Background: an optimization exercise with open tools, aiming at small area and few clock cycles. Do not read the settings as production practice. Where RTL was checked, it was by simulation tests only, not by an equivalence proof against the original. The series may have gaps, and a smaller design here may also do less where the tests do not look. Only the layout flow was run in run 3; the RTL was not checked for function there.

run_1/m1.png
(3 px per um) Supply wires on this layer in grey.
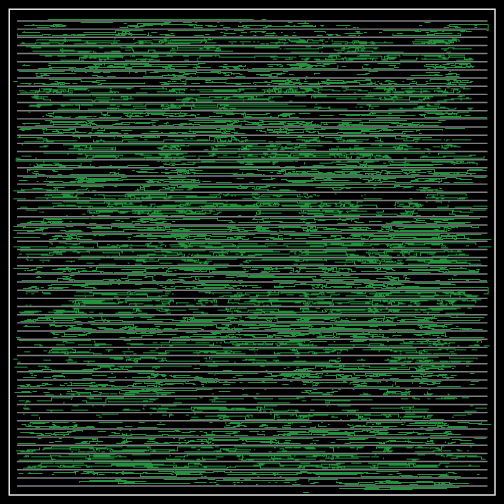
run_1/m2.png
(4 px per um) Cells faint in the background.
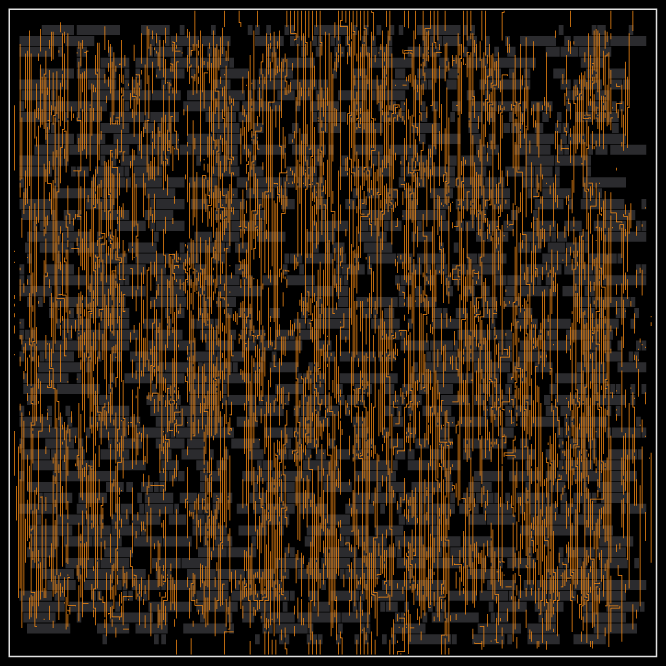
run_1/m3.png
(2 px per um) Cells faint in the background.
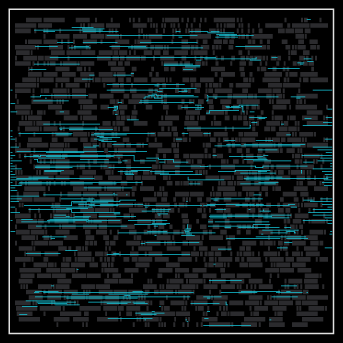
run_1/m4.png
(4 px per um) Supply wires on this layer in grey.
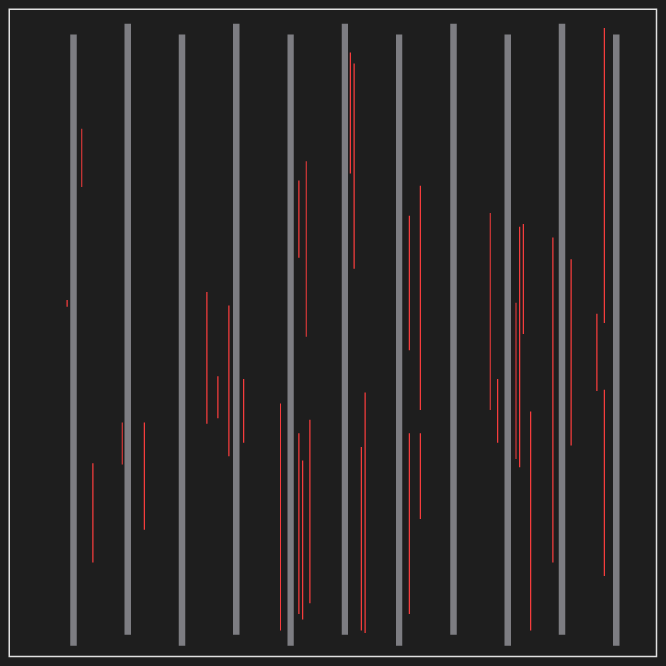
File: standard.sh
#!/bin/bash
# synth_recipe.tcl (not shown) runs the flow's synth.tcl, then flattens the netlist and writes it again
# the make line also repeats each setting of config.mk as NAME=value (left out here)
make -C /OpenROAD-flow-scripts/flow DESIGN_CONFIG=/design/flow/config.mk WORK_HOME=/design/flow/orfs CLKGATE_MAP_FILE= SYNTH_SCRIPT=/design/flow/synth_recipe.tcl "${@:-finish}"
File: constraint.sdc
create_clock -name core_clock -period 10.0 [get_ports {clk}]
set_input_delay 2.0000 -clock core_clock [delete_from_list [all_inputs] [get_ports {clk}]]
set_output_delay 2.0000 -clock core_clock [all_outputs]
set_load 0.01 [all_outputs]
File: flow/run.sh
#!/bin/bash
# The standard layout (standard.sh), with one change: the buffers that
# buffer_ports puts on every input and output port are the smallest buffer
# cell instead of the default choice. ORFS's global_place.tcl passes
# BUFFER_PORTS_ARGS to buffer_ports.
set -euo pipefail
export BUFFER_PORTS_ARGS="-buffer_cell sky130_fd_sc_hd__buf_1"
bash standard.sh > standard_run.log 2>&1
File: config.mk
export PLATFORM = sky130hd
export DESIGN_NAME = ALU
export DESIGN_NICKNAME = ALU
export VERILOG_FILES = /design/flow/design.v
export SDC_FILE = /design/flow/constraint.sdc
export NUM_CORES = 4
export LEC_CHECK = 0
export CAP_MARGIN = 5
export CORE_MARGIN = 2
export CORE_UTILIZATION = 55
export SLEW_MARGIN = 5
export SYNTH_HIERARCHICAL = 1
export SYNTH_MINIMUM_KEEP_SIZE = 0
File: design.v
module ALU(
    clk,
    rst_n,
    valid,
    ready,
    mode,
    in_A,
    in_B,
    out
);
    input         clk, rst_n;
    input         valid;
    input  [1:0]  mode;  
    output        ready;
    input  [31:0] in_A, in_B;
    output [63:0] out;
    localparam K  = 8;               
    localparam CW = 4;               
    localparam NSTEP = 4;
    localparam W = 40;               
    localparam IDLE  = 3'd0;
    localparam MUL   = 3'd1;
    localparam DSRCH = 3'd2;         
    localparam DSTEP = 3'd3;         
    localparam LAND  = 3'd4;         
    localparam LAVG  = 3'd5;         
    reg  [2:0]  state;
    reg  [4:0]  cnt;
    reg         ready_;
    reg  [31:0] X;
    reg  [31:0] H;
    reg  [31:0] L;
    reg  [31:0] X_nx, H_nx, L_nx;
    assign ready = ready_;
    assign out   = {H_nx, L_nx};
    wire idle   = (state == IDLE);
    wire start  = idle && valid && !ready_;
    wire op_mul = (state == MUL);
    wire op_div = (state == DSRCH) || (state == DSTEP);
    wire srch   = idle ? (mode == 2'd1) : (state == DSRCH);
    wire [31:0] Xi = idle ? in_B : X;
    wire [31:0] Hi = idle ? in_A : H;
    wire [K-1:0] m = op_mul ? L[K-1:0] : {{(K-1){1'b0}}, 1'b1};
    wire [31:0] nHi = ~H;
    wire        ncin = ~op_div;
    wire [31:0] npp0 = ~((X & {32{m[0]}}) ^ {32{op_div}});
    wire [31:0] npp1 = ~(X & {32{m[1]}});
    wire [31:0] npp2 = ~(X & {32{m[2]}});
    wire [31:0] npp3 = ~(X & {32{m[3]}});
    wire [31:0] npp4 = ~(X & {32{m[4]}});
    wire [31:0] npp5 = ~(X & {32{m[5]}});
    wire [31:0] npp6 = ~(X & {32{m[6]}});
    wire [31:0] npp7 = ~(X & {32{m[7]}});
    wire fs0, fc0, fs1, fc1, fs2, fc2, fs3, fc3, fs4, fc4, fs5, fc5, fs6, fc6, fs7, fc7, fs8, fc8, fs9, fc9, fs10, fc10, fs11, fc11, fs12, fc12, fs13, fc13, fs14, fc14, fs15, fc15, fs16, fc16, fs17, fc17, fs18, fc18, fs19, fc19, fs20, fc20, fs21, fc21, fs22, fc22, fs23, fc23, fs24, fc24, fs25, fc25, fs26, fc26, fs27, fc27, fs28, fc28, fs29, fc29, fs30, fc30, fs31, fc31, fs32, fc32, fs33, fc33, fs34, fc34, fs35, fc35, fs36, fc36, fs37, fc37, fs38, fc38, fs39, fc39, fs40, fc40, fs41, fc41, fs42, fc42, fs43, fc43, fs44, fc44, fs45, fc45, fs46, fc46, fs47, fc47, fs48, fc48, fs49, fc49, fs50, fc50, fs51, fc51, fs52, fc52, fs53, fc53, fs54, fc54, fs55, fc55, fs56, fc56, fs57, fc57, fs58, fc58, fs59, fc59, fs60, fc60, fs61, fc61, fs62, fc62, fs63, fc63, fs64, fc64, fs65, fc65, fs66, fc66, fs67, fc67, fs68, fc68, fs69, fc69, fs70, fc70, fs71, fc71, fs72, fc72, fs73, fc73, fs74, fc74, fs75, fc75, fs76, fc76, fs77, fc77, fs78, fc78, fs79, fc79, fs80, fc80, fs81, fc81, fs82, fc82, fs83, fc83, fs84, fc84, fs85, fc85, fs86, fc86, fs87, fc87, fs88, fc88, fs89, fc89, fs90, fc90, fs91, fc91, fs92, fc92, fs93, fc93, fs94, fc94, fs95, fc95, fs96, fc96, fs97, fc97, fs98, fc98, fs99, fc99, fs100, fc100, fs101, fc101, fs102, fc102, fs103, fc103, fs104, fc104, fs105, fc105, fs106, fc106, fs107, fc107, fs108, fc108, fs109, fc109, fs110, fc110, fs111, fc111, fs112, fc112, fs113, fc113, fs114, fc114, fs115, fc115, fs116, fc116, fs117, fc117, fs118, fc118, fs119, fc119, fs120, fc120, fs121, fc121, fs122, fc122, fs123, fc123, fs124, fc124, fs125, fc125, fs126, fc126, fs127, fc127, fs128, fc128, fs129, fc129, fs130, fc130, fs131, fc131, fs132, fc132, fs133, fc133, fs134, fc134, fs135, fc135, fs136, fc136, fs137, fc137, fs138, fc138, fs139, fc139, fs140, fc140, fs141, fc141, fs142, fc142, fs143, fc143, fs144, fc144, fs145, fc145, fs146, fc146, fs147, fc147, fs148, fc148, fs149, fc149, fs150, fc150, fs151, fc151, fs152, fc152, fs153, fc153, fs154, fc154, fs155, fc155, fs156, fc156, fs157, fc157, fs158, fc158, fs159, fc159, fs160, fc160, fs161, fc161, fs162, fc162, fs163, fc163, fs164, fc164, fs165, fc165, fs166, fc166, fs167, fc167, fs168, fc168, fs169, fc169, fs170, fc170, fs171, fc171, fs172, fc172, fs173, fc173, fs174, fc174, fs175, fc175, fs176, fc176, fs177, fc177, fs178, fc178, fs179, fc179, fs180, fc180, fs181, fc181, fs182, fc182, fs183, fc183, fs184, fc184, fs185, fc185, fs186, fc186, fs187, fc187, fs188, fc188, fs189, fc189, fs190, fc190, fs191, fc191, fs192, fc192, fs193, fc193, fs194, fc194, fs195, fc195, fs196, fc196, fs197, fc197, fs198, fc198, fs199, fc199, fs200, fc200, fs201, fc201, fs202, fc202, fs203, fc203, fs204, fc204, fs205, fc205, fs206, fc206, fs207, fc207, fs208, fc208, fs209, fc209, fs210, fc210;
    wire hs0, hc0, hs1, hc1, hs2, hc2, hs3, hc3, hs4, hc4, hs5, hc5, hs6, hc6;
    assign hs0 = ~(nHi[5] ^ npp0[5]);
    assign hc0 = nHi[5] | npp0[5];
    ALU_fa u_fa0 (.a(nHi[6]), .b(npp0[6]), .c(npp1[5]), .s(fs0), .co(fc0));
    assign hs1 = ~(npp2[4] ^ npp3[3]);
    assign hc1 = npp2[4] | npp3[3];
    ALU_fa u_fa1 (.a(nHi[7]), .b(npp0[7]), .c(npp1[6]), .s(fs1), .co(fc1));
    ALU_fa u_fa2 (.a(npp2[5]), .b(npp3[4]), .c(npp4[3]), .s(fs2), .co(fc2));
    assign hs2 = ~(npp5[2] ^ npp6[1]);
    assign hc2 = npp5[2] | npp6[1];
    ALU_fa u_fa3 (.a(nHi[8]), .b(npp0[8]), .c(npp1[7]), .s(fs3), .co(fc3));
    ALU_fa u_fa4 (.a(npp2[6]), .b(npp3[5]), .c(npp4[4]), .s(fs4), .co(fc4));
    ALU_fa u_fa5 (.a(npp5[3]), .b(npp6[2]), .c(npp7[1]), .s(fs5), .co(fc5));
    ALU_fa u_fa6 (.a(nHi[9]), .b(npp0[9]), .c(npp1[8]), .s(fs6), .co(fc6));
    ALU_fa u_fa7 (.a(npp2[7]), .b(npp3[6]), .c(npp4[5]), .s(fs7), .co(fc7));
    ALU_fa u_fa8 (.a(npp5[4]), .b(npp6[3]), .c(npp7[2]), .s(fs8), .co(fc8));
    ALU_fa u_fa9 (.a(nHi[10]), .b(npp0[10]), .c(npp1[9]), .s(fs9), .co(fc9));
    ALU_fa u_fa10 (.a(npp2[8]), .b(npp3[7]), .c(npp4[6]), .s(fs10), .co(fc10));
    ALU_fa u_fa11 (.a(npp5[5]), .b(npp6[4]), .c(npp7[3]), .s(fs11), .co(fc11));
    ALU_fa u_fa12 (.a(nHi[11]), .b(npp0[11]), .c(npp1[10]), .s(fs12), .co(fc12));
    ALU_fa u_fa13 (.a(npp2[9]), .b(npp3[8]), .c(npp4[7]), .s(fs13), .co(fc13));
    ALU_fa u_fa14 (.a(npp5[6]), .b(npp6[5]), .c(npp7[4]), .s(fs14), .co(fc14));
    ALU_fa u_fa15 (.a(nHi[12]), .b(npp0[12]), .c(npp1[11]), .s(fs15), .co(fc15));
    ALU_fa u_fa16 (.a(npp2[10]), .b(npp3[9]), .c(npp4[8]), .s(fs16), .co(fc16));
    ALU_fa u_fa17 (.a(npp5[7]), .b(npp6[6]), .c(npp7[5]), .s(fs17), .co(fc17));
    ALU_fa u_fa18 (.a(nHi[13]), .b(npp0[13]), .c(npp1[12]), .s(fs18), .co(fc18));
    ALU_fa u_fa19 (.a(npp2[11]), .b(npp3[10]), .c(npp4[9]), .s(fs19), .co(fc19));
    ALU_fa u_fa20 (.a(npp5[8]), .b(npp6[7]), .c(npp7[6]), .s(fs20), .co(fc20));
    ALU_fa u_fa21 (.a(nHi[14]), .b(npp0[14]), .c(npp1[13]), .s(fs21), .co(fc21));
    ALU_fa u_fa22 (.a(npp2[12]), .b(npp3[11]), .c(npp4[10]), .s(fs22), .co(fc22));
    ALU_fa u_fa23 (.a(npp5[9]), .b(npp6[8]), .c(npp7[7]), .s(fs23), .co(fc23));
    ALU_fa u_fa24 (.a(nHi[15]), .b(npp0[15]), .c(npp1[14]), .s(fs24), .co(fc24));
    ALU_fa u_fa25 (.a(npp2[13]), .b(npp3[12]), .c(npp4[11]), .s(fs25), .co(fc25));
    ALU_fa u_fa26 (.a(npp5[10]), .b(npp6[9]), .c(npp7[8]), .s(fs26), .co(fc26));
    ALU_fa u_fa27 (.a(nHi[16]), .b(npp0[16]), .c(npp1[15]), .s(fs27), .co(fc27));
    ALU_fa u_fa28 (.a(npp2[14]), .b(npp3[13]), .c(npp4[12]), .s(fs28), .co(fc28));
    ALU_fa u_fa29 (.a(npp5[11]), .b(npp6[10]), .c(npp7[9]), .s(fs29), .co(fc29));
    ALU_fa u_fa30 (.a(nHi[17]), .b(npp0[17]), .c(npp1[16]), .s(fs30), .co(fc30));
    ALU_fa u_fa31 (.a(npp2[15]), .b(npp3[14]), .c(npp4[13]), .s(fs31), .co(fc31));
    ALU_fa u_fa32 (.a(npp5[12]), .b(npp6[11]), .c(npp7[10]), .s(fs32), .co(fc32));
    ALU_fa u_fa33 (.a(nHi[18]), .b(npp0[18]), .c(npp1[17]), .s(fs33), .co(fc33));
    ALU_fa u_fa34 (.a(npp2[16]), .b(npp3[15]), .c(npp4[14]), .s(fs34), .co(fc34));
    ALU_fa u_fa35 (.a(npp5[13]), .b(npp6[12]), .c(npp7[11]), .s(fs35), .co(fc35));
    ALU_fa u_fa36 (.a(nHi[19]), .b(npp0[19]), .c(npp1[18]), .s(fs36), .co(fc36));
    ALU_fa u_fa37 (.a(npp2[17]), .b(npp3[16]), .c(npp4[15]), .s(fs37), .co(fc37));
    ALU_fa u_fa38 (.a(npp5[14]), .b(npp6[13]), .c(npp7[12]), .s(fs38), .co(fc38));
    ALU_fa u_fa39 (.a(nHi[20]), .b(npp0[20]), .c(npp1[19]), .s(fs39), .co(fc39));
    ALU_fa u_fa40 (.a(npp2[18]), .b(npp3[17]), .c(npp4[16]), .s(fs40), .co(fc40));
    ALU_fa u_fa41 (.a(npp5[15]), .b(npp6[14]), .c(npp7[13]), .s(fs41), .co(fc41));
    ALU_fa u_fa42 (.a(nHi[21]), .b(npp0[21]), .c(npp1[20]), .s(fs42), .co(fc42));
    ALU_fa u_fa43 (.a(npp2[19]), .b(npp3[18]), .c(npp4[17]), .s(fs43), .co(fc43));
    ALU_fa u_fa44 (.a(npp5[16]), .b(npp6[15]), .c(npp7[14]), .s(fs44), .co(fc44));
    ALU_fa u_fa45 (.a(nHi[22]), .b(npp0[22]), .c(npp1[21]), .s(fs45), .co(fc45));
    ALU_fa u_fa46 (.a(npp2[20]), .b(npp3[19]), .c(npp4[18]), .s(fs46), .co(fc46));
    ALU_fa u_fa47 (.a(npp5[17]), .b(npp6[16]), .c(npp7[15]), .s(fs47), .co(fc47));
    ALU_fa u_fa48 (.a(nHi[23]), .b(npp0[23]), .c(npp1[22]), .s(fs48), .co(fc48));
    ALU_fa u_fa49 (.a(npp2[21]), .b(npp3[20]), .c(npp4[19]), .s(fs49), .co(fc49));
    ALU_fa u_fa50 (.a(npp5[18]), .b(npp6[17]), .c(npp7[16]), .s(fs50), .co(fc50));
    ALU_fa u_fa51 (.a(nHi[24]), .b(npp0[24]), .c(npp1[23]), .s(fs51), .co(fc51));
    ALU_fa u_fa52 (.a(npp2[22]), .b(npp3[21]), .c(npp4[20]), .s(fs52), .co(fc52));
    ALU_fa u_fa53 (.a(npp5[19]), .b(npp6[18]), .c(npp7[17]), .s(fs53), .co(fc53));
    ALU_fa u_fa54 (.a(nHi[25]), .b(npp0[25]), .c(npp1[24]), .s(fs54), .co(fc54));
    ALU_fa u_fa55 (.a(npp2[23]), .b(npp3[22]), .c(npp4[21]), .s(fs55), .co(fc55));
    ALU_fa u_fa56 (.a(npp5[20]), .b(npp6[19]), .c(npp7[18]), .s(fs56), .co(fc56));
    ALU_fa u_fa57 (.a(nHi[26]), .b(npp0[26]), .c(npp1[25]), .s(fs57), .co(fc57));
    ALU_fa u_fa58 (.a(npp2[24]), .b(npp3[23]), .c(npp4[22]), .s(fs58), .co(fc58));
    ALU_fa u_fa59 (.a(npp5[21]), .b(npp6[20]), .c(npp7[19]), .s(fs59), .co(fc59));
    ALU_fa u_fa60 (.a(nHi[27]), .b(npp0[27]), .c(npp1[26]), .s(fs60), .co(fc60));
    ALU_fa u_fa61 (.a(npp2[25]), .b(npp3[24]), .c(npp4[23]), .s(fs61), .co(fc61));
    ALU_fa u_fa62 (.a(npp5[22]), .b(npp6[21]), .c(npp7[20]), .s(fs62), .co(fc62));
    ALU_fa u_fa63 (.a(nHi[28]), .b(npp0[28]), .c(npp1[27]), .s(fs63), .co(fc63));
    ALU_fa u_fa64 (.a(npp2[26]), .b(npp3[25]), .c(npp4[24]), .s(fs64), .co(fc64));
    ALU_fa u_fa65 (.a(npp5[23]), .b(npp6[22]), .c(npp7[21]), .s(fs65), .co(fc65));
    ALU_fa u_fa66 (.a(nHi[29]), .b(npp0[29]), .c(npp1[28]), .s(fs66), .co(fc66));
    ALU_fa u_fa67 (.a(npp2[27]), .b(npp3[26]), .c(npp4[25]), .s(fs67), .co(fc67));
    ALU_fa u_fa68 (.a(npp5[24]), .b(npp6[23]), .c(npp7[22]), .s(fs68), .co(fc68));
    ALU_fa u_fa69 (.a(nHi[30]), .b(npp0[30]), .c(npp1[29]), .s(fs69), .co(fc69));
    ALU_fa u_fa70 (.a(npp2[28]), .b(npp3[27]), .c(npp4[26]), .s(fs70), .co(fc70));
    ALU_fa u_fa71 (.a(npp5[25]), .b(npp6[24]), .c(npp7[23]), .s(fs71), .co(fc71));
    ALU_fa u_fa72 (.a(nHi[31]), .b(npp0[31]), .c(npp1[30]), .s(fs72), .co(fc72));
    ALU_fa u_fa73 (.a(npp2[29]), .b(npp3[28]), .c(npp4[27]), .s(fs73), .co(fc73));
    ALU_fa u_fa74 (.a(npp5[26]), .b(npp6[25]), .c(npp7[24]), .s(fs74), .co(fc74));
    ALU_fa u_fa75 (.a(npp1[31]), .b(npp2[30]), .c(npp3[29]), .s(fs75), .co(fc75));
    ALU_fa u_fa76 (.a(npp4[28]), .b(npp5[27]), .c(npp6[26]), .s(fs76), .co(fc76));
    ALU_fa u_fa77 (.a(npp2[31]), .b(npp3[30]), .c(npp4[29]), .s(fs77), .co(fc77));
    assign hs3 = ~(nHi[3] ^ npp0[3]);
    assign hc3 = nHi[3] | npp0[3];
    ALU_fa u_fa78 (.a(nHi[4]), .b(npp0[4]), .c(npp1[3]), .s(fs78), .co(fc78));
    assign hs4 = ~(npp2[2] ^ npp3[1]);
    assign hc4 = npp2[2] | npp3[1];
    ALU_fa u_fa79 (.a(hs0), .b(npp1[4]), .c(npp2[3]), .s(fs79), .co(fc79));
    ALU_fa u_fa80 (.a(npp3[2]), .b(npp4[1]), .c(npp5[0]), .s(fs80), .co(fc80));
    ALU_fa u_fa81 (.a(hc0), .b(fs0), .c(hs1), .s(fs81), .co(fc81));
    ALU_fa u_fa82 (.a(npp4[2]), .b(npp5[1]), .c(npp6[0]), .s(fs82), .co(fc82));
    ALU_fa u_fa83 (.a(fc0), .b(hc1), .c(fs1), .s(fs83), .co(fc83));
    ALU_fa u_fa84 (.a(fs2), .b(hs2), .c(npp7[0]), .s(fs84), .co(fc84));
    ALU_fa u_fa85 (.a(fc1), .b(fc2), .c(hc2), .s(fs85), .co(fc85));
    ALU_fa u_fa86 (.a(fs3), .b(fs4), .c(fs5), .s(fs86), .co(fc86));
    ALU_fa u_fa87 (.a(fc3), .b(fc4), .c(fc5), .s(fs87), .co(fc87));
    ALU_fa u_fa88 (.a(fs6), .b(fs7), .c(fs8), .s(fs88), .co(fc88));
    ALU_fa u_fa89 (.a(fc6), .b(fc7), .c(fc8), .s(fs89), .co(fc89));
    ALU_fa u_fa90 (.a(fs9), .b(fs10), .c(fs11), .s(fs90), .co(fc90));
    ALU_fa u_fa91 (.a(fc9), .b(fc10), .c(fc11), .s(fs91), .co(fc91));
    ALU_fa u_fa92 (.a(fs12), .b(fs13), .c(fs14), .s(fs92), .co(fc92));
    ALU_fa u_fa93 (.a(fc12), .b(fc13), .c(fc14), .s(fs93), .co(fc93));
    ALU_fa u_fa94 (.a(fs15), .b(fs16), .c(fs17), .s(fs94), .co(fc94));
    ALU_fa u_fa95 (.a(fc15), .b(fc16), .c(fc17), .s(fs95), .co(fc95));
    ALU_fa u_fa96 (.a(fs18), .b(fs19), .c(fs20), .s(fs96), .co(fc96));
    ALU_fa u_fa97 (.a(fc18), .b(fc19), .c(fc20), .s(fs97), .co(fc97));
    ALU_fa u_fa98 (.a(fs21), .b(fs22), .c(fs23), .s(fs98), .co(fc98));
    ALU_fa u_fa99 (.a(fc21), .b(fc22), .c(fc23), .s(fs99), .co(fc99));
    ALU_fa u_fa100 (.a(fs24), .b(fs25), .c(fs26), .s(fs100), .co(fc100));
    ALU_fa u_fa101 (.a(fc24), .b(fc25), .c(fc26), .s(fs101), .co(fc101));
    ALU_fa u_fa102 (.a(fs27), .b(fs28), .c(fs29), .s(fs102), .co(fc102));
    ALU_fa u_fa103 (.a(fc27), .b(fc28), .c(fc29), .s(fs103), .co(fc103));
    ALU_fa u_fa104 (.a(fs30), .b(fs31), .c(fs32), .s(fs104), .co(fc104));
    ALU_fa u_fa105 (.a(fc30), .b(fc31), .c(fc32), .s(fs105), .co(fc105));
    ALU_fa u_fa106 (.a(fs33), .b(fs34), .c(fs35), .s(fs106), .co(fc106));
    ALU_fa u_fa107 (.a(fc33), .b(fc34), .c(fc35), .s(fs107), .co(fc107));
    ALU_fa u_fa108 (.a(fs36), .b(fs37), .c(fs38), .s(fs108), .co(fc108));
    ALU_fa u_fa109 (.a(fc36), .b(fc37), .c(fc38), .s(fs109), .co(fc109));
    ALU_fa u_fa110 (.a(fs39), .b(fs40), .c(fs41), .s(fs110), .co(fc110));
    ALU_fa u_fa111 (.a(fc39), .b(fc40), .c(fc41), .s(fs111), .co(fc111));
    ALU_fa u_fa112 (.a(fs42), .b(fs43), .c(fs44), .s(fs112), .co(fc112));
    ALU_fa u_fa113 (.a(fc42), .b(fc43), .c(fc44), .s(fs113), .co(fc113));
    ALU_fa u_fa114 (.a(fs45), .b(fs46), .c(fs47), .s(fs114), .co(fc114));
    ALU_fa u_fa115 (.a(fc45), .b(fc46), .c(fc47), .s(fs115), .co(fc115));
    ALU_fa u_fa116 (.a(fs48), .b(fs49), .c(fs50), .s(fs116), .co(fc116));
    ALU_fa u_fa117 (.a(fc48), .b(fc49), .c(fc50), .s(fs117), .co(fc117));
    ALU_fa u_fa118 (.a(fs51), .b(fs52), .c(fs53), .s(fs118), .co(fc118));
    ALU_fa u_fa119 (.a(fc51), .b(fc52), .c(fc53), .s(fs119), .co(fc119));
    ALU_fa u_fa120 (.a(fs54), .b(fs55), .c(fs56), .s(fs120), .co(fc120));
    ALU_fa u_fa121 (.a(fc54), .b(fc55), .c(fc56), .s(fs121), .co(fc121));
    ALU_fa u_fa122 (.a(fs57), .b(fs58), .c(fs59), .s(fs122), .co(fc122));
    ALU_fa u_fa123 (.a(fc57), .b(fc58), .c(fc59), .s(fs123), .co(fc123));
    ALU_fa u_fa124 (.a(fs60), .b(fs61), .c(fs62), .s(fs124), .co(fc124));
    ALU_fa u_fa125 (.a(fc60), .b(fc61), .c(fc62), .s(fs125), .co(fc125));
    ALU_fa u_fa126 (.a(fs63), .b(fs64), .c(fs65), .s(fs126), .co(fc126));
    ALU_fa u_fa127 (.a(fc63), .b(fc64), .c(fc65), .s(fs127), .co(fc127));
    ALU_fa u_fa128 (.a(fs66), .b(fs67), .c(fs68), .s(fs128), .co(fc128));
    ALU_fa u_fa129 (.a(fc66), .b(fc67), .c(fc68), .s(fs129), .co(fc129));
    ALU_fa u_fa130 (.a(fs69), .b(fs70), .c(fs71), .s(fs130), .co(fc130));
    ALU_fa u_fa131 (.a(fc69), .b(fc70), .c(fc71), .s(fs131), .co(fc131));
    ALU_fa u_fa132 (.a(fs72), .b(fs73), .c(fs74), .s(fs132), .co(fc132));
    ALU_fa u_fa133 (.a(fc72), .b(fc73), .c(fc74), .s(fs133), .co(fc133));
    ALU_fa u_fa134 (.a(fs75), .b(fs76), .c(npp7[25]), .s(fs134), .co(fc134));
    ALU_fa u_fa135 (.a(fc75), .b(fc76), .c(fs77), .s(fs135), .co(fc135));
    ALU_fa u_fa136 (.a(npp5[28]), .b(npp6[27]), .c(npp7[26]), .s(fs136), .co(fc136));
    ALU_fa u_fa137 (.a(fc77), .b(npp3[31]), .c(npp4[30]), .s(fs137), .co(fc137));
    ALU_fa u_fa138 (.a(npp5[29]), .b(npp6[28]), .c(npp7[27]), .s(fs138), .co(fc138));
    ALU_fa u_fa139 (.a(npp4[31]), .b(npp5[30]), .c(npp6[29]), .s(fs139), .co(fc139));
    assign hs5 = ~(nHi[2] ^ npp0[2]);
    assign hc5 = nHi[2] | npp0[2];
    ALU_fa u_fa140 (.a(hs3), .b(npp1[2]), .c(npp2[1]), .s(fs140), .co(fc140));
    ALU_fa u_fa141 (.a(hc3), .b(fs78), .c(hs4), .s(fs141), .co(fc141));
    ALU_fa u_fa142 (.a(fc78), .b(hc4), .c(fs79), .s(fs142), .co(fc142));
    ALU_fa u_fa143 (.a(fc79), .b(fc80), .c(fs81), .s(fs143), .co(fc143));
    ALU_fa u_fa144 (.a(fc81), .b(fc82), .c(fs83), .s(fs144), .co(fc144));
    ALU_fa u_fa145 (.a(fc83), .b(fc84), .c(fs85), .s(fs145), .co(fc145));
    ALU_fa u_fa146 (.a(fc85), .b(fc86), .c(fs87), .s(fs146), .co(fc146));
    ALU_fa u_fa147 (.a(fc87), .b(fc88), .c(fs89), .s(fs147), .co(fc147));
    ALU_fa u_fa148 (.a(fc89), .b(fc90), .c(fs91), .s(fs148), .co(fc148));
    ALU_fa u_fa149 (.a(fc91), .b(fc92), .c(fs93), .s(fs149), .co(fc149));
    ALU_fa u_fa150 (.a(fc93), .b(fc94), .c(fs95), .s(fs150), .co(fc150));
    ALU_fa u_fa151 (.a(fc95), .b(fc96), .c(fs97), .s(fs151), .co(fc151));
    ALU_fa u_fa152 (.a(fc97), .b(fc98), .c(fs99), .s(fs152), .co(fc152));
    ALU_fa u_fa153 (.a(fc99), .b(fc100), .c(fs101), .s(fs153), .co(fc153));
    ALU_fa u_fa154 (.a(fc101), .b(fc102), .c(fs103), .s(fs154), .co(fc154));
    ALU_fa u_fa155 (.a(fc103), .b(fc104), .c(fs105), .s(fs155), .co(fc155));
    ALU_fa u_fa156 (.a(fc105), .b(fc106), .c(fs107), .s(fs156), .co(fc156));
    ALU_fa u_fa157 (.a(fc107), .b(fc108), .c(fs109), .s(fs157), .co(fc157));
    ALU_fa u_fa158 (.a(fc109), .b(fc110), .c(fs111), .s(fs158), .co(fc158));
    ALU_fa u_fa159 (.a(fc111), .b(fc112), .c(fs113), .s(fs159), .co(fc159));
    ALU_fa u_fa160 (.a(fc113), .b(fc114), .c(fs115), .s(fs160), .co(fc160));
    ALU_fa u_fa161 (.a(fc115), .b(fc116), .c(fs117), .s(fs161), .co(fc161));
    ALU_fa u_fa162 (.a(fc117), .b(fc118), .c(fs119), .s(fs162), .co(fc162));
    ALU_fa u_fa163 (.a(fc119), .b(fc120), .c(fs121), .s(fs163), .co(fc163));
    ALU_fa u_fa164 (.a(fc121), .b(fc122), .c(fs123), .s(fs164), .co(fc164));
    ALU_fa u_fa165 (.a(fc123), .b(fc124), .c(fs125), .s(fs165), .co(fc165));
    ALU_fa u_fa166 (.a(fc125), .b(fc126), .c(fs127), .s(fs166), .co(fc166));
    ALU_fa u_fa167 (.a(fc127), .b(fc128), .c(fs129), .s(fs167), .co(fc167));
    ALU_fa u_fa168 (.a(fc129), .b(fc130), .c(fs131), .s(fs168), .co(fc168));
    ALU_fa u_fa169 (.a(fc131), .b(fc132), .c(fs133), .s(fs169), .co(fc169));
    ALU_fa u_fa170 (.a(fc133), .b(fc134), .c(fs135), .s(fs170), .co(fc170));
    ALU_fa u_fa171 (.a(fc135), .b(fc136), .c(fs137), .s(fs171), .co(fc171));
    ALU_fa u_fa172 (.a(fc137), .b(fc138), .c(fs139), .s(fs172), .co(fc172));
    ALU_fa u_fa173 (.a(fc139), .b(npp5[31]), .c(npp6[30]), .s(fs173), .co(fc173));
    assign hs6 = ~(nHi[0] ^ npp0[0]);
    assign hc6 = nHi[0] | npp0[0];
    ALU_fa u_fa174 (.a(nHi[1]), .b(npp0[1]), .c(npp1[0]), .s(fs174), .co(fc174));
    ALU_fa u_fa175 (.a(hs5), .b(npp1[1]), .c(npp2[0]), .s(fs175), .co(fc175));
    ALU_fa u_fa176 (.a(hc5), .b(fs140), .c(npp3[0]), .s(fs176), .co(fc176));
    ALU_fa u_fa177 (.a(fc140), .b(fs141), .c(npp4[0]), .s(fs177), .co(fc177));
    ALU_fa u_fa178 (.a(fc141), .b(fs142), .c(fs80), .s(fs178), .co(fc178));
    ALU_fa u_fa179 (.a(fc142), .b(fs143), .c(fs82), .s(fs179), .co(fc179));
    ALU_fa u_fa180 (.a(fc143), .b(fs144), .c(fs84), .s(fs180), .co(fc180));
    ALU_fa u_fa181 (.a(fc144), .b(fs145), .c(fs86), .s(fs181), .co(fc181));
    ALU_fa u_fa182 (.a(fc145), .b(fs146), .c(fs88), .s(fs182), .co(fc182));
    ALU_fa u_fa183 (.a(fc146), .b(fs147), .c(fs90), .s(fs183), .co(fc183));
    ALU_fa u_fa184 (.a(fc147), .b(fs148), .c(fs92), .s(fs184), .co(fc184));
    ALU_fa u_fa185 (.a(fc148), .b(fs149), .c(fs94), .s(fs185), .co(fc185));
    ALU_fa u_fa186 (.a(fc149), .b(fs150), .c(fs96), .s(fs186), .co(fc186));
    ALU_fa u_fa187 (.a(fc150), .b(fs151), .c(fs98), .s(fs187), .co(fc187));
    ALU_fa u_fa188 (.a(fc151), .b(fs152), .c(fs100), .s(fs188), .co(fc188));
    ALU_fa u_fa189 (.a(fc152), .b(fs153), .c(fs102), .s(fs189), .co(fc189));
    ALU_fa u_fa190 (.a(fc153), .b(fs154), .c(fs104), .s(fs190), .co(fc190));
    ALU_fa u_fa191 (.a(fc154), .b(fs155), .c(fs106), .s(fs191), .co(fc191));
    ALU_fa u_fa192 (.a(fc155), .b(fs156), .c(fs108), .s(fs192), .co(fc192));
    ALU_fa u_fa193 (.a(fc156), .b(fs157), .c(fs110), .s(fs193), .co(fc193));
    ALU_fa u_fa194 (.a(fc157), .b(fs158), .c(fs112), .s(fs194), .co(fc194));
    ALU_fa u_fa195 (.a(fc158), .b(fs159), .c(fs114), .s(fs195), .co(fc195));
    ALU_fa u_fa196 (.a(fc159), .b(fs160), .c(fs116), .s(fs196), .co(fc196));
    ALU_fa u_fa197 (.a(fc160), .b(fs161), .c(fs118), .s(fs197), .co(fc197));
    ALU_fa u_fa198 (.a(fc161), .b(fs162), .c(fs120), .s(fs198), .co(fc198));
    ALU_fa u_fa199 (.a(fc162), .b(fs163), .c(fs122), .s(fs199), .co(fc199));
    ALU_fa u_fa200 (.a(fc163), .b(fs164), .c(fs124), .s(fs200), .co(fc200));
    ALU_fa u_fa201 (.a(fc164), .b(fs165), .c(fs126), .s(fs201), .co(fc201));
    ALU_fa u_fa202 (.a(fc165), .b(fs166), .c(fs128), .s(fs202), .co(fc202));
    ALU_fa u_fa203 (.a(fc166), .b(fs167), .c(fs130), .s(fs203), .co(fc203));
    ALU_fa u_fa204 (.a(fc167), .b(fs168), .c(fs132), .s(fs204), .co(fc204));
    ALU_fa u_fa205 (.a(fc168), .b(fs169), .c(fs134), .s(fs205), .co(fc205));
    ALU_fa u_fa206 (.a(fc169), .b(fs170), .c(fs136), .s(fs206), .co(fc206));
    ALU_fa u_fa207 (.a(fc170), .b(fs171), .c(fs138), .s(fs207), .co(fc207));
    ALU_fa u_fa208 (.a(fc171), .b(fs172), .c(npp7[28]), .s(fs208), .co(fc208));
    ALU_fa u_fa209 (.a(fc172), .b(fs173), .c(npp7[29]), .s(fs209), .co(fc209));
    ALU_fa u_fa210 (.a(fc173), .b(npp6[31]), .c(npp7[30]), .s(fs210), .co(fc210));
    wire [W-1:0] na = {1'b1, fc210, fc209, fc208, fc207, fc206, fc205, fc204, fc203, fc202, fc201, fc200, fc199, fc198, fc197, fc196, fc195, fc194, fc193, fc192, fc191, fc190, fc189, fc188, fc187, fc186, fc185, fc184, fc183, fc182, fc181, fc180, fc179, fc178, fc177, fc176, fc175, fc174, hc6, hs6};
    wire [W-1:0] nb = {1'b1, npp7[31], fs210, fs209, fs208, fs207, fs206, fs205, fs204, fs203, fs202, fs201, fs200, fs199, fs198, fs197, fs196, fs195, fs194, fs193, fs192, fs191, fs190, fs189, fs188, fs187, fs186, fs185, fs184, fs183, fs182, fs181, fs180, fs179, fs178, fs177, fs176, fs175, fs174, ncin};
    reg [W-1:0] G, P;
    integer i, d;
    always @(*) begin
        G = na & nb;
        P = na ^ nb;
        G[0] = G[0] | P[0];                              
        for (d = 1; d < W; d = d * 2)
            for (i = 2*d-1; i < W; i = i + 2*d) begin
                G[i] = G[i] | (P[i] & G[i-d]);
                P[i] = P[i] & P[i-d];
            end
        for (d = 64; d >= 1; d = d / 2)
            for (i = 3*d-1; i < W; i = i + 2*d) begin
                G[i] = G[i] | (P[i] & G[i-d]);
                P[i] = P[i] & P[i-d];
            end
    end
    wire [W-1:0] S = ~(na ^ nb ^ {G[W-2:0], 1'b1});
    wire c1 = S[32];                                    
    wire c2 = srch && !Xi[31] && (cnt != 5'd31) &&
              (Hi[31:32-CW] >= Xi[30:31-CW]);
    always @(*) begin
        if (idle) begin
            X_nx = c2 ? in_B << 1 : in_B;
            H_nx = in_A & {32{mode != 2'd0}};
            L_nx = in_A & {32{mode == 2'd0}};
        end else if (op_mul) begin
            X_nx = X;
            H_nx = S[31+K:K];
            L_nx = {S[K-1:0], L[31:K]};
        end else if (op_div) begin
            if (c2) begin
                X_nx = X << 1;
                H_nx = H;
            end else begin
                X_nx = X >> 1;
                H_nx = c1 ? S[31:0] : H;
            end
            L_nx = {L[30:0], c1 & !c2};
        end else begin  
            X_nx = X;
            H_nx = 32'd0;
            L_nx = (state == LAVG) ? S[32:1] : (H & X);
        end
    end
    always @(posedge clk) begin
        X <= X_nx;
        H <= H_nx;
        L <= L_nx;
    end
    always @(posedge clk or negedge rst_n) begin
        if (!rst_n) begin
            state  <= IDLE;
            cnt    <= 5'd0;
            ready_ <= 1'b0;
        end else begin
            ready_ <= 1'b0;
            case (state)
                IDLE: begin
                    if (start) begin
                        case (mode)
                            2'd0: state <= MUL;
                            2'd1: begin
                                if (c2) begin
                                    cnt   <= 5'd1;
                                    state <= DSRCH;
                                end else begin
                                    state  <= DSTEP;
                                    ready_ <= 1'b1;
                                end
                            end
                            2'd2: begin
                                state  <= LAND;
                                ready_ <= 1'b1;
                            end
                            2'd3: begin
                                state  <= LAVG;
                                ready_ <= 1'b1;
                            end
                        endcase
                    end
                end
                MUL: begin
                    cnt <= cnt + 5'd1;
                    if (cnt == NSTEP - 2) ready_ <= 1'b1;
                    if (ready_) begin
                        cnt   <= 5'd0;
                        state <= IDLE;
                    end
                end
                DSRCH, DSTEP: begin
                    if (c2) cnt <= cnt + 5'd1;
                    else begin
                        cnt   <= cnt - 5'd1;
                        state <= DSTEP;
                        if (cnt == 5'd1) ready_ <= 1'b1;
                        if (cnt == 5'd0) begin
                            cnt   <= 5'd0;
                            state <= IDLE;
                        end
                    end
                end
                default: state <= IDLE;
            endcase
        end
    end
endmodule
module ALU_fa(a, b, c, s, co);
    input  a, b, c;
    output s, co;
    assign s  = a ^ b ^ c;
    assign co = (a & b) | (a & c) | (b & c);
endmodule
==> flow_summary.toml, run 1 <==
[status]
status = "complete, no violations"

[synth]
synth_edf_count = 32
synth.largest_area_cell = "fa_1"
synth_cells = 1412
post_synth.cell_area_avg_um2 = 9.65
netlist_area_mm2 = 0.0136
synthTopCellsByCount = "331 x nand2_1, 231 x fa_1, 98 x clkbuf_1"
ys_seq_area_frac = 0.181
yosys_warnings = 7
ys.flop_type = "dfxtp_1"
synthArstFlopShare = 0.0857
synth.distinct_cells = 62
ys_top_cells_by_area = "fa_1 34%, dfxtp_1 9.4%, nand2_1 9.1%"
syn-num-nets = 1765
yosysTopAreaCellShare = 0.339
synth_most_common_cell = "nand2_1"
ys_ff_latch = 105

[floorplan]
coreArea_mm2 = 0.0243
die_y_um = 161
initial_core_util = 0.560
die_w_um = 161
rows = 57
io_pins = 134
die-area_mm2 = 0.0261

[timing]
worst_pin_slew_ns = 1.07
finalCritPeriodShare = 0.975
final_hold_viol_count = 0
grt_setup_unrepaired = "no"
fmax_mhz = 103
slew_headroom = 0.288
report.final.slew_viol_count = 0
setup_viol = 0
skew_ns = 0.0175
timing.setup.tns_ns = 0
min_period_ns = 9.75
holdWs_ns = 0.585

[clock_tree]
clk_latency_ns = 0.38
clk_path_buf_depth = 2
htree_levels = 3
clock-sinks = 105
clk_pin_slew_ns = 0.10
cts_made_buffers = 9
holdBufCountCts = 0
cts-root-buf = "clkbuf_16"
cts_tree = "done"

[detailed_routing]
drt_iter0_drc = 1216
wire_per_inst_um = 25.4
ant_nets = 0
viasPerCell = 6.32
drcViolationCount = 0
first_pass_iters = 6

[critical_path]
crit_type = "register to output pin"
cp_max_fo = 16
worstPathRequired_ns = 8.00
reg2reg_depth = 20
arrival_ns = 7.75
startpoint_type = "register"
endpoint_kind = "output pin"

[finish]
antenna_cells = 0
finalNonFillerCells = 1799
layout-drive-gt1-share = 0.0678
nFillCells = 2144
nets = 1823
areaGrowthSynthToFinish_pct = 7.52

[global_route]
grt_use_total = 0.361
grt_start_max_net_pins = 58
grt_pass1_vias = 11623
grt_first_pass_wirelength_um = 70200
antenna_found_initial = 1
global_route.overflow_total = 0

[place]
gp_congestion = 0.935
place_hpwl_um = 34700
dp_cells = 1780
numPortBuffers = 133

[run]
max_cap_violations = 0

[hold_path]
holdPathStages = 1
hold_path.class = "register to register"

[power_and_ir_drop]
Testbench counts for the RTL of run 1, summed over its fixed seeds: cycles 5,537.
-- m1.png (at the start) --
1643 nets have wire on it. The wires run mostly horizontal. The layer holds 41% of the routed length. The longest straight run is 68.5 um. The layer carries 18800 um of wire.
GRT met1 Usage: 0.514
vias post-DR: 11364

-- m2.png (at the start) --
1576 nets have wire on it. The longest straight run is 105 um. The wires run mostly vertical. The layer carries 21.4 mm of wire.
final WL: 45700 um
M2 GR Usage: 0.568

-- m3.png (at the start) --
The wires run mostly horizontal. 255 nets have wire on it. The longest straight run is 82.8 um. The layer carries 4240 um of wire. The layer holds 9.3% of the routed length.
GRT met3 Usage: 0.0704

-- m4.png (at the start) --
The wires run mostly vertical. The layer holds 2.8% of the routed length.

## run 1: cells in the final DEF, fill, tap and decap left out, types with 7 or more instances in the layout
cell type / instances
nand2_1: 330
fa_1: 231
buf_1: 133
inv_1: 76
dfxtp_1: 64
o21ai_0: 59
ha_1: 53
nor2_1: 43
a21oi_1: 40
xnor2_1: 38
buf_4: 34
edfxtp_1: 32
mux2i_1: 31
nand3_1: 29
mux4_2: 27
a22oi_1: 26
o221ai_1: 19
xor2_1: 15
o21bai_1: 15
and3_1: 12
a21o_1: 12
a32o_1: 12
a31oi_1: 10
a311oi_1: 10
and2_1: 9
clkbuf_16: 9
dfrtp_1: 9
a221oi_1: 8
o211ai_1: 7
## run 1: modules after synthesis, one instance, submodules excluded
module,cells,times used
ALU_fa,1,211
ALU,1201,1
## run 1: layout make-up
class,count,area [um2],area share
clock buffer,9,225,0.0154
timing repair buffer,169,795,0.0542
tap,324,405,0.0277
inverter,77,293,0.0200
clock inverter,7,88.8,0.00606
multi-input combinational,1108,10400,0.708
sequential,105,2470,0.168
## run 1: cell families (layout without fill, tap and decap cells)
kind of cell,count (synthesis),in the layout,share of synthesized area
simple gates,460,460,0.140
fa+ha+maj,284,284,0.388
mux,59,59,0.0682
xor+xnor,53,53,0.0341
compound gates,252,252,0.128
buf+inv,199,262,0.0603
flops,105,105,0.181
## run 1: repair_timing
action                                  CTS  global route
endpoints found under the setup margin    7            33
buffers inserted                          0             3
resized for setup                         1             5
## run 1: flip-flops by register name, indices dropped and copies added, names as in the netlist
name,flops
H,32
L,32
X,32
cnt,5
ready_,1
state,3
## run 1: metrics by stage
step | worst slack (ns) | util | instance area (um2)
floorplan | 1.52 | - | 13600
global placement | 0.476 | 0.588 | 14300
detailed placement | 0.352 | 0.588 | 14300
CTS | 0.0135 | 0.601 | 14600
global route | 0.0249 | 0.603 | 14700
finish | 0.255 | 0.603 | 14700
## run 1: worst max-delay path: stages, from the launching register on
cell and delay (ns):
dfrtp_1 0.58, nand2b_1 0.11, or3_1 0.63, buf_4 0.34, nand2_1 0.12, xnor2_1 0.15
fa_1 0.47, fa_1 0.46, fa_1 0.54, fa_1 0.43, ha_1 0.34, and4_1 0.18
a221o_1 0.35, a31oi_4 0.24, o31a_1 0.34, o21ai_0 0.20, fa_1 0.60, a21oi_4 0.32
buf_4 0.28, mux2i_1 0.09, o21ai_0 0.39, buf_1 0.20
## run 1: per-layer routing
| layer | share of wire | GRT usage | routed length [um] |
|---|---|---|---|
| met5 | 0 | 0 | 0 |
| met4 | 0.028 | 0.0990 | 1270 |
| met3 | 0.093 | 0.0704 | 4240 |
| met2 | 0.47 | 0.568 | 21400 |
| met1 | 0.41 | 0.514 | 18800 |
## run 1: path summary, 6_finish.rpt
path | slack [ns] | to | startpoint
max in group asynchronous | 8.05 | state[0] | rst_n
min in group asynchronous | 1.58 | cnt[2] | rst_n
setup reg to reg | 2.69 | H[6] | state[0]
hold reg to reg | 0.59 | ready_ | cnt[4]
hold / removal | 0.59 | ready_ | cnt[4]
setup / recovery | 0.25 | out[38] | state[0]
## Run 2: what changed since run 1
==> config.mk (replaced) <==
export PLATFORM = sky130hd
export DESIGN_NAME = ALU
export DESIGN_NICKNAME = ALU
export VERILOG_FILES = /design/flow/design.v
export SDC_FILE = /design/flow/constraint.sdc
export NUM_CORES = 4
export LEC_CHECK = 0
export CAP_MARGIN = 20
export CORE_MARGIN = 2
export CORE_UTILIZATION = 40
export SLEW_MARGIN = 20
export SYNTH_HIERARCHICAL = 1
export SYNTH_MINIMUM_KEEP_SIZE = 0
==> run 2 against run 1 <==
Effect of this change:
- worst setup slack better by 0.078 ns
- critical path depth is 1 lower
- clock skew is 0.00080 ns higher
- via count hardly changed
- hold slack worse by 0.015 ns
- cell area is 0.76% higher
- critical path type unchanged
- highest routed layer unchanged
- area after synthesis stayed put
- sequential share of layout area is 0.13 points lower
- utilization is 16 points lower
==> flow_summary.toml, run 2 <==
[synth]
synth_cells = 1412
yosysTopAreaCellShare = 0.339
ys_seq_area_frac = 0.181
ys_top_cells_by_area = "fa_1 34%, dfxtp_1 9.4%, nand2_1 9.1%"
syn-num-nets = 1765
ys_ff_latch = 105
synth.largest_area_cell = "fa_1"
synthTopCellsByCount = "331 x nand2_1, 231 x fa_1, 98 x clkbuf_1"
ys.flop_type = "dfxtp_1"
synthArstFlopShare = 0.0857
yosys_warnings = 7
post_synth.cell_area_avg_um2 = 9.65

[finish]
regArea_mm2 = 0.00247
reg_top3 = "H: 32 flops, L: 32 flops, X: 32 flops"
antenna_cells = 0
final_common_cell = "nand2_1"
nets = 1826
multi_input_area_mm2 = 0.0104
layout-drive-gt1-share = 0.0683
areaGrowthSynthToFinish_pct = 8.34
layout_common_cells = "330 x nand2_1, 231 x fa_1, 133 x buf_1, 77 x inv_1, 64 x dfxtp_1"
stdcell_area_mm2 = 0.0148

[critical_path]
slowest_stage = "fa_1"
worst_path_largest_cell_delay_ns = 0.57
crit_type = "register to output pin"
cpMostUsedCell = "fa_1"
cp_cell_sequence = "nor2b_1 > and3_1 > buf_4 > nand2_1 > fa_1 > fa_1 > fa_1 > fa_1 > ha_1 > and4_1 > and3_1 > a31oi_4 > o31a_1 > o21ai_0 > fa_1 > a21oi_4 > buf_4 > nor2_1 > o31ai_1 > buf_1"
cp_num_buf_inv = 3
startpoint_type = "register"
cp_max_fo = 19

[floorplan]
rows = 67
io_pins = 134
die_w_um = 189
initial_core_util = 0.406

[place]
place_hpwl_um = 35900
gp_congestion = 0.930
numPortBuffers = 133

[timing]
fmax_mhz = 103
report.final.slew_viol_count = 0
slew_headroom = 0.291
holdWs_ns = 0.571
min_period_ns = 9.67
worst_pin_slew_ns = 1.06

[global_route]
global_route.overflow_total = 0
busiest_layer = "met2"
antenna_found_initial = 0
grt_start_max_net_pins = 52
use_met2 = 0.422
grt_first_pass_wirelength_um = 72100

[detailed_routing]
wire_per_inst_um = 24.5
first_pass_iters = 6

[clock_tree]
clk_latency_ns = 0.39
clk_path_buf_depth = 2
cts_made_buffers = 9
clock-sinks = 105
holdBufCountCts = 0

[run]
max_cap_violations = 0

[hold_path]
hold_path.class = "register to register"

[status]
status = "complete, no violations"
==> run 2: cell count changes in the layout (fill, tap and decap cells not counted), sizes merged <==
cell / previous run / this run
buf: 169 / 172
inv: 82 / 81
clkbuf: 9 / 11
clkinvlp: 1 / 0
==> run 2: worst paths after layout <==
path | startpoint | cells past startpoint | slack [ns] | end
worst max-delay path | state[0] | 20 | 0.33 | out[58]
worst min-delay path | cnt[4] | 1 | 0.57 | ready_
worst max register to register | state[0] | 19 | 2.78 | H[26]
worst min register to register | cnt[4] | 1 | 0.57 | ready_
max in group asynchronous | rst_n | 1 | 8.04 | ready_
min in group asynchronous | rst_n | 1 | 1.58 | cnt[4]
==> run 2: layer usage <==
metal,up-vias,share of wire
li1,4874,-
met1,5716,0.40
met2,648,0.45
met3,121,0.091
met4,0,0.049
met5,-,0
==> run 2: final cells by class <==
type / count / area share
Multi-Input combinational cell: 1108 / 0.703
Timing Repair Buffer: 172 / 0.0536
Clock inverter: 5 / 0.00271
Clock buffer: 11 / 0.0158
Tap cell: 448 / 0.0380
Inverter: 77 / 0.0196
Sequential cell: 105 / 0.167
==> run 2: Yosys stat by module (local to each module, per instance) <==
module	area [um2]	flip-flops and latches
ALU_fa	20.0	0
ALU	9400	105
==> run 2: logic make-up after synthesis <==
family,share of synthesized area
AND/OR/NAND/NOR,0.140
AO/OA/AOI/OAI,0.128
adder cells (fa/ha/maj),0.388
XOR/XNOR,0.0341
buffers and inverters,0.0603
multiplexers,0.0682
flip-flops,0.181
==> run 2: worst register-to-register path, delay by kind of cell (launching register included) <==
family,cells,cell delay [ns]
compound gates,5,1.72
fa+ha+maj,6,2.85
buf+inv,2,0.62
flops,1,0.44
simple gates,6,1.44
==> run 2: stage by stage <==
step,worst slack [ns],std cells
floorplan,1.52,1412
CTS,0.251,1926
global placement,0.523,1906
detailed placement,0.391,1907
global route,0.00630,1926
finish,0.332,1926
==> run 2: what timing repair did <==
action,CTS,global route
buffers inserted,3,0
resized for setup,0,8
setup endpoints to repair,2,18
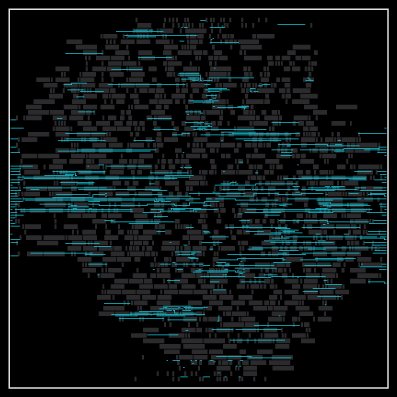
run_2/m3.png
(2 px per um) Cells faint in the background.
vias post-DR: 11359
final WL: 47200 um
GRT met3 Usage: 0.0516

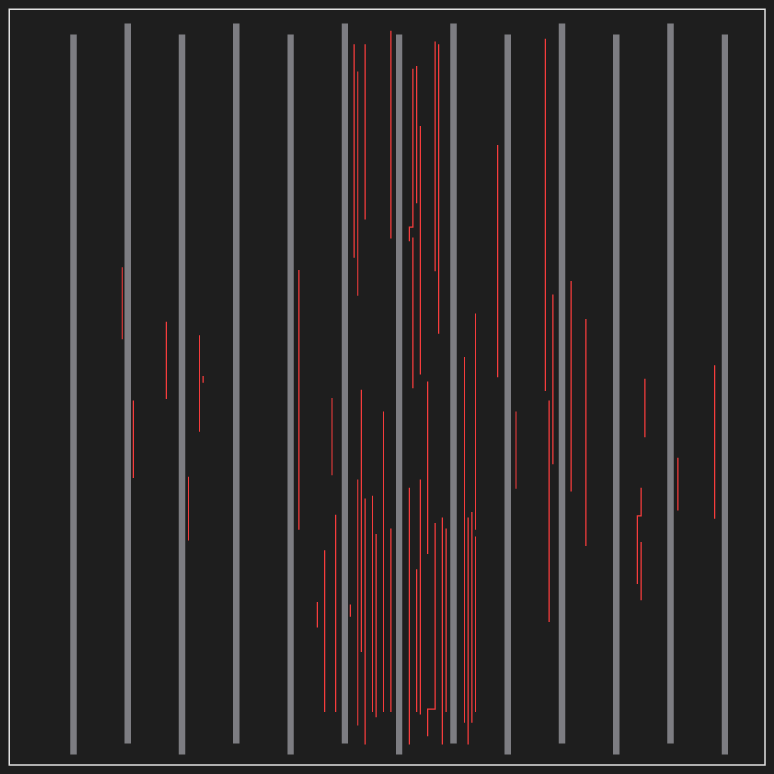
run_2/m4.png
(4 px per um) Supply wires on this layer in grey.
The layer carries 2330 um of wire. The layer holds 4.9% of the routed length.

==> run 3: a larger rewrite; changed files in full <==
==> design.v <==
module ALU(
    clk,
    rst_n,
    valid,
    ready,
    mode,
    in_A,
    in_B,
    out
);
    input         clk, rst_n;
    input         valid;
    input  [1:0]  mode;  
    output        ready;
    input  [31:0] in_A, in_B;
    output [63:0] out;
    localparam K  = 8;               
    localparam CW = 4;               
    localparam NSTEP = 4;
    localparam W = 40;               
    localparam IDLE  = 3'd0;
    localparam MUL   = 3'd1;
    localparam DSRCH = 3'd2;         
    localparam DSTEP = 3'd3;         
    localparam LAND  = 3'd4;         
    localparam LAVG  = 3'd5;         
    reg  [2:0]  state;
    reg  [4:0]  cnt;
    reg         ready_;
    reg  [31:0] X;
    reg  [31:0] H;
    reg  [31:0] L;
    reg  [31:0] X_nx, H_nx, L_nx;
    assign ready = ready_;
    assign out   = {H_nx, L_nx};
    wire idle   = (state == IDLE);
    wire start  = idle && valid && !ready_;
    wire op_mul = idle || (state == MUL);
    wire op_div = (state == DSRCH) || (state == DSTEP);
    wire srch   = idle ? (mode == 2'd1) : (state == DSRCH);
    wire [31:0] Xi = idle ? in_B : ~X;           
    wire [31:0] Hi = idle ? in_A : H;
    wire [31:0] Li = idle ? in_A : L;
    wire [31:0] Ha = H & {32{!idle}};            
    wire [K-1:0] m = op_mul ? Li[K-1:0] : {{(K-1){1'b0}}, 1'b1};
    wire        cin = op_div;
    wire [31:0] pp0 = op_div ? X : (Xi & {32{m[0]}});
    wire [31:0] pp1 = Xi & {32{m[1]}};
    wire [31:0] pp2 = Xi & {32{m[2]}};
    wire [31:0] pp3 = Xi & {32{m[3]}};
    wire [31:0] pp4 = Xi & {32{m[4]}};
    wire [31:0] pp5 = Xi & {32{m[5]}};
    wire [31:0] pp6 = Xi & {32{m[6]}};
    wire [31:0] pp7 = Xi & {32{m[7]}};
    wire fs0, fc0, fs1, fc1, fs2, fc2, fs3, fc3, fs4, fc4, fs5, fc5, fs6, fc6, fs7, fc7, fs8, fc8, fs9, fc9, fs10, fc10, fs11, fc11, fs12, fc12, fs13, fc13, fs14, fc14, fs15, fc15, fs16, fc16, fs17, fc17, fs18, fc18, fs19, fc19, fs20, fc20, fs21, fc21, fs22, fc22, fs23, fc23, fs24, fc24, fs25, fc25, fs26, fc26, fs27, fc27, fs28, fc28, fs29, fc29, fs30, fc30, fs31, fc31, fs32, fc32, fs33, fc33, fs34, fc34, fs35, fc35, fs36, fc36, fs37, fc37, fs38, fc38, fs39, fc39, fs40, fc40, fs41, fc41, fs42, fc42, fs43, fc43, fs44, fc44, fs45, fc45, fs46, fc46, fs47, fc47, fs48, fc48, fs49, fc49, fs50, fc50, fs51, fc51, fs52, fc52, fs53, fc53, fs54, fc54, fs55, fc55, fs56, fc56, fs57, fc57, fs58, fc58, fs59, fc59, fs60, fc60, fs61, fc61, fs62, fc62, fs63, fc63, fs64, fc64, fs65, fc65, fs66, fc66, fs67, fc67, fs68, fc68, fs69, fc69, fs70, fc70, fs71, fc71, fs72, fc72, fs73, fc73, fs74, fc74, fs75, fc75, fs76, fc76, fs77, fc77, fs78, fc78, fs79, fc79, fs80, fc80, fs81, fc81, fs82, fc82, fs83, fc83, fs84, fc84, fs85, fc85, fs86, fc86, fs87, fc87, fs88, fc88, fs89, fc89, fs90, fc90, fs91, fc91, fs92, fc92, fs93, fc93, fs94, fc94, fs95, fc95, fs96, fc96, fs97, fc97, fs98, fc98, fs99, fc99, fs100, fc100, fs101, fc101, fs102, fc102, fs103, fc103, fs104, fc104, fs105, fc105, fs106, fc106, fs107, fc107, fs108, fc108, fs109, fc109, fs110, fc110, fs111, fc111, fs112, fc112, fs113, fc113, fs114, fc114, fs115, fc115, fs116, fc116, fs117, fc117, fs118, fc118, fs119, fc119, fs120, fc120, fs121, fc121, fs122, fc122, fs123, fc123, fs124, fc124, fs125, fc125, fs126, fc126, fs127, fc127, fs128, fc128, fs129, fc129, fs130, fc130, fs131, fc131, fs132, fc132, fs133, fc133, fs134, fc134, fs135, fc135, fs136, fc136, fs137, fc137, fs138, fc138, fs139, fc139, fs140, fc140, fs141, fc141, fs142, fc142, fs143, fc143, fs144, fc144, fs145, fc145, fs146, fc146, fs147, fc147, fs148, fc148, fs149, fc149, fs150, fc150, fs151, fc151, fs152, fc152, fs153, fc153, fs154, fc154, fs155, fc155, fs156, fc156, fs157, fc157, fs158, fc158, fs159, fc159, fs160, fc160, fs161, fc161, fs162, fc162, fs163, fc163, fs164, fc164, fs165, fc165, fs166, fc166, fs167, fc167, fs168, fc168, fs169, fc169, fs170, fc170, fs171, fc171, fs172, fc172, fs173, fc173, fs174, fc174, fs175, fc175, fs176, fc176, fs177, fc177, fs178, fc178, fs179, fc179, fs180, fc180, fs181, fc181, fs182, fc182, fs183, fc183, fs184, fc184, fs185, fc185, fs186, fc186, fs187, fc187, fs188, fc188, fs189, fc189, fs190, fc190, fs191, fc191, fs192, fc192, fs193, fc193, fs194, fc194, fs195, fc195, fs196, fc196, fs197, fc197, fs198, fc198, fs199, fc199, fs200, fc200, fs201, fc201, fs202, fc202, fs203, fc203, fs204, fc204, fs205, fc205, fs206, fc206, fs207, fc207, fs208, fc208, fs209, fc209, fs210, fc210;
    wire hs0, hc0, hs1, hc1, hs2, hc2, hs3, hc3, hs4, hc4, hs5, hc5, hs6, hc6;
    assign hs0 = Ha[5] ^ pp0[5];
    assign hc0 = Ha[5] & pp0[5];
    ALU_fa u_fa0 (.a(Ha[6]), .b(pp0[6]), .c(pp1[5]), .s(fs0), .co(fc0));
    assign hs1 = pp2[4] ^ pp3[3];
    assign hc1 = pp2[4] & pp3[3];
    ALU_fa u_fa1 (.a(Ha[7]), .b(pp0[7]), .c(pp1[6]), .s(fs1), .co(fc1));
    ALU_fa u_fa2 (.a(pp2[5]), .b(pp3[4]), .c(pp4[3]), .s(fs2), .co(fc2));
    assign hs2 = pp5[2] ^ pp6[1];
    assign hc2 = pp5[2] & pp6[1];
    ALU_fa u_fa3 (.a(Ha[8]), .b(pp0[8]), .c(pp1[7]), .s(fs3), .co(fc3));
    ALU_fa u_fa4 (.a(pp2[6]), .b(pp3[5]), .c(pp4[4]), .s(fs4), .co(fc4));
    ALU_fa u_fa5 (.a(pp5[3]), .b(pp6[2]), .c(pp7[1]), .s(fs5), .co(fc5));
    ALU_fa u_fa6 (.a(Ha[9]), .b(pp0[9]), .c(pp1[8]), .s(fs6), .co(fc6));
    ALU_fa u_fa7 (.a(pp2[7]), .b(pp3[6]), .c(pp4[5]), .s(fs7), .co(fc7));
    ALU_fa u_fa8 (.a(pp5[4]), .b(pp6[3]), .c(pp7[2]), .s(fs8), .co(fc8));
    ALU_fa u_fa9 (.a(Ha[10]), .b(pp0[10]), .c(pp1[9]), .s(fs9), .co(fc9));
    ALU_fa u_fa10 (.a(pp2[8]), .b(pp3[7]), .c(pp4[6]), .s(fs10), .co(fc10));
    ALU_fa u_fa11 (.a(pp5[5]), .b(pp6[4]), .c(pp7[3]), .s(fs11), .co(fc11));
    ALU_fa u_fa12 (.a(Ha[11]), .b(pp0[11]), .c(pp1[10]), .s(fs12), .co(fc12));
    ALU_fa u_fa13 (.a(pp2[9]), .b(pp3[8]), .c(pp4[7]), .s(fs13), .co(fc13));
    ALU_fa u_fa14 (.a(pp5[6]), .b(pp6[5]), .c(pp7[4]), .s(fs14), .co(fc14));
    ALU_fa u_fa15 (.a(Ha[12]), .b(pp0[12]), .c(pp1[11]), .s(fs15), .co(fc15));
    ALU_fa u_fa16 (.a(pp2[10]), .b(pp3[9]), .c(pp4[8]), .s(fs16), .co(fc16));
    ALU_fa u_fa17 (.a(pp5[7]), .b(pp6[6]), .c(pp7[5]), .s(fs17), .co(fc17));
    ALU_fa u_fa18 (.a(Ha[13]), .b(pp0[13]), .c(pp1[12]), .s(fs18), .co(fc18));
    ALU_fa u_fa19 (.a(pp2[11]), .b(pp3[10]), .c(pp4[9]), .s(fs19), .co(fc19));
    ALU_fa u_fa20 (.a(pp5[8]), .b(pp6[7]), .c(pp7[6]), .s(fs20), .co(fc20));
    ALU_fa u_fa21 (.a(Ha[14]), .b(pp0[14]), .c(pp1[13]), .s(fs21), .co(fc21));
    ALU_fa u_fa22 (.a(pp2[12]), .b(pp3[11]), .c(pp4[10]), .s(fs22), .co(fc22));
    ALU_fa u_fa23 (.a(pp5[9]), .b(pp6[8]), .c(pp7[7]), .s(fs23), .co(fc23));
    ALU_fa u_fa24 (.a(Ha[15]), .b(pp0[15]), .c(pp1[14]), .s(fs24), .co(fc24));
    ALU_fa u_fa25 (.a(pp2[13]), .b(pp3[12]), .c(pp4[11]), .s(fs25), .co(fc25));
    ALU_fa u_fa26 (.a(pp5[10]), .b(pp6[9]), .c(pp7[8]), .s(fs26), .co(fc26));
    ALU_fa u_fa27 (.a(Ha[16]), .b(pp0[16]), .c(pp1[15]), .s(fs27), .co(fc27));
    ALU_fa u_fa28 (.a(pp2[14]), .b(pp3[13]), .c(pp4[12]), .s(fs28), .co(fc28));
    ALU_fa u_fa29 (.a(pp5[11]), .b(pp6[10]), .c(pp7[9]), .s(fs29), .co(fc29));
    ALU_fa u_fa30 (.a(Ha[17]), .b(pp0[17]), .c(pp1[16]), .s(fs30), .co(fc30));
    ALU_fa u_fa31 (.a(pp2[15]), .b(pp3[14]), .c(pp4[13]), .s(fs31), .co(fc31));
    ALU_fa u_fa32 (.a(pp5[12]), .b(pp6[11]), .c(pp7[10]), .s(fs32), .co(fc32));
    ALU_fa u_fa33 (.a(Ha[18]), .b(pp0[18]), .c(pp1[17]), .s(fs33), .co(fc33));
    ALU_fa u_fa34 (.a(pp2[16]), .b(pp3[15]), .c(pp4[14]), .s(fs34), .co(fc34));
    ALU_fa u_fa35 (.a(pp5[13]), .b(pp6[12]), .c(pp7[11]), .s(fs35), .co(fc35));
    ALU_fa u_fa36 (.a(Ha[19]), .b(pp0[19]), .c(pp1[18]), .s(fs36), .co(fc36));
    ALU_fa u_fa37 (.a(pp2[17]), .b(pp3[16]), .c(pp4[15]), .s(fs37), .co(fc37));
    ALU_fa u_fa38 (.a(pp5[14]), .b(pp6[13]), .c(pp7[12]), .s(fs38), .co(fc38));
    ALU_fa u_fa39 (.a(Ha[20]), .b(pp0[20]), .c(pp1[19]), .s(fs39), .co(fc39));
    ALU_fa u_fa40 (.a(pp2[18]), .b(pp3[17]), .c(pp4[16]), .s(fs40), .co(fc40));
    ALU_fa u_fa41 (.a(pp5[15]), .b(pp6[14]), .c(pp7[13]), .s(fs41), .co(fc41));
    ALU_fa u_fa42 (.a(Ha[21]), .b(pp0[21]), .c(pp1[20]), .s(fs42), .co(fc42));
    ALU_fa u_fa43 (.a(pp2[19]), .b(pp3[18]), .c(pp4[17]), .s(fs43), .co(fc43));
    ALU_fa u_fa44 (.a(pp5[16]), .b(pp6[15]), .c(pp7[14]), .s(fs44), .co(fc44));
    ALU_fa u_fa45 (.a(Ha[22]), .b(pp0[22]), .c(pp1[21]), .s(fs45), .co(fc45));
    ALU_fa u_fa46 (.a(pp2[20]), .b(pp3[19]), .c(pp4[18]), .s(fs46), .co(fc46));
    ALU_fa u_fa47 (.a(pp5[17]), .b(pp6[16]), .c(pp7[15]), .s(fs47), .co(fc47));
    ALU_fa u_fa48 (.a(Ha[23]), .b(pp0[23]), .c(pp1[22]), .s(fs48), .co(fc48));
    ALU_fa u_fa49 (.a(pp2[21]), .b(pp3[20]), .c(pp4[19]), .s(fs49), .co(fc49));
    ALU_fa u_fa50 (.a(pp5[18]), .b(pp6[17]), .c(pp7[16]), .s(fs50), .co(fc50));
    ALU_fa u_fa51 (.a(Ha[24]), .b(pp0[24]), .c(pp1[23]), .s(fs51), .co(fc51));
    ALU_fa u_fa52 (.a(pp2[22]), .b(pp3[21]), .c(pp4[20]), .s(fs52), .co(fc52));
    ALU_fa u_fa53 (.a(pp5[19]), .b(pp6[18]), .c(pp7[17]), .s(fs53), .co(fc53));
    ALU_fa u_fa54 (.a(Ha[25]), .b(pp0[25]), .c(pp1[24]), .s(fs54), .co(fc54));
    ALU_fa u_fa55 (.a(pp2[23]), .b(pp3[22]), .c(pp4[21]), .s(fs55), .co(fc55));
    ALU_fa u_fa56 (.a(pp5[20]), .b(pp6[19]), .c(pp7[18]), .s(fs56), .co(fc56));
    ALU_fa u_fa57 (.a(Ha[26]), .b(pp0[26]), .c(pp1[25]), .s(fs57), .co(fc57));
    ALU_fa u_fa58 (.a(pp2[24]), .b(pp3[23]), .c(pp4[22]), .s(fs58), .co(fc58));
    ALU_fa u_fa59 (.a(pp5[21]), .b(pp6[20]), .c(pp7[19]), .s(fs59), .co(fc59));
    ALU_fa u_fa60 (.a(Ha[27]), .b(pp0[27]), .c(pp1[26]), .s(fs60), .co(fc60));
    ALU_fa u_fa61 (.a(pp2[25]), .b(pp3[24]), .c(pp4[23]), .s(fs61), .co(fc61));
    ALU_fa u_fa62 (.a(pp5[22]), .b(pp6[21]), .c(pp7[20]), .s(fs62), .co(fc62));
    ALU_fa u_fa63 (.a(Ha[28]), .b(pp0[28]), .c(pp1[27]), .s(fs63), .co(fc63));
    ALU_fa u_fa64 (.a(pp2[26]), .b(pp3[25]), .c(pp4[24]), .s(fs64), .co(fc64));
    ALU_fa u_fa65 (.a(pp5[23]), .b(pp6[22]), .c(pp7[21]), .s(fs65), .co(fc65));
    ALU_fa u_fa66 (.a(Ha[29]), .b(pp0[29]), .c(pp1[28]), .s(fs66), .co(fc66));
    ALU_fa u_fa67 (.a(pp2[27]), .b(pp3[26]), .c(pp4[25]), .s(fs67), .co(fc67));
    ALU_fa u_fa68 (.a(pp5[24]), .b(pp6[23]), .c(pp7[22]), .s(fs68), .co(fc68));
    ALU_fa u_fa69 (.a(Ha[30]), .b(pp0[30]), .c(pp1[29]), .s(fs69), .co(fc69));
    ALU_fa u_fa70 (.a(pp2[28]), .b(pp3[27]), .c(pp4[26]), .s(fs70), .co(fc70));
    ALU_fa u_fa71 (.a(pp5[25]), .b(pp6[24]), .c(pp7[23]), .s(fs71), .co(fc71));
    ALU_fa u_fa72 (.a(Ha[31]), .b(pp0[31]), .c(pp1[30]), .s(fs72), .co(fc72));
    ALU_fa u_fa73 (.a(pp2[29]), .b(pp3[28]), .c(pp4[27]), .s(fs73), .co(fc73));
    ALU_fa u_fa74 (.a(pp5[26]), .b(pp6[25]), .c(pp7[24]), .s(fs74), .co(fc74));
    ALU_fa u_fa75 (.a(pp1[31]), .b(pp2[30]), .c(pp3[29]), .s(fs75), .co(fc75));
    ALU_fa u_fa76 (.a(pp4[28]), .b(pp5[27]), .c(pp6[26]), .s(fs76), .co(fc76));
    ALU_fa u_fa77 (.a(pp2[31]), .b(pp3[30]), .c(pp4[29]), .s(fs77), .co(fc77));
    assign hs3 = Ha[3] ^ pp0[3];
    assign hc3 = Ha[3] & pp0[3];
    ALU_fa u_fa78 (.a(Ha[4]), .b(pp0[4]), .c(pp1[3]), .s(fs78), .co(fc78));
    assign hs4 = pp2[2] ^ pp3[1];
    assign hc4 = pp2[2] & pp3[1];
    ALU_fa u_fa79 (.a(hs0), .b(pp1[4]), .c(pp2[3]), .s(fs79), .co(fc79));
    ALU_fa u_fa80 (.a(pp3[2]), .b(pp4[1]), .c(pp5[0]), .s(fs80), .co(fc80));
    ALU_fa u_fa81 (.a(hc0), .b(fs0), .c(hs1), .s(fs81), .co(fc81));
    ALU_fa u_fa82 (.a(pp4[2]), .b(pp5[1]), .c(pp6[0]), .s(fs82), .co(fc82));
    ALU_fa u_fa83 (.a(fc0), .b(hc1), .c(fs1), .s(fs83), .co(fc83));
    ALU_fa u_fa84 (.a(fs2), .b(hs2), .c(pp7[0]), .s(fs84), .co(fc84));
    ALU_fa u_fa85 (.a(fc1), .b(fc2), .c(hc2), .s(fs85), .co(fc85));
    ALU_fa u_fa86 (.a(fs3), .b(fs4), .c(fs5), .s(fs86), .co(fc86));
    ALU_fa u_fa87 (.a(fc3), .b(fc4), .c(fc5), .s(fs87), .co(fc87));
    ALU_fa u_fa88 (.a(fs6), .b(fs7), .c(fs8), .s(fs88), .co(fc88));
    ALU_fa u_fa89 (.a(fc6), .b(fc7), .c(fc8), .s(fs89), .co(fc89));
    ALU_fa u_fa90 (.a(fs9), .b(fs10), .c(fs11), .s(fs90), .co(fc90));
    ALU_fa u_fa91 (.a(fc9), .b(fc10), .c(fc11), .s(fs91), .co(fc91));
    ALU_fa u_fa92 (.a(fs12), .b(fs13), .c(fs14), .s(fs92), .co(fc92));
    ALU_fa u_fa93 (.a(fc12), .b(fc13), .c(fc14), .s(fs93), .co(fc93));
    ALU_fa u_fa94 (.a(fs15), .b(fs16), .c(fs17), .s(fs94), .co(fc94));
    ALU_fa u_fa95 (.a(fc15), .b(fc16), .c(fc17), .s(fs95), .co(fc95));
    ALU_fa u_fa96 (.a(fs18), .b(fs19), .c(fs20), .s(fs96), .co(fc96));
    ALU_fa u_fa97 (.a(fc18), .b(fc19), .c(fc20), .s(fs97), .co(fc97));
    ALU_fa u_fa98 (.a(fs21), .b(fs22), .c(fs23), .s(fs98), .co(fc98));
    ALU_fa u_fa99 (.a(fc21), .b(fc22), .c(fc23), .s(fs99), .co(fc99));
    ALU_fa u_fa100 (.a(fs24), .b(fs25), .c(fs26), .s(fs100), .co(fc100));
    ALU_fa u_fa101 (.a(fc24), .b(fc25), .c(fc26), .s(fs101), .co(fc101));
    ALU_fa u_fa102 (.a(fs27), .b(fs28), .c(fs29), .s(fs102), .co(fc102));
    ALU_fa u_fa103 (.a(fc27), .b(fc28), .c(fc29), .s(fs103), .co(fc103));
    ALU_fa u_fa104 (.a(fs30), .b(fs31), .c(fs32), .s(fs104), .co(fc104));
    ALU_fa u_fa105 (.a(fc30), .b(fc31), .c(fc32), .s(fs105), .co(fc105));
    ALU_fa u_fa106 (.a(fs33), .b(fs34), .c(fs35), .s(fs106), .co(fc106));
    ALU_fa u_fa107 (.a(fc33), .b(fc34), .c(fc35), .s(fs107), .co(fc107));
    ALU_fa u_fa108 (.a(fs36), .b(fs37), .c(fs38), .s(fs108), .co(fc108));
    ALU_fa u_fa109 (.a(fc36), .b(fc37), .c(fc38), .s(fs109), .co(fc109));
    ALU_fa u_fa110 (.a(fs39), .b(fs40), .c(fs41), .s(fs110), .co(fc110));
    ALU_fa u_fa111 (.a(fc39), .b(fc40), .c(fc41), .s(fs111), .co(fc111));
    ALU_fa u_fa112 (.a(fs42), .b(fs43), .c(fs44), .s(fs112), .co(fc112));
    ALU_fa u_fa113 (.a(fc42), .b(fc43), .c(fc44), .s(fs113), .co(fc113));
    ALU_fa u_fa114 (.a(fs45), .b(fs46), .c(fs47), .s(fs114), .co(fc114));
    ALU_fa u_fa115 (.a(fc45), .b(fc46), .c(fc47), .s(fs115), .co(fc115));
    ALU_fa u_fa116 (.a(fs48), .b(fs49), .c(fs50), .s(fs116), .co(fc116));
    ALU_fa u_fa117 (.a(fc48), .b(fc49), .c(fc50), .s(fs117), .co(fc117));
    ALU_fa u_fa118 (.a(fs51), .b(fs52), .c(fs53), .s(fs118), .co(fc118));
    ALU_fa u_fa119 (.a(fc51), .b(fc52), .c(fc53), .s(fs119), .co(fc119));
    ALU_fa u_fa120 (.a(fs54), .b(fs55), .c(fs56), .s(fs120), .co(fc120));
    ALU_fa u_fa121 (.a(fc54), .b(fc55), .c(fc56), .s(fs121), .co(fc121));
    ALU_fa u_fa122 (.a(fs57), .b(fs58), .c(fs59), .s(fs122), .co(fc122));
    ALU_fa u_fa123 (.a(fc57), .b(fc58), .c(fc59), .s(fs123), .co(fc123));
    ALU_fa u_fa124 (.a(fs60), .b(fs61), .c(fs62), .s(fs124), .co(fc124));
    ALU_fa u_fa125 (.a(fc60), .b(fc61), .c(fc62), .s(fs125), .co(fc125));
    ALU_fa u_fa126 (.a(fs63), .b(fs64), .c(fs65), .s(fs126), .co(fc126));
    ALU_fa u_fa127 (.a(fc63), .b(fc64), .c(fc65), .s(fs127), .co(fc127));
    ALU_fa u_fa128 (.a(fs66), .b(fs67), .c(fs68), .s(fs128), .co(fc128));
    ALU_fa u_fa129 (.a(fc66), .b(fc67), .c(fc68), .s(fs129), .co(fc129));
    ALU_fa u_fa130 (.a(fs69), .b(fs70), .c(fs71), .s(fs130), .co(fc130));
    ALU_fa u_fa131 (.a(fc69), .b(fc70), .c(fc71), .s(fs131), .co(fc131));
    ALU_fa u_fa132 (.a(fs72), .b(fs73), .c(fs74), .s(fs132), .co(fc132));
    ALU_fa u_fa133 (.a(fc72), .b(fc73), .c(fc74), .s(fs133), .co(fc133));
    ALU_fa u_fa134 (.a(fs75), .b(fs76), .c(pp7[25]), .s(fs134), .co(fc134));
    ALU_fa u_fa135 (.a(fc75), .b(fc76), .c(fs77), .s(fs135), .co(fc135));
    ALU_fa u_fa136 (.a(pp5[28]), .b(pp6[27]), .c(pp7[26]), .s(fs136), .co(fc136));
    ALU_fa u_fa137 (.a(fc77), .b(pp3[31]), .c(pp4[30]), .s(fs137), .co(fc137));
    ALU_fa u_fa138 (.a(pp5[29]), .b(pp6[28]), .c(pp7[27]), .s(fs138), .co(fc138));
    ALU_fa u_fa139 (.a(pp4[31]), .b(pp5[30]), .c(pp6[29]), .s(fs139), .co(fc139));
    assign hs5 = Ha[2] ^ pp0[2];
    assign hc5 = Ha[2] & pp0[2];
    ALU_fa u_fa140 (.a(hs3), .b(pp1[2]), .c(pp2[1]), .s(fs140), .co(fc140));
    ALU_fa u_fa141 (.a(hc3), .b(fs78), .c(hs4), .s(fs141), .co(fc141));
    ALU_fa u_fa142 (.a(fc78), .b(hc4), .c(fs79), .s(fs142), .co(fc142));
    ALU_fa u_fa143 (.a(fc79), .b(fc80), .c(fs81), .s(fs143), .co(fc143));
    ALU_fa u_fa144 (.a(fc81), .b(fc82), .c(fs83), .s(fs144), .co(fc144));
    ALU_fa u_fa145 (.a(fc83), .b(fc84), .c(fs85), .s(fs145), .co(fc145));
    ALU_fa u_fa146 (.a(fc85), .b(fc86), .c(fs87), .s(fs146), .co(fc146));
    ALU_fa u_fa147 (.a(fc87), .b(fc88), .c(fs89), .s(fs147), .co(fc147));
    ALU_fa u_fa148 (.a(fc89), .b(fc90), .c(fs91), .s(fs148), .co(fc148));
    ALU_fa u_fa149 (.a(fc91), .b(fc92), .c(fs93), .s(fs149), .co(fc149));
    ALU_fa u_fa150 (.a(fc93), .b(fc94), .c(fs95), .s(fs150), .co(fc150));
    ALU_fa u_fa151 (.a(fc95), .b(fc96), .c(fs97), .s(fs151), .co(fc151));
    ALU_fa u_fa152 (.a(fc97), .b(fc98), .c(fs99), .s(fs152), .co(fc152));
    ALU_fa u_fa153 (.a(fc99), .b(fc100), .c(fs101), .s(fs153), .co(fc153));
    ALU_fa u_fa154 (.a(fc101), .b(fc102), .c(fs103), .s(fs154), .co(fc154));
    ALU_fa u_fa155 (.a(fc103), .b(fc104), .c(fs105), .s(fs155), .co(fc155));
    ALU_fa u_fa156 (.a(fc105), .b(fc106), .c(fs107), .s(fs156), .co(fc156));
    ALU_fa u_fa157 (.a(fc107), .b(fc108), .c(fs109), .s(fs157), .co(fc157));
    ALU_fa u_fa158 (.a(fc109), .b(fc110), .c(fs111), .s(fs158), .co(fc158));
    ALU_fa u_fa159 (.a(fc111), .b(fc112), .c(fs113), .s(fs159), .co(fc159));
    ALU_fa u_fa160 (.a(fc113), .b(fc114), .c(fs115), .s(fs160), .co(fc160));
    ALU_fa u_fa161 (.a(fc115), .b(fc116), .c(fs117), .s(fs161), .co(fc161));
    ALU_fa u_fa162 (.a(fc117), .b(fc118), .c(fs119), .s(fs162), .co(fc162));
    ALU_fa u_fa163 (.a(fc119), .b(fc120), .c(fs121), .s(fs163), .co(fc163));
    ALU_fa u_fa164 (.a(fc121), .b(fc122), .c(fs123), .s(fs164), .co(fc164));
    ALU_fa u_fa165 (.a(fc123), .b(fc124), .c(fs125), .s(fs165), .co(fc165));
    ALU_fa u_fa166 (.a(fc125), .b(fc126), .c(fs127), .s(fs166), .co(fc166));
    ALU_fa u_fa167 (.a(fc127), .b(fc128), .c(fs129), .s(fs167), .co(fc167));
    ALU_fa u_fa168 (.a(fc129), .b(fc130), .c(fs131), .s(fs168), .co(fc168));
    ALU_fa u_fa169 (.a(fc131), .b(fc132), .c(fs133), .s(fs169), .co(fc169));
    ALU_fa u_fa170 (.a(fc133), .b(fc134), .c(fs135), .s(fs170), .co(fc170));
    ALU_fa u_fa171 (.a(fc135), .b(fc136), .c(fs137), .s(fs171), .co(fc171));
    ALU_fa u_fa172 (.a(fc137), .b(fc138), .c(fs139), .s(fs172), .co(fc172));
    ALU_fa u_fa173 (.a(fc139), .b(pp5[31]), .c(pp6[30]), .s(fs173), .co(fc173));
    assign hs6 = Ha[0] ^ pp0[0];
    assign hc6 = Ha[0] & pp0[0];
    ALU_fa u_fa174 (.a(Ha[1]), .b(pp0[1]), .c(pp1[0]), .s(fs174), .co(fc174));
    ALU_fa u_fa175 (.a(hs5), .b(pp1[1]), .c(pp2[0]), .s(fs175), .co(fc175));
    ALU_fa u_fa176 (.a(hc5), .b(fs140), .c(pp3[0]), .s(fs176), .co(fc176));
    ALU_fa u_fa177 (.a(fc140), .b(fs141), .c(pp4[0]), .s(fs177), .co(fc177));
    ALU_fa u_fa178 (.a(fc141), .b(fs142), .c(fs80), .s(fs178), .co(fc178));
    ALU_fa u_fa179 (.a(fc142), .b(fs143), .c(fs82), .s(fs179), .co(fc179));
    ALU_fa u_fa180 (.a(fc143), .b(fs144), .c(fs84), .s(fs180), .co(fc180));
    ALU_fa u_fa181 (.a(fc144), .b(fs145), .c(fs86), .s(fs181), .co(fc181));
    ALU_fa u_fa182 (.a(fc145), .b(fs146), .c(fs88), .s(fs182), .co(fc182));
    ALU_fa u_fa183 (.a(fc146), .b(fs147), .c(fs90), .s(fs183), .co(fc183));
    ALU_fa u_fa184 (.a(fc147), .b(fs148), .c(fs92), .s(fs184), .co(fc184));
    ALU_fa u_fa185 (.a(fc148), .b(fs149), .c(fs94), .s(fs185), .co(fc185));
    ALU_fa u_fa186 (.a(fc149), .b(fs150), .c(fs96), .s(fs186), .co(fc186));
    ALU_fa u_fa187 (.a(fc150), .b(fs151), .c(fs98), .s(fs187), .co(fc187));
    ALU_fa u_fa188 (.a(fc151), .b(fs152), .c(fs100), .s(fs188), .co(fc188));
    ALU_fa u_fa189 (.a(fc152), .b(fs153), .c(fs102), .s(fs189), .co(fc189));
    ALU_fa u_fa190 (.a(fc153), .b(fs154), .c(fs104), .s(fs190), .co(fc190));
    ALU_fa u_fa191 (.a(fc154), .b(fs155), .c(fs106), .s(fs191), .co(fc191));
    ALU_fa u_fa192 (.a(fc155), .b(fs156), .c(fs108), .s(fs192), .co(fc192));
    ALU_fa u_fa193 (.a(fc156), .b(fs157), .c(fs110), .s(fs193), .co(fc193));
    ALU_fa u_fa194 (.a(fc157), .b(fs158), .c(fs112), .s(fs194), .co(fc194));
    ALU_fa u_fa195 (.a(fc158), .b(fs159), .c(fs114), .s(fs195), .co(fc195));
    ALU_fa u_fa196 (.a(fc159), .b(fs160), .c(fs116), .s(fs196), .co(fc196));
    ALU_fa u_fa197 (.a(fc160), .b(fs161), .c(fs118), .s(fs197), .co(fc197));
    ALU_fa u_fa198 (.a(fc161), .b(fs162), .c(fs120), .s(fs198), .co(fc198));
    ALU_fa u_fa199 (.a(fc162), .b(fs163), .c(fs122), .s(fs199), .co(fc199));
    ALU_fa u_fa200 (.a(fc163), .b(fs164), .c(fs124), .s(fs200), .co(fc200));
    ALU_fa u_fa201 (.a(fc164), .b(fs165), .c(fs126), .s(fs201), .co(fc201));
    ALU_fa u_fa202 (.a(fc165), .b(fs166), .c(fs128), .s(fs202), .co(fc202));
    ALU_fa u_fa203 (.a(fc166), .b(fs167), .c(fs130), .s(fs203), .co(fc203));
    ALU_fa u_fa204 (.a(fc167), .b(fs168), .c(fs132), .s(fs204), .co(fc204));
    ALU_fa u_fa205 (.a(fc168), .b(fs169), .c(fs134), .s(fs205), .co(fc205));
    ALU_fa u_fa206 (.a(fc169), .b(fs170), .c(fs136), .s(fs206), .co(fc206));
    ALU_fa u_fa207 (.a(fc170), .b(fs171), .c(fs138), .s(fs207), .co(fc207));
    ALU_fa u_fa208 (.a(fc171), .b(fs172), .c(pp7[28]), .s(fs208), .co(fc208));
    ALU_fa u_fa209 (.a(fc172), .b(fs173), .c(pp7[29]), .s(fs209), .co(fc209));
    ALU_fa u_fa210 (.a(fc173), .b(pp6[31]), .c(pp7[30]), .s(fs210), .co(fc210));
    wire [W-1:0] ra = {1'b0, fc210, fc209, fc208, fc207, fc206, fc205, fc204, fc203, fc202, fc201, fc200, fc199, fc198, fc197, fc196, fc195, fc194, fc193, fc192, fc191, fc190, fc189, fc188, fc187, fc186, fc185, fc184, fc183, fc182, fc181, fc180, fc179, fc178, fc177, fc176, fc175, fc174, hc6, hs6};
    wire [W-1:0] rb = {1'b0, pp7[31], fs210, fs209, fs208, fs207, fs206, fs205, fs204, fs203, fs202, fs201, fs200, fs199, fs198, fs197, fs196, fs195, fs194, fs193, fs192, fs191, fs190, fs189, fs188, fs187, fs186, fs185, fs184, fs183, fs182, fs181, fs180, fs179, fs178, fs177, fs176, fs175, fs174, cin};
    reg [W-1:0] G, P;
    integer i, d;
    always @(*) begin
        G = ra & rb;
        P = ra ^ rb;
        for (d = 1; d < W; d = d * 2)
            for (i = 2*d-1; i < W; i = i + 2*d) begin
                G[i] = G[i] | (P[i] & G[i-d]);
                P[i] = P[i] & P[i-d];
            end
        for (d = 64; d >= 1; d = d / 2)
            for (i = 3*d-1; i < W; i = i + 2*d) begin
                G[i] = G[i] | (P[i] & G[i-d]);
                P[i] = P[i] & P[i-d];
            end
    end
    wire [W-1:0] P0 = ra ^ rb;
    wire [W-1:0] S;
    assign S[0] = P0[0];
    genvar gs;
    generate
        for (gs = 1; gs < W; gs = gs + 1) begin: sx
            ALU_xor2 u_x (.a(P0[gs]), .b(G[gs-1]), .y(S[gs]));
        end
    endgenerate
    wire c1;
    ALU_ge u_ge (.h(H), .xn(X), .ge(c1));
    wire c2 = srch && !Xi[31] && (cnt != 5'd31) &&
              (Hi[31:32-CW] >= Xi[30:31-CW]);
    always @(*) begin
        if (idle) begin
            X_nx = c2 ? ~(in_B << 1) : ~in_B;
            H_nx = (mode == 2'd0) ? S[31+K:K] : in_A;
            L_nx = (mode == 2'd0) ? {S[K-1:0], in_A[31:K]} : 32'd0;
        end else if (op_mul) begin
            X_nx = X;
            H_nx = S[31+K:K];
            L_nx = {S[K-1:0], L[31:K]};
        end else if (op_div) begin
            if (c2) begin
                X_nx = {X[30:0], 1'b1};      
                H_nx = H;
            end else begin
                X_nx = {1'b1, X[31:1]};      
                H_nx = c1 ? S[31:0] : H;
            end
            L_nx = {L[30:0], c1 & !c2};
        end else begin  
            X_nx = X;
            H_nx = 32'd0;
            L_nx = (state == LAVG) ? S[32:1] : (H & ~X);
        end
    end
    always @(posedge clk) begin
        X <= X_nx;
        H <= H_nx;
        L <= L_nx;
    end
    always @(posedge clk or negedge rst_n) begin
        if (!rst_n) begin
            state  <= IDLE;
            cnt    <= 5'd0;
            ready_ <= 1'b0;
        end else begin
            ready_ <= 1'b0;
            case (state)
                IDLE: begin
                    if (start) begin
                        case (mode)
                            2'd0: begin
                                cnt    <= 5'd1;
                                state  <= MUL;
                                ready_ <= (NSTEP == 2);
                            end
                            2'd1: begin
                                if (c2) begin
                                    cnt   <= 5'd1;
                                    state <= DSRCH;
                                end else begin
                                    state  <= DSTEP;
                                    ready_ <= 1'b1;
                                end
                            end
                            2'd2: begin
                                state  <= LAND;
                                ready_ <= 1'b1;
                            end
                            2'd3: begin
                                state  <= LAVG;
                                ready_ <= 1'b1;
                            end
                        endcase
                    end
                end
                MUL: begin
                    cnt <= cnt + 5'd1;
                    if (cnt == NSTEP - 2) ready_ <= 1'b1;
                    if (ready_) begin
                        cnt   <= 5'd0;
                        state <= IDLE;
                    end
                end
                DSRCH, DSTEP: begin
                    if (c2) cnt <= cnt + 5'd1;
                    else begin
                        cnt   <= cnt - 5'd1;
                        state <= DSTEP;
                        if (cnt == 5'd1) ready_ <= 1'b1;
                        if (cnt == 5'd0) begin
                            cnt   <= 5'd0;
                            state <= IDLE;
                        end
                    end
                end
                default: state <= IDLE;
            endcase
        end
    end
endmodule
module ALU_fa(a, b, c, s, co);
    input  a, b, c;
    output s, co;
    assign s  = a ^ b ^ c;
    assign co = (a & b) | (a & c) | (b & c);
endmodule
module ALU_ge(h, xn, ge);
    input  [31:0] h, xn;
    output        ge;
    wire [31:0] g = h & xn;
    wire [31:0] t = h | xn;
    wire [8:0]  c;
    assign c[0] = 1'b1;
    genvar k;
    generate
        for (k = 0; k < 8; k = k + 1) begin: grp
            wire [3:0] gg = g[4*k+3:4*k];
            wire [3:0] tt = t[4*k+3:4*k];
            wire G = gg[3] | (tt[3] & gg[2]) | (tt[3] & tt[2] & gg[1]) |
                     (tt[3] & tt[2] & tt[1] & gg[0]);
            wire T = &tt;
            assign c[k+1] = G | (T & c[k]);
        end
    endgenerate
    assign ge = c[8];
endmodule
module ALU_xor2(a, b, y);
    input  a, b;
    output y;
    assign y = a ^ b;
endmodule
==> run 3 against run 2 <==
Effect of this change:
- still clean
- register-to-register slack better by 0.37 ns
- count of clock-buffer cells in the layout is 1 lower
- utilization is 2.4 points higher
- non-clock buffer count is 74 higher
- synthesized cell count is 16% higher
- largest cell class unchanged
- highest routed layer unchanged
==> flow_summary.toml, run 3 <==
[finish]
areaGrowthSynthToFinish_pct = 14.1
nFillCells = 3503
layout-drive-gt1-share = 0.128
reg_top3 = "H: 32 flops, L: 32 flops, X: 32 flops"
final_common_cell = "nor2_1"
utilization = 0.464
nets = 2130
stdcell_area_mm2 = 0.0165
layout_common_cells = "279 x nor2_1, 211 x fa_1, 162 x nand2_1, 133 x buf_1, 103 x buf_4"

[floorplan]
die-area_mm2 = 0.0377
initial_core_util = 0.407
die_w_um = 194
coreArea_mm2 = 0.0356
io_pins = 134
rows = 69
die_y_um = 194

[timing]
worst_slack_ns = 0.254
setup_viol = 0
slew_headroom = 0.464
fmax_mhz = 103
worst_pin_slew_ns = 0.805
report.final.slew_viol_count = 0
holdWs_ns = 0.593
final_hold_viol_count = 0
grt_setup_unrepaired = "yes"
min_period_ns = 9.75
finalCritPeriodShare = 0.975

[critical_path]
cpMostUsedCell = "fa_1"
cp_cell_sequence = "buf_1 > mux2_2 > nand2_1 > buf_12 > nor2_1 > fa_1 > fa_1 > fa_1 > fa_1 > ha_1 > a21oi_1 > o21ai_1 > a22oi_1 > a31oi_2 > or2_4 > a221o_1 > a21o_1 > xor2_2 > mux2_2 > nor2_1 > a211oi_1 > buf_4 > buf_1"
startpoint_type = "input port"
slowest_stage = "fa_1"
endpoint_kind = "output pin"
crit_type = "input port to output pin"
arrival_ns = 7.75
cp_max_fo = 32
worstPathRequired_ns = 8.00
worst_path_largest_cell_delay_ns = 0.55

[global_route]
antenna_found_initial = 2
grt_first_pass_wirelength_um = 84400
grt_pass1_vias = 13912
grt_use_total = 0.294
grt_start_max_net_pins = 64
global_route.overflow_total = 0

[clock_tree]
clk_pin_slew_ns = 0.08
clk_latency_ns = 0.39
cts_made_buffers = 9
htree_levels = 3
clk_path_buf_depth = 2
cts_tree = "done"
clock-sinks = 105
holdBufCountCts = 0

[synth]
syn-num-nets = 1975
netlist_area_mm2 = 0.0145
post_synth.cell_area_avg_um2 = 8.83
synthArstFlopShare = 0.0857
ys_top_cells_by_area = "fa_1 29%, dfxtp_1 8.9%, nor2_1 7.3%"
synth_most_common_cell = "nor2_1"
synthTopCellsByCount = "283 x nor2_1, 211 x fa_1, 165 x nand2_1"
synth.largest_area_cell = "fa_1"
ys_ff_latch = 105
synth.distinct_cells = 70
yosys_warnings = 7
yosysTopAreaCellShare = 0.292
ys.flop_type = "dfxtp_1"
synth_edf_count = 32
ys_seq_area_frac = 0.170
synth_cells = 1639

[place]
gp_congestion = 0.938
placed_area_mm2 = 0.0161
preCtsSetupSlack_ns = -0.0715
place_hpwl_um = 42300
numPortBuffers = 133

[run]
max_cap_violations = 0

[detailed_routing]
viasPerCell = 6.00
wire_per_inst_um = 24.2
drcViolationCount = 0
drt_iter0_drc = 1249
first_pass_iters = 6

[hold_path]
hold_path.class = "register to register"

[status]
status = "complete, no violations"
[run 3: final cells by class]
type | instances | area, um2 | area share
well taps | 461 | 577 | 0.0349
clock inverters | 6 | 43.8 | 0.00265
clock buffers | 10 | 229 | 0.0139
repair buffers | 246 | 1480 | 0.0894
multi-input cells | 1417 | 11700 | 0.706
inverters | 15 | 56.3 | 0.00341
flip-flops and latches | 105 | 2470 | 0.150
diodes | 1 | 2.50 | 0.000151
[run 3: kinds of logic (layout without fill, tap and decap cells)]
family | Yosys count | in the layout | share of synthesized area
other | 1 | 2 | 0.000259
xor gates and xnor gates | 40 | 40 | 0.0242
buffers and inverters | 117 | 277 | 0.0316
adders and majority gates | 272 | 272 | 0.344
and+or+nand+nor | 634 | 634 | 0.195
AOI/OAI and AO/OA | 377 | 377 | 0.163
DFF | 105 | 105 | 0.170
muxes | 93 | 93 | 0.0714
[run 3: Yosys stat by module, one instance, submodules excluded]
| module | area (um2) | cells inside | copies in the design | flip-flops and latches |
|---|---|---|---|---|
| ALU | 9360 | 1292 | 1 | 105 |
| ALU_fa | 20.0 | 1 | 211 | 0 |
| ALU_ge | 551 | 97 | 1 | 0 |
| ALU_xor2 | 8.76 | 1 | 39 | 0 |
[run 3: critical path: cells and delay by family]
family | cells | cell delay (ns)
xor+xnor | 1 | 0.19
mux | 2 | 0.44
fa+ha+maj | 5 | 2.21
simple gates | 4 | 0.57
buf+inv | 4 | 0.66
compound gates | 7 | 1.62
[run 3: timing repair]
action / CTS / global route
cloned: 0 / 1
setup endpoints to repair: 3 / 26
pin swaps: 0 / 2
gates resized for setup: 3 / 22
setup buffers: 0 / 0
[run 3: final timing paths]
check                          from  cells past startpoint  endpoint  slack [ns]
max in group asynchronous     rst_n                      1  state[1]        8.05
min in group asynchronous     rst_n                      1    ready_        1.57
hold reg to reg              cnt[4]                      1    cnt[4]        0.59
setup reg to reg           state[1]                     23     H[29]        3.15
setup / recovery            in_A[3]                     23   out[57]        0.25
hold / removal               cnt[4]                      1    cnt[4]        0.59
[run 3: per-stage QoR]
stage | std cells | TNS, ns
after global placement | 2243 | 0
after detailed placement | 2243 | -0.110
after floorplan | 1639 | 0
after CTS | 2259 | 0
after global routing | 2260 | -0.147
final | 2261 | 0
[run 3: metal layers]
metal,share of wire,GRT usage,routed length (um),vias to the layer above
li1,-,-,-,5999
met1,0.41,0.399,22600,6758
met2,0.45,0.462,24900,686
met3,0.090,0.0510,4940,125
met4,0.043,0.126,2370,0
met5,0,0,0,-
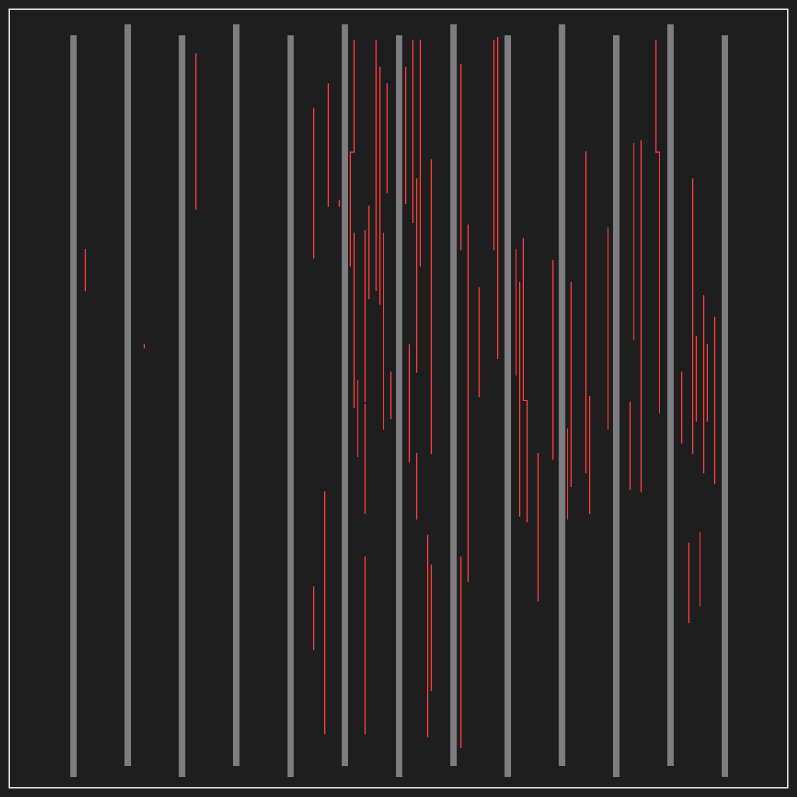
run_3/m4.png
(4 px per um) Supply wires on this layer in grey.
vias post-DR: 13568
final WL: 54700 um

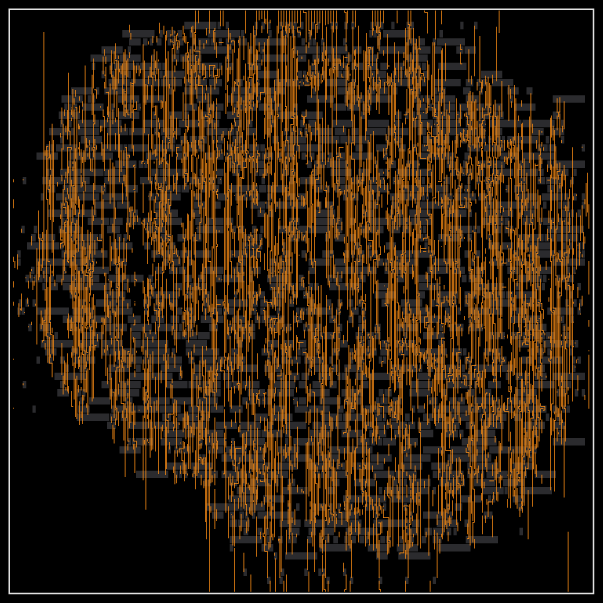
run_3/m2.png
(3 px per um) Cells faint in the background.
1831 nets have wire on it. The layer carries 24.9 mm of wire. The layer holds 45% of the routed length. The longest straight run is 84.7 um. The wires run mostly vertical.
M2 GR Usage: 0.462

## Run 4: large edit since run 3, in outline
design.v: 433 -> 406 lines; modules unchanged: 2
  ALU: edited, 402 -> 395 lines
  removed: ALU_ge
--- a/config.mk
+++ b/config.mk
@@ -9,4 +9,5 @@
 export CORE_MARGIN = 2
 export CORE_UTILIZATION = 40
+export GPL_TIMING_DRIVEN = 0
 export SLEW_MARGIN = 20
 export SYNTH_HIERARCHICAL = 1
==> run 4 against run 3 <==
Effect of this change:
- hold slack lost 0.011 ns
- die area down 8.1%
- first-iteration DRC count is 0.40% higher
- wire length is 8.5% lower
- synthesized cell count decreased by 8.5%
- via count fell by 9.1%
- critical endpoint is now out[33]
- highest routed layer unchanged
==> flow_summary.toml, run 4 <==
[global_route]
grt_use_total = 0.293
met3_usage = 0.0565
grt_pass1_vias = 12323
busiest_layer = "met2"
groute.layer.met1.usage = 0.391
use_met2 = 0.469
grt_start_max_net_pins = 21
antenna_found_initial = 0
global_route.overflow_total = 0
grt_first_pass_wirelength_um = 74700

[synth]
yosysTopAreaCellShare = 0.318
synth_xor_area_frac = 0.0264
ys_seq_area_frac = 0.186
ys_ff_latch = 105
synth.distinct_cells = 53
synthSimpleGateAreaFrac = 0.156
synth_most_common_cell = "nor2_1"
ys.flop_type = "dfxtp_1"
post_synth.cell_area_avg_um2 = 8.86
synth_top_family_by_area = "adder cells"
synthTopCellsByCount = "251 x nor2_1, 211 x fa_1, 180 x nand2_1"
yosys_warnings = 7
synth.largest_area_cell = "fa_1"
synth_compound_area_frac = 0.198
ys_top_cells_by_area = "fa_1 32%, dfxtp_1 9.6%, edfxtp_1 7.2%"
synthAdderAreaFrac = 0.371
syn-num-nets = 1836
synthArstFlopShare = 0.0857
netlist_area_mm2 = 0.0133
synthMuxAreaShare = 0.0241
synth_cells = 1500
synth_edf_count = 32

[floorplan]
coreArea_mm2 = 0.0326
io_pins = 134
rows = 66
initial_core_util = 0.407
die_y_um = 186
die_w_um = 186
die-area_mm2 = 0.0347

[finish]
stdcell_area_mm2 = 0.0147
reg_top3 = "H: 32 flops, L: 32 flops, X: 32 flops"
antenna_cells = 0
areaGrowthSynthToFinish_pct = 10.9
utilization = 0.451
final_common_cell = "nor2_1"
nFillCells = 3271
layout_common_cells = "250 x nor2_1, 211 x fa_1, 172 x nand2_1, 158 x a21oi_1, 139 x buf_1"
multi_input_area_mm2 = 0.0104
finalNonFillerCells = 2092
layout-drive-gt1-share = 0.0309
nets = 1981
regArea_mm2 = 0.00247

[critical_path]
cp_num_buf_inv = 6
cp_cell_sequence = "nor2b_1 > clkbuf_1 > nor2b_1 > clkbuf_2 > nand2_2 > clkbuf_1 > nor2_1 > fa_1 > fa_1 > fa_1 > fa_1 > ha_1 > nand4_1 > or3_1 > nor3b_1 > a21oi_1 > inv_1 > xor2_2 > nand2_2 > buf_2 > mux2i_1 > a21oi_1 > a21o_1 > buf_1"
cpMostUsedCell = "fa_1"
reg2reg_depth = 23
crit_end = "out[33]"
crit_start = "state[0]"
r2r-end = "H[13]"
r2r_slack_ns = 2.80
worst_path_largest_cell_delay_ns = 0.59
cp_max_fo = 10
critPathTopFamily = "adder cells"
slowest_stage = "clkbuf_1"
crit_type = "register to output pin"
worstPathRequired_ns = 8.00
endpoint_kind = "output pin"
critical_path_depth = 24
r2r_start = "state[0]"
arrival_ns = 7.61
startpoint_type = "register"

[place]
dp_cells = 2076
preCtsSetupSlack_ns = 0.166
placed_area_mm2 = 0.0144
numPortBuffers = 133
gp_congestion = 0.980
place_hpwl_um = 40200

[clock_tree]
clock-sinks = 105
cts-root-buf = "clkbuf_16"
htree_levels = 3
clk_path_buf_depth = 2
clk_latency_ns = 0.38
cts_made_buffers = 9
cts_tree = "done"
post_cts_buffers = 0
clk_pin_slew_ns = 0.09
holdBufCountCts = 0

[detailed_routing]
first_pass_iters = 5
drt_iter0_drc = 1254
wire_per_inst_um = 23.9
ant_nets = 0
drcViolationCount = 0
viasPerCell = 5.90

[timing]
slew_headroom = 0.375
worst_slack_ns = 0.394
setup_viol = 0
min_period_ns = 9.61
final_hold_viol_count = 0
grt_setup_unrepaired = "no"
report.final.slew_viol_count = 0
finalCritPeriodShare = 0.961
fmax_mhz = 104
skew_ns = 0.0210
worst_pin_slew_ns = 0.938

[hold_path]
hold_path.class = "register to register"

[run]
max_cap_violations = 0

[status]
status = "complete, no violations"
Testbench counts for the RTL of run 4, summed over its fixed seeds: cycles 5,537.
[run 4: cell count changes in the layout (fill, tap and decap cells not counted), moves of 24 or more]
cell | before | now
a21o_1 | 40 | 94
a21oi_1 | 68 | 158
a22oi_1 | 26 | 2
and2_1 | 34 | 1
buf_4 | 103 | 0
clkbuf_1 | 1 | 104
mux2_2 | 59 | 0
nand3_1 | 48 | 4
nor2_1 | 279 | 250
o21ai_1 | 33 | 1
[run 4: final cells by class]
type / count / area share
buffer: 125 / 0.0332
clock buffer: 10 / 0.0155
clock inverter: 6 / 0.00408
inverter: 11 / 0.00306
multi-input combinational: 1259 / 0.703
sequential: 105 / 0.168
tap: 442 / 0.0376
timing repair buffer: 134 / 0.0358
[run 4: metrics by stage]
stage / hold WS [ns] / setup TNS, ns
after floorplan: 0.513 / 0
after global placement: 0.571 / -4.46
after detailed placement: 0.564 / 0
after CTS: 0.575 / 0
after global routing: 0.616 / 0
final: 0.582 / 0
[run 4: cell families after synthesis]
kind of cell,after synthesis
multiplexers,32
adder cells (fa/ha/maj),267
AO/OA/AOI/OAI,421
AND/OR/NAND/NOR,498
XOR/XNOR,40
other,1
buffers and inverters,136
flip-flops,105
[run 4: worst reg2reg max path: stages, from the launching register on]
cell      delay (ns)
dfrtp_1         0.42
nor2b_1         0.14
clkbuf_1        0.20
nor2b_1         0.18
clkbuf_2        0.24
nand2_2         0.32
clkbuf_1        0.60
nor2_1          0.15
fa_1            0.51
fa_1            0.42
fa_1            0.55
fa_1            0.44
ha_1            0.37
nand4_1         0.15
or3_1           0.45
nor3b_1         0.28
a21oi_1         0.15
inv_1           0.14
xor2_2          0.33
nand2_2         0.21
buf_2           0.28
mux2i_1         0.22
a21oi_1         0.09
a21o_1          0.22
[run 4: worst min-delay path by stage]
stage | start | endpoint | slack (ns) | cells after the start
final | cnt[3] | cnt[3] | 0.58 | 1
after global routing | cnt[3] | cnt[3] | 0.62 | 1
after CTS | cnt[3] | cnt[3] | 0.57 | 1
after detailed placement | cnt[3] | cnt[3] | 0.56 | 1
after global placement | cnt[3] | cnt[3] | 0.57 | 1
after floorplan | cnt[3] | cnt[3] | 0.51 | 1
[run 4: Yosys stat by module (local to each module, per instance)]
module    times used  cells  flops+latches
ALU_fa           211      1              0
ALU_xor2          39      1              0
ALU                1   1250            105
[run 4: timing repair]
item,4_1_cts,5_1_grt
endpoints found under the setup margin,30,34
gates resized for setup,10,23
hold endpoints to repair,0,0
[run 4: per-layer routing]
layer  part of all wire  wire (um)  vias up
met1               0.41      20300     6147
li1                   -          -     5434
met5                  0          0        -
met3              0.095       4770       94
met4              0.039       1960        0
met2               0.46      23000      664
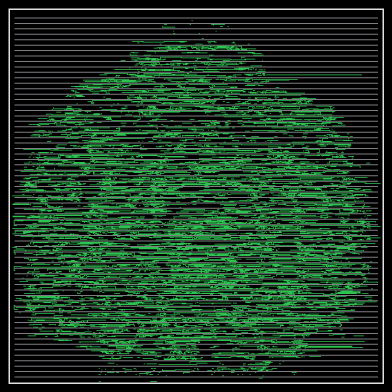
run_4/m1.png
(2 px per um) Supply wires on this layer in grey.
The longest straight run is 68.1 um. The layer carries 20.3 mm of wire. 1788 nets have wire on it. The layer holds 41% of the routed length. The wires run mostly horizontal.

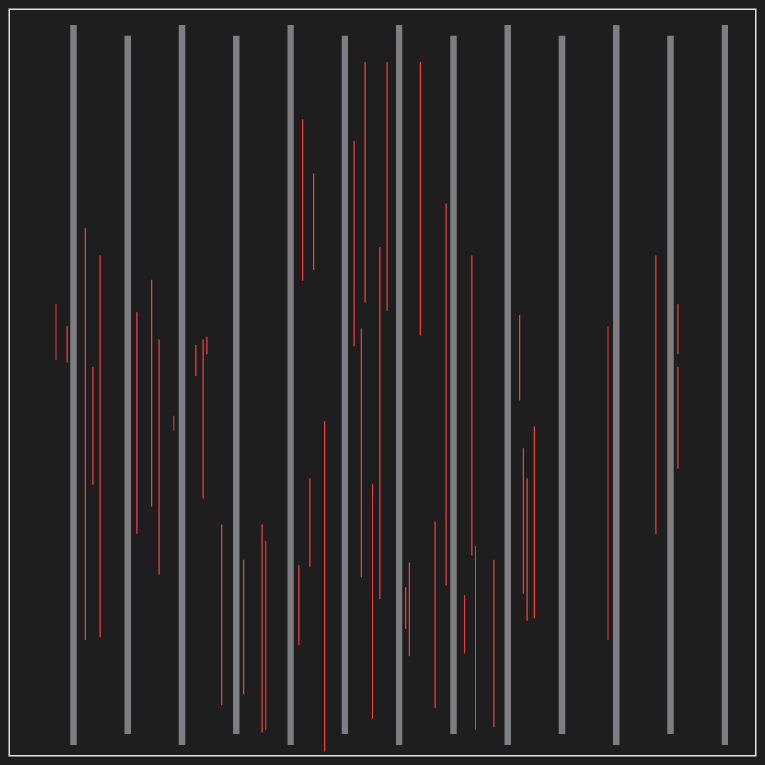
run_4/m4.png
(4 px per um) Supply wires on this layer in grey.
vias post-DR: 12339
final WL: 50100 um

## Run 5: what changed since run 4
--- a/config.mk
+++ b/config.mk
@@ -8,7 +8,6 @@
 export CAP_MARGIN = 20
 export CORE_MARGIN = 2
 export CORE_UTILIZATION = 40
-export GPL_TIMING_DRIVEN = 0
 export SLEW_MARGIN = 20
 export SYNTH_HIERARCHICAL = 1
 export SYNTH_MINIMUM_KEEP_SIZE = 0
==> run 5 against run 4 <==
Effect of this change:
- global-route usage fell by 2.2 points
- via count fell by 4.2%
- worst setup slack improved by 0.069 ns
- non-clock buffer count fell by 98
- wire length fell by 8.8%
- area after synthesis did not move
- die area did not move
- register-to-register slack improved by 0.08 ns
==> flow_summary.toml, run 5 <==
[finish]
layout_common_cells = "248 x nor2_1, 211 x fa_1, 179 x nand2_1, 158 x a21oi_1, 133 x buf_1"
reg_top3 = "H: 32 flops, L: 32 flops, X: 32 flops"
layout-drive-gt1-share = 0.0399
final_common_cell = "nor2_1"
nets = 1883
antenna_cells = 0
nFillCells = 3190
areaGrowthSynthToFinish_pct = 8.78

[detailed_routing]
viasPerCell = 5.93
top_layer_used = "met4"
drt_iter0_drc = 1145
wl_met3_um = 4340
wl_met2_um = 20900
drcViolationCount = 0
first_pass_iters = 6
wire_per_inst_um = 22.9
drt-met1-wl_um = 19200
ant_nets = 0

[clock_tree]
clk_pin_slew_ns = 0.08
holdBufCountCts = 0
clk_latency_ns = 0.38
htree_levels = 3
cts-root-buf = "clkbuf_16"
cts_tree = "done"
post_cts_resized = 0
post_cts_buffers = 0
clk_path_buf_depth = 2
cts_made_buffers = 9

[place]
gp_congestion = 0.966
preCtsSetupSlack_ns = 0.980
place_hpwl_um = 33700
numPortBuffers = 133

[global_route]
grt_pass1_vias = 11958
global_route.overflow_total = 0
grt_use_total = 0.270
antenna_found_initial = 0
grt_first_pass_wirelength_um = 70200
grt_start_max_net_pins = 103

[synth]
ys_ff_latch = 105
synth.distinct_cells = 53
post_synth.cell_area_avg_um2 = 8.86
syn-num-nets = 1836
ys_seq_area_frac = 0.186
synth_cells = 1500
netlist_area_mm2 = 0.0133
ys.flop_type = "dfxtp_1"
synthArstFlopShare = 0.0857
synth_most_common_cell = "nor2_1"
synthTopCellsByCount = "251 x nor2_1, 211 x fa_1, 180 x nand2_1"
synth.largest_area_cell = "fa_1"
yosysTopAreaCellShare = 0.318
ys_top_cells_by_area = "fa_1 32%, dfxtp_1 9.6%, edfxtp_1 7.2%"
yosys_warnings = 7
synth_edf_count = 32

[timing]
grt_setup_unrepaired = "no"
skew_ns = 0.0138
final_hold_viol_count = 0
timing.setup.tns_ns = 0
worst_pin_slew_ns = 1.07
worst_slack_ns = 0.463
slew_headroom = 0.288
fmax_mhz = 105
setup_viol = 0
finalCritPeriodShare = 0.954
report.final.slew_viol_count = 0
min_period_ns = 9.54

[critical_path]
cp_num_buf_inv = 4
crit_type = "register to output pin"
arrival_ns = 7.54
endpoint_kind = "output pin"
cp_max_fo = 18
critPathTopFamily = "adder cells"
worst_path_largest_cell_delay_ns = 0.62
worstPathRequired_ns = 8.00
cp_cell_sequence = "nor2b_2 > nor2b_1 > nand2_1 > buf_4 > nor2_1 > fa_1 > fa_1 > fa_1 > fa_1 > ha_1 > a21o_1 > a21o_1 > a21oi_1 > o21ai_0 > a21oi_1 > inv_1 > xor2_1 > nand2_2 > buf_12 > mux2i_1 > a21oi_1 > a21o_1 > buf_1"
startpoint_type = "register"
cpMostUsedCell = "fa_1"
slowest_stage = "nand2_1"

[floorplan]
initial_core_util = 0.407
die_w_um = 186
die-area_mm2 = 0.0347
rows = 66
io_pins = 134
coreArea_mm2 = 0.0326
die_y_um = 186

[status]
status = "complete, no violations"

[run]
max_cap_violations = 0

[hold_path]
hold_path.class = "register to register"
[run 5: kinds of logic (layout without fill, tap and decap cells)]
family	Yosys count	in the layout	synth area share
and+or+nand+nor	498	498	0.156
AOI/OAI and AO/OA	421	421	0.198
other	1	1	0.000282
adders and majority gates	267	267	0.371
DFF	105	105	0.186
xor gates and xnor gates	40	40	0.0264
buffers and inverters	136	188	0.0388
muxes	32	32	0.0241
[run 5: routing by layer]
layer  vias up  track usage
met5         -            0
met4         0       0.0863
met3        86       0.0680
met2       597        0.428
met1      5911        0.365
li1       5226            -
[run 5: path summary, 6_finish.rpt]
path                            endpoint      from  cells past startpoint  slack, ns
max in group asynchronous       state[1]     rst_n                      1       8.03
worst max-delay path             out[45]  state[1]                     23       0.46
worst min-delay path              ready_    cnt[4]                      1       0.57
worst max register to register     H[12]  state[1]                     22       2.88
min in group asynchronous         cnt[4]     rst_n                      1       1.56
worst min register to register    ready_    cnt[4]                      1       0.57
[run 5: through the flow]
| step | std cells | area, um2 | utilization | hold WS (ns) |
|---|---|---|---|---|
| 3_3_place_gp | 1978 | 14200 | 0.434 | 0.544 |
| 4_1_cts | 1994 | 14400 | 0.443 | 0.562 |
| 2_1_floorplan | 1500 | 13300 | - | 0.513 |
| 5_1_grt | 1994 | 14400 | 0.443 | 0.590 |
| 6_report | 1994 | 14400 | 0.443 | 0.565 |
| 3_5_place_dp | 1978 | 14200 | 0.434 | 0.548 |
[run 5: area by class of cell]
| cell class | instances | area, um2 | share of cell area |
|---|---|---|---|
| multi-input combinational | 1259 | 10300 | 0.716 |
| sequential | 105 | 2470 | 0.171 |
| timing repair buffer | 161 | 747 | 0.0517 |
| tap | 442 | 553 | 0.0383 |
| clock buffer | 11 | 253 | 0.0175 |
| inverter | 11 | 41.3 | 0.00286 |
| clock inverter | 5 | 35.0 | 0.00242 |
[run 5: per-module statistics from Yosys, one instance, submodules excluded]
module	area (um2)	flip-flops and latches	copies in the design	cells
ALU_fa	20.0	0	211	1
ALU	8720	105	1	1250
ALU_xor2	8.76	0	39	1
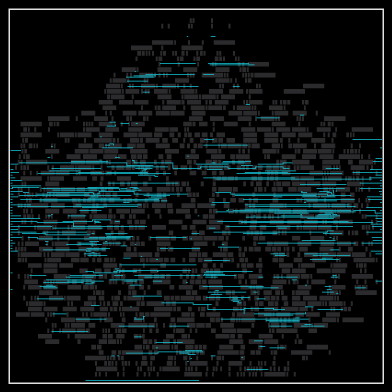
run_5/m3.png
(2 px per um) Cells faint in the background.
GRT met3 Usage: 0.0680
final WL: 45700 um
vias post-DR: 11820

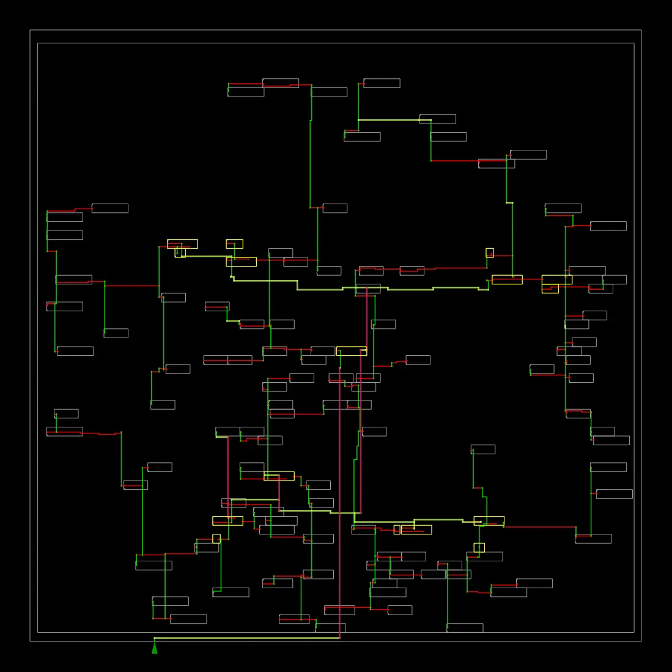
run_5/clock_nets.png
layout clock buffer count: 11
Sinks on Clock Net: 105

## Run 6: what changed since run 5
--- a/design.v
+++ b/design.v
@@ -22,8 +22,7 @@
     localparam MUL   = 3'd1;
     localparam DSRCH = 3'd2;         
     localparam DSTEP = 3'd3;         
-    localparam LAND  = 3'd4;         
-    localparam LAVG  = 3'd5;         
+    localparam LAA   = 3'd4;         
     reg  [2:0]  state;
     reg  [4:0]  cnt;
     reg         ready_;
@@ -309,8 +308,8 @@
               (Hi[31:32-CW] >= Xi[30:31-CW]);
     always @(*) begin
         if (idle) begin
-            X_nx = c2 ? ~(in_B << 1) : ~in_B;
-            H_nx = in_A & {32{mode != 2'd0}};
+            X_nx = c2 ? ~(in_B << 1) : ~((mode == 2'd2) ? (in_A & in_B) : in_B);
+            H_nx = (mode == 2'd0) ? 32'd0 : (mode == 2'd2) ? (in_A & in_B) : in_A;
             L_nx = in_A & {32{mode == 2'd0}};
         end else if (op_mul) begin
             X_nx = X;
@@ -328,7 +327,7 @@
         end else begin  
             X_nx = X;
             H_nx = 32'd0;
-            L_nx = (state == LAVG) ? S[32:1] : (H & ~X);
+            L_nx = S[32:1];
         end
     end
     always @(posedge clk) begin
@@ -357,12 +356,8 @@
                                     ready_ <= 1'b1;
                                 end
                             end
-                            2'd2: begin
-                                state  <= LAND;
-                                ready_ <= 1'b1;
-                            end
-                            2'd3: begin
-                                state  <= LAVG;
+                            default: begin   
+                                state  <= LAA;
                                 ready_ <= 1'b1;
                             end
                         endcase
--- a/config.mk
+++ b/config.mk
@@ -8,6 +8,7 @@
 export CAP_MARGIN = 20
 export CORE_MARGIN = 2
 export CORE_UTILIZATION = 40
+export CTS_CLUSTER_SIZE = 30
 export SLEW_MARGIN = 20
 export SYNTH_HIERARCHICAL = 1
 export SYNTH_MINIMUM_KEEP_SIZE = 0
==> run 6 against run 5 <==
Effect of this change:
- sequential share of layout area rose by 0.32 points
- fmax rose by 0.30%
- cell count fell by 4.5%
- non-clock buffer count fell by 3
- worst setup slack improved by 0.028 ns
- largest cell class unchanged
- wire length rose by 0.55%
- still clean
- area after synthesis fell by 1.5%
- flip-flop and latch count did not move
- synthesized cell count fell by 6.1%
==> flow_summary.toml, run 6 <==
[synth]
post_synth.cell_area_avg_um2 = 9.29
ys_seq_area_frac = 0.189
synth_cells = 1409
synth.distinct_cells = 60
synthTopCellsByCount = "276 x nor2_1, 211 x fa_1, 129 x nand2_1"
syn-num-nets = 1744
yosysTopAreaCellShare = 0.323
synth_most_common_cell = "nor2_1"
yosys_warnings = 7
synthArstFlopShare = 0.0857
ys_ff_latch = 105
synth.largest_area_cell = "fa_1"
ys_top_cells_by_area = "fa_1 32%, dfxtp_1 9.8%, nor2_1 7.9%"
netlist_area_mm2 = 0.0131
synth_edf_count = 32
ys.flop_type = "dfxtp_1"

[clock_tree]
clk_pin_slew_ns = 0.08
cts_tree = "done"
clk_path_buf_depth = 2
clk_latency_ns = 0.38
holdBufCountCts = 0
htree_levels = 3
post_cts_resized = 0
post_cts_buffers = 0
cts-root-buf = "clkbuf_16"
clock-sinks = 105

[global_route]
grt_pass1_vias = 11594
grt_use_total = 0.277
grt_start_max_net_pins = 73
grt_first_pass_wirelength_um = 70100
global_route.overflow_total = 0
antenna_found_initial = 0

[critical_path]
crit_type = "register to output pin"
arrival_ns = 7.51
worstPathRequired_ns = 8.00
endpoint_kind = "output pin"
cp_max_fo = 34
startpoint_type = "register"

[hold_path]
hold_path.class = "register to register"

[finish]
layout-drive-gt1-share = 0.0410
antenna_cells = 0
nets = 1793
final_common_cell = "nor2_1"
nFillCells = 3252
reg_top3 = "H: 32 flops, L: 32 flops, X: 32 flops"
layout_common_cells = "276 x nor2_1, 211 x fa_1, 133 x buf_1, 126 x nand2_1, 100 x o21ai_0"
areaGrowthSynthToFinish_pct = 8.24

[floorplan]
io_pins = 134
rows = 66
die_w_um = 185
die_y_um = 185
coreArea_mm2 = 0.0324
initial_core_util = 0.404
die-area_mm2 = 0.0342

[place]
place_hpwl_um = 34600
gp_congestion = 0.932
numPortBuffers = 133
preCtsSetupSlack_ns = 0.698

[timing]
min_period_ns = 9.51
timing.setup.tns_ns = 0
fmax_mhz = 105
worst_slack_ns = 0.492
setup_viol = 0
final_hold_viol_count = 0
report.final.slew_viol_count = 0
skew_ns = 0.0203
slew_headroom = 0.279
finalCritPeriodShare = 0.951
worst_pin_slew_ns = 1.08
grt_setup_unrepaired = "no"

[detailed_routing]
ant_nets = 0
first_pass_iters = 5
drcViolationCount = 0
drt_iter0_drc = 1202
finalWirelength_um = 45900
viasPerCell = 6.01
wire_per_inst_um = 24.1
vias = 11453

[status]
status = "complete, no violations"

[run]
max_cap_violations = 0
Testbench counts for the RTL of run 6, summed over its fixed seeds: cycles 5,537.
-- run 6: changes by cell type in the layout (fill, tap and decap cells not counted), sizes merged, moves of 27 or more --
cell	before	now
a21oi	158	22
a22oi	2	33
o21ai	78	136
o221ai	1	31
a31oi	31	4
nor3b	32	1
a21o	94	29
a221oi	31	1
o211ai	3	32
nand2	180	129
a221o	1	32
mux2i	32	59
-- run 6: final timing paths --
check	from	endpoint	slack, ns	cells after the start
setup reg to reg	state[2]	H[27]	2.95	21
min in group asynchronous	rst_n	ready_	1.59	1
hold reg to reg	cnt[4]	ready_	0.56	1
hold / removal	cnt[4]	ready_	0.56	1
setup / recovery	state[2]	out[55]	0.49	22
max in group asynchronous	rst_n	state[2]	8.01	1
-- run 6: cells by family (layout without fill, tap and decap cells) --
kind of cell | count (synthesis) | count (layout) | synth area share
compound gates | 347 | 347 | 0.181
fa+ha+maj | 266 | 266 | 0.375
buf+inv | 129 | 183 | 0.0400
simple gates | 463 | 463 | 0.144
xor+xnor | 39 | 39 | 0.0261
mux | 59 | 59 | 0.0451
flops | 105 | 105 | 0.189
other cells | 1 | 1 | 0.000287
-- run 6: final cells by class --
type / instances / area (um2) / share of cell area
Multi-Input combinational cell: 1175 / 10100 / 0.716
Clock buffer: 10 / 229 / 0.0162
Sequential cell: 105 / 2470 / 0.174
Tap cell: 442 / 553 / 0.0390
Clock inverter: 6 / 41.3 / 0.00292
Inverter: 9 / 33.8 / 0.00239
Timing Repair Buffer: 158 / 699 / 0.0494
-- run 6: critical path, stage by stage (launching register included) --
cell      delay (ns)
dfrtp_2         0.78
nand2b_4        0.51
clkinv_1        0.15
buf_4           0.25
nand2_1         0.09
o21ai_0         0.16
fa_1            0.61
fa_1            0.44
fa_1            0.53
fa_1            0.44
ha_1            0.34
a21oi_1         0.15
o21ai_0         0.18
a22oi_1         0.24
nand4b_1        0.22
a21o_1          0.27
a41oi_1         0.26
a21oi_1         0.13
a21o_1          0.20
xor2_1          0.50
mux2i_1         0.16
o221ai_1        0.33
buf_1           0.21
-- run 6: per-stage QoR --
| step | hold WS (ns) | utilization | std cells | cell area (um2) |
|---|---|---|---|---|
| global placement | 0.550 | 0.429 | 1889 | 13900 |
| floorplan | 0.480 | - | 1409 | 13100 |
| finish | 0.560 | 0.438 | 1905 | 14200 |
| CTS | 0.555 | 0.437 | 1905 | 14200 |
| detailed placement | 0.536 | 0.429 | 1889 | 13900 |
| global route | 0.589 | 0.438 | 1905 | 14200 |
-- run 6: routing by layer --
layer	global-route usage	vias up	wire length, um
met5	0	-	0
met4	0.128	0	2160
met3	0.0625	108	4580
met2	0.421	673	20500
met1	0.375	5677	18700
li1	-	4995	-
-- run 6: Yosys stat by module, one instance, submodules excluded --
module / area, um2 / times used / cells
ALU: 8520 / 1 / 1159
ALU_fa: 20.0 / 211 / 1
ALU_xor2: 8.76 / 39 / 1
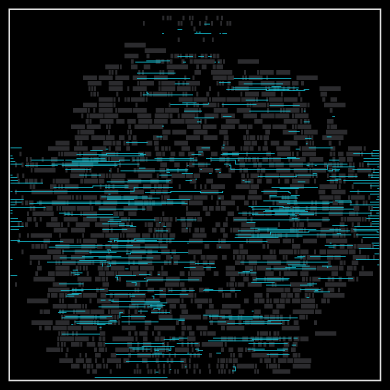
run_6/m3.png
(2 px per um) Cells faint in the background.
The wires run mostly horizontal. The layer carries 4580 um of wire. The longest straight run is 78.7 um. The layer holds 10% of the routed length.

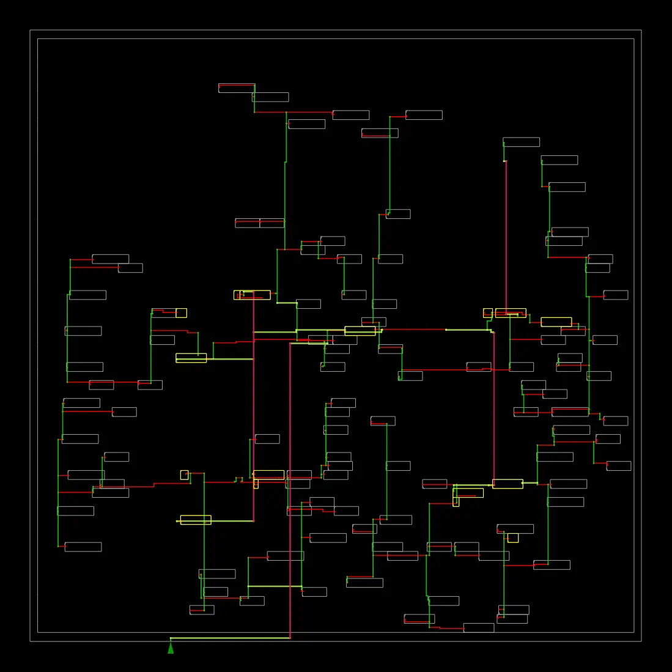
run_6/clock_nets.png
layout clock buffer count: 10
CTS Buf Count: 9

[afterwards: timing with drivers on the ports]
The flow's constraints put no driver on any port. The routed layouts listed below were extracted and timed again, unchanged, in two steps. Step 1 assumes that a clkbuf_16 drives the clock port and a buf_2 every other input. Step 2 adds t to the input delays and takes it off the output delays; t is the mean of the earliest and latest rising clock arrival at the registers after step 1. Input paths then give back, and output paths get back, about the clock's delay inside the block. Slacks: no drivers / after step 1 / after step 2; pairs: no drivers / after step 1.
run	shift t [ns]	setup slack, ns	worst register clock-pin slew, ns	cell pins on the clock port's net
run 1	0.419	0.255 / 0.203 / 0.622	0.10 / 0.10	1
run 2	0.432	0.332 / 0.284 / 0.716	0.09 / 0.09	1
run 3	0.435	0.254 / 0.224 / 0.224	0.09 / 0.09	1
run 4	0.413	0.394 / 0.349 / 0.762	0.09 / 0.09	1
run 5	0.422	0.463 / 0.418 / 0.840	0.09 / 0.09	1
run 6	0.417	0.492 / 0.444 / 0.862	0.09 / 0.09	1
After both steps every run listed still meets setup and hold. For run 3, which loses most, drivers alone change the setup slack by -0.030 ns; drivers and shift together by -0.030 ns.
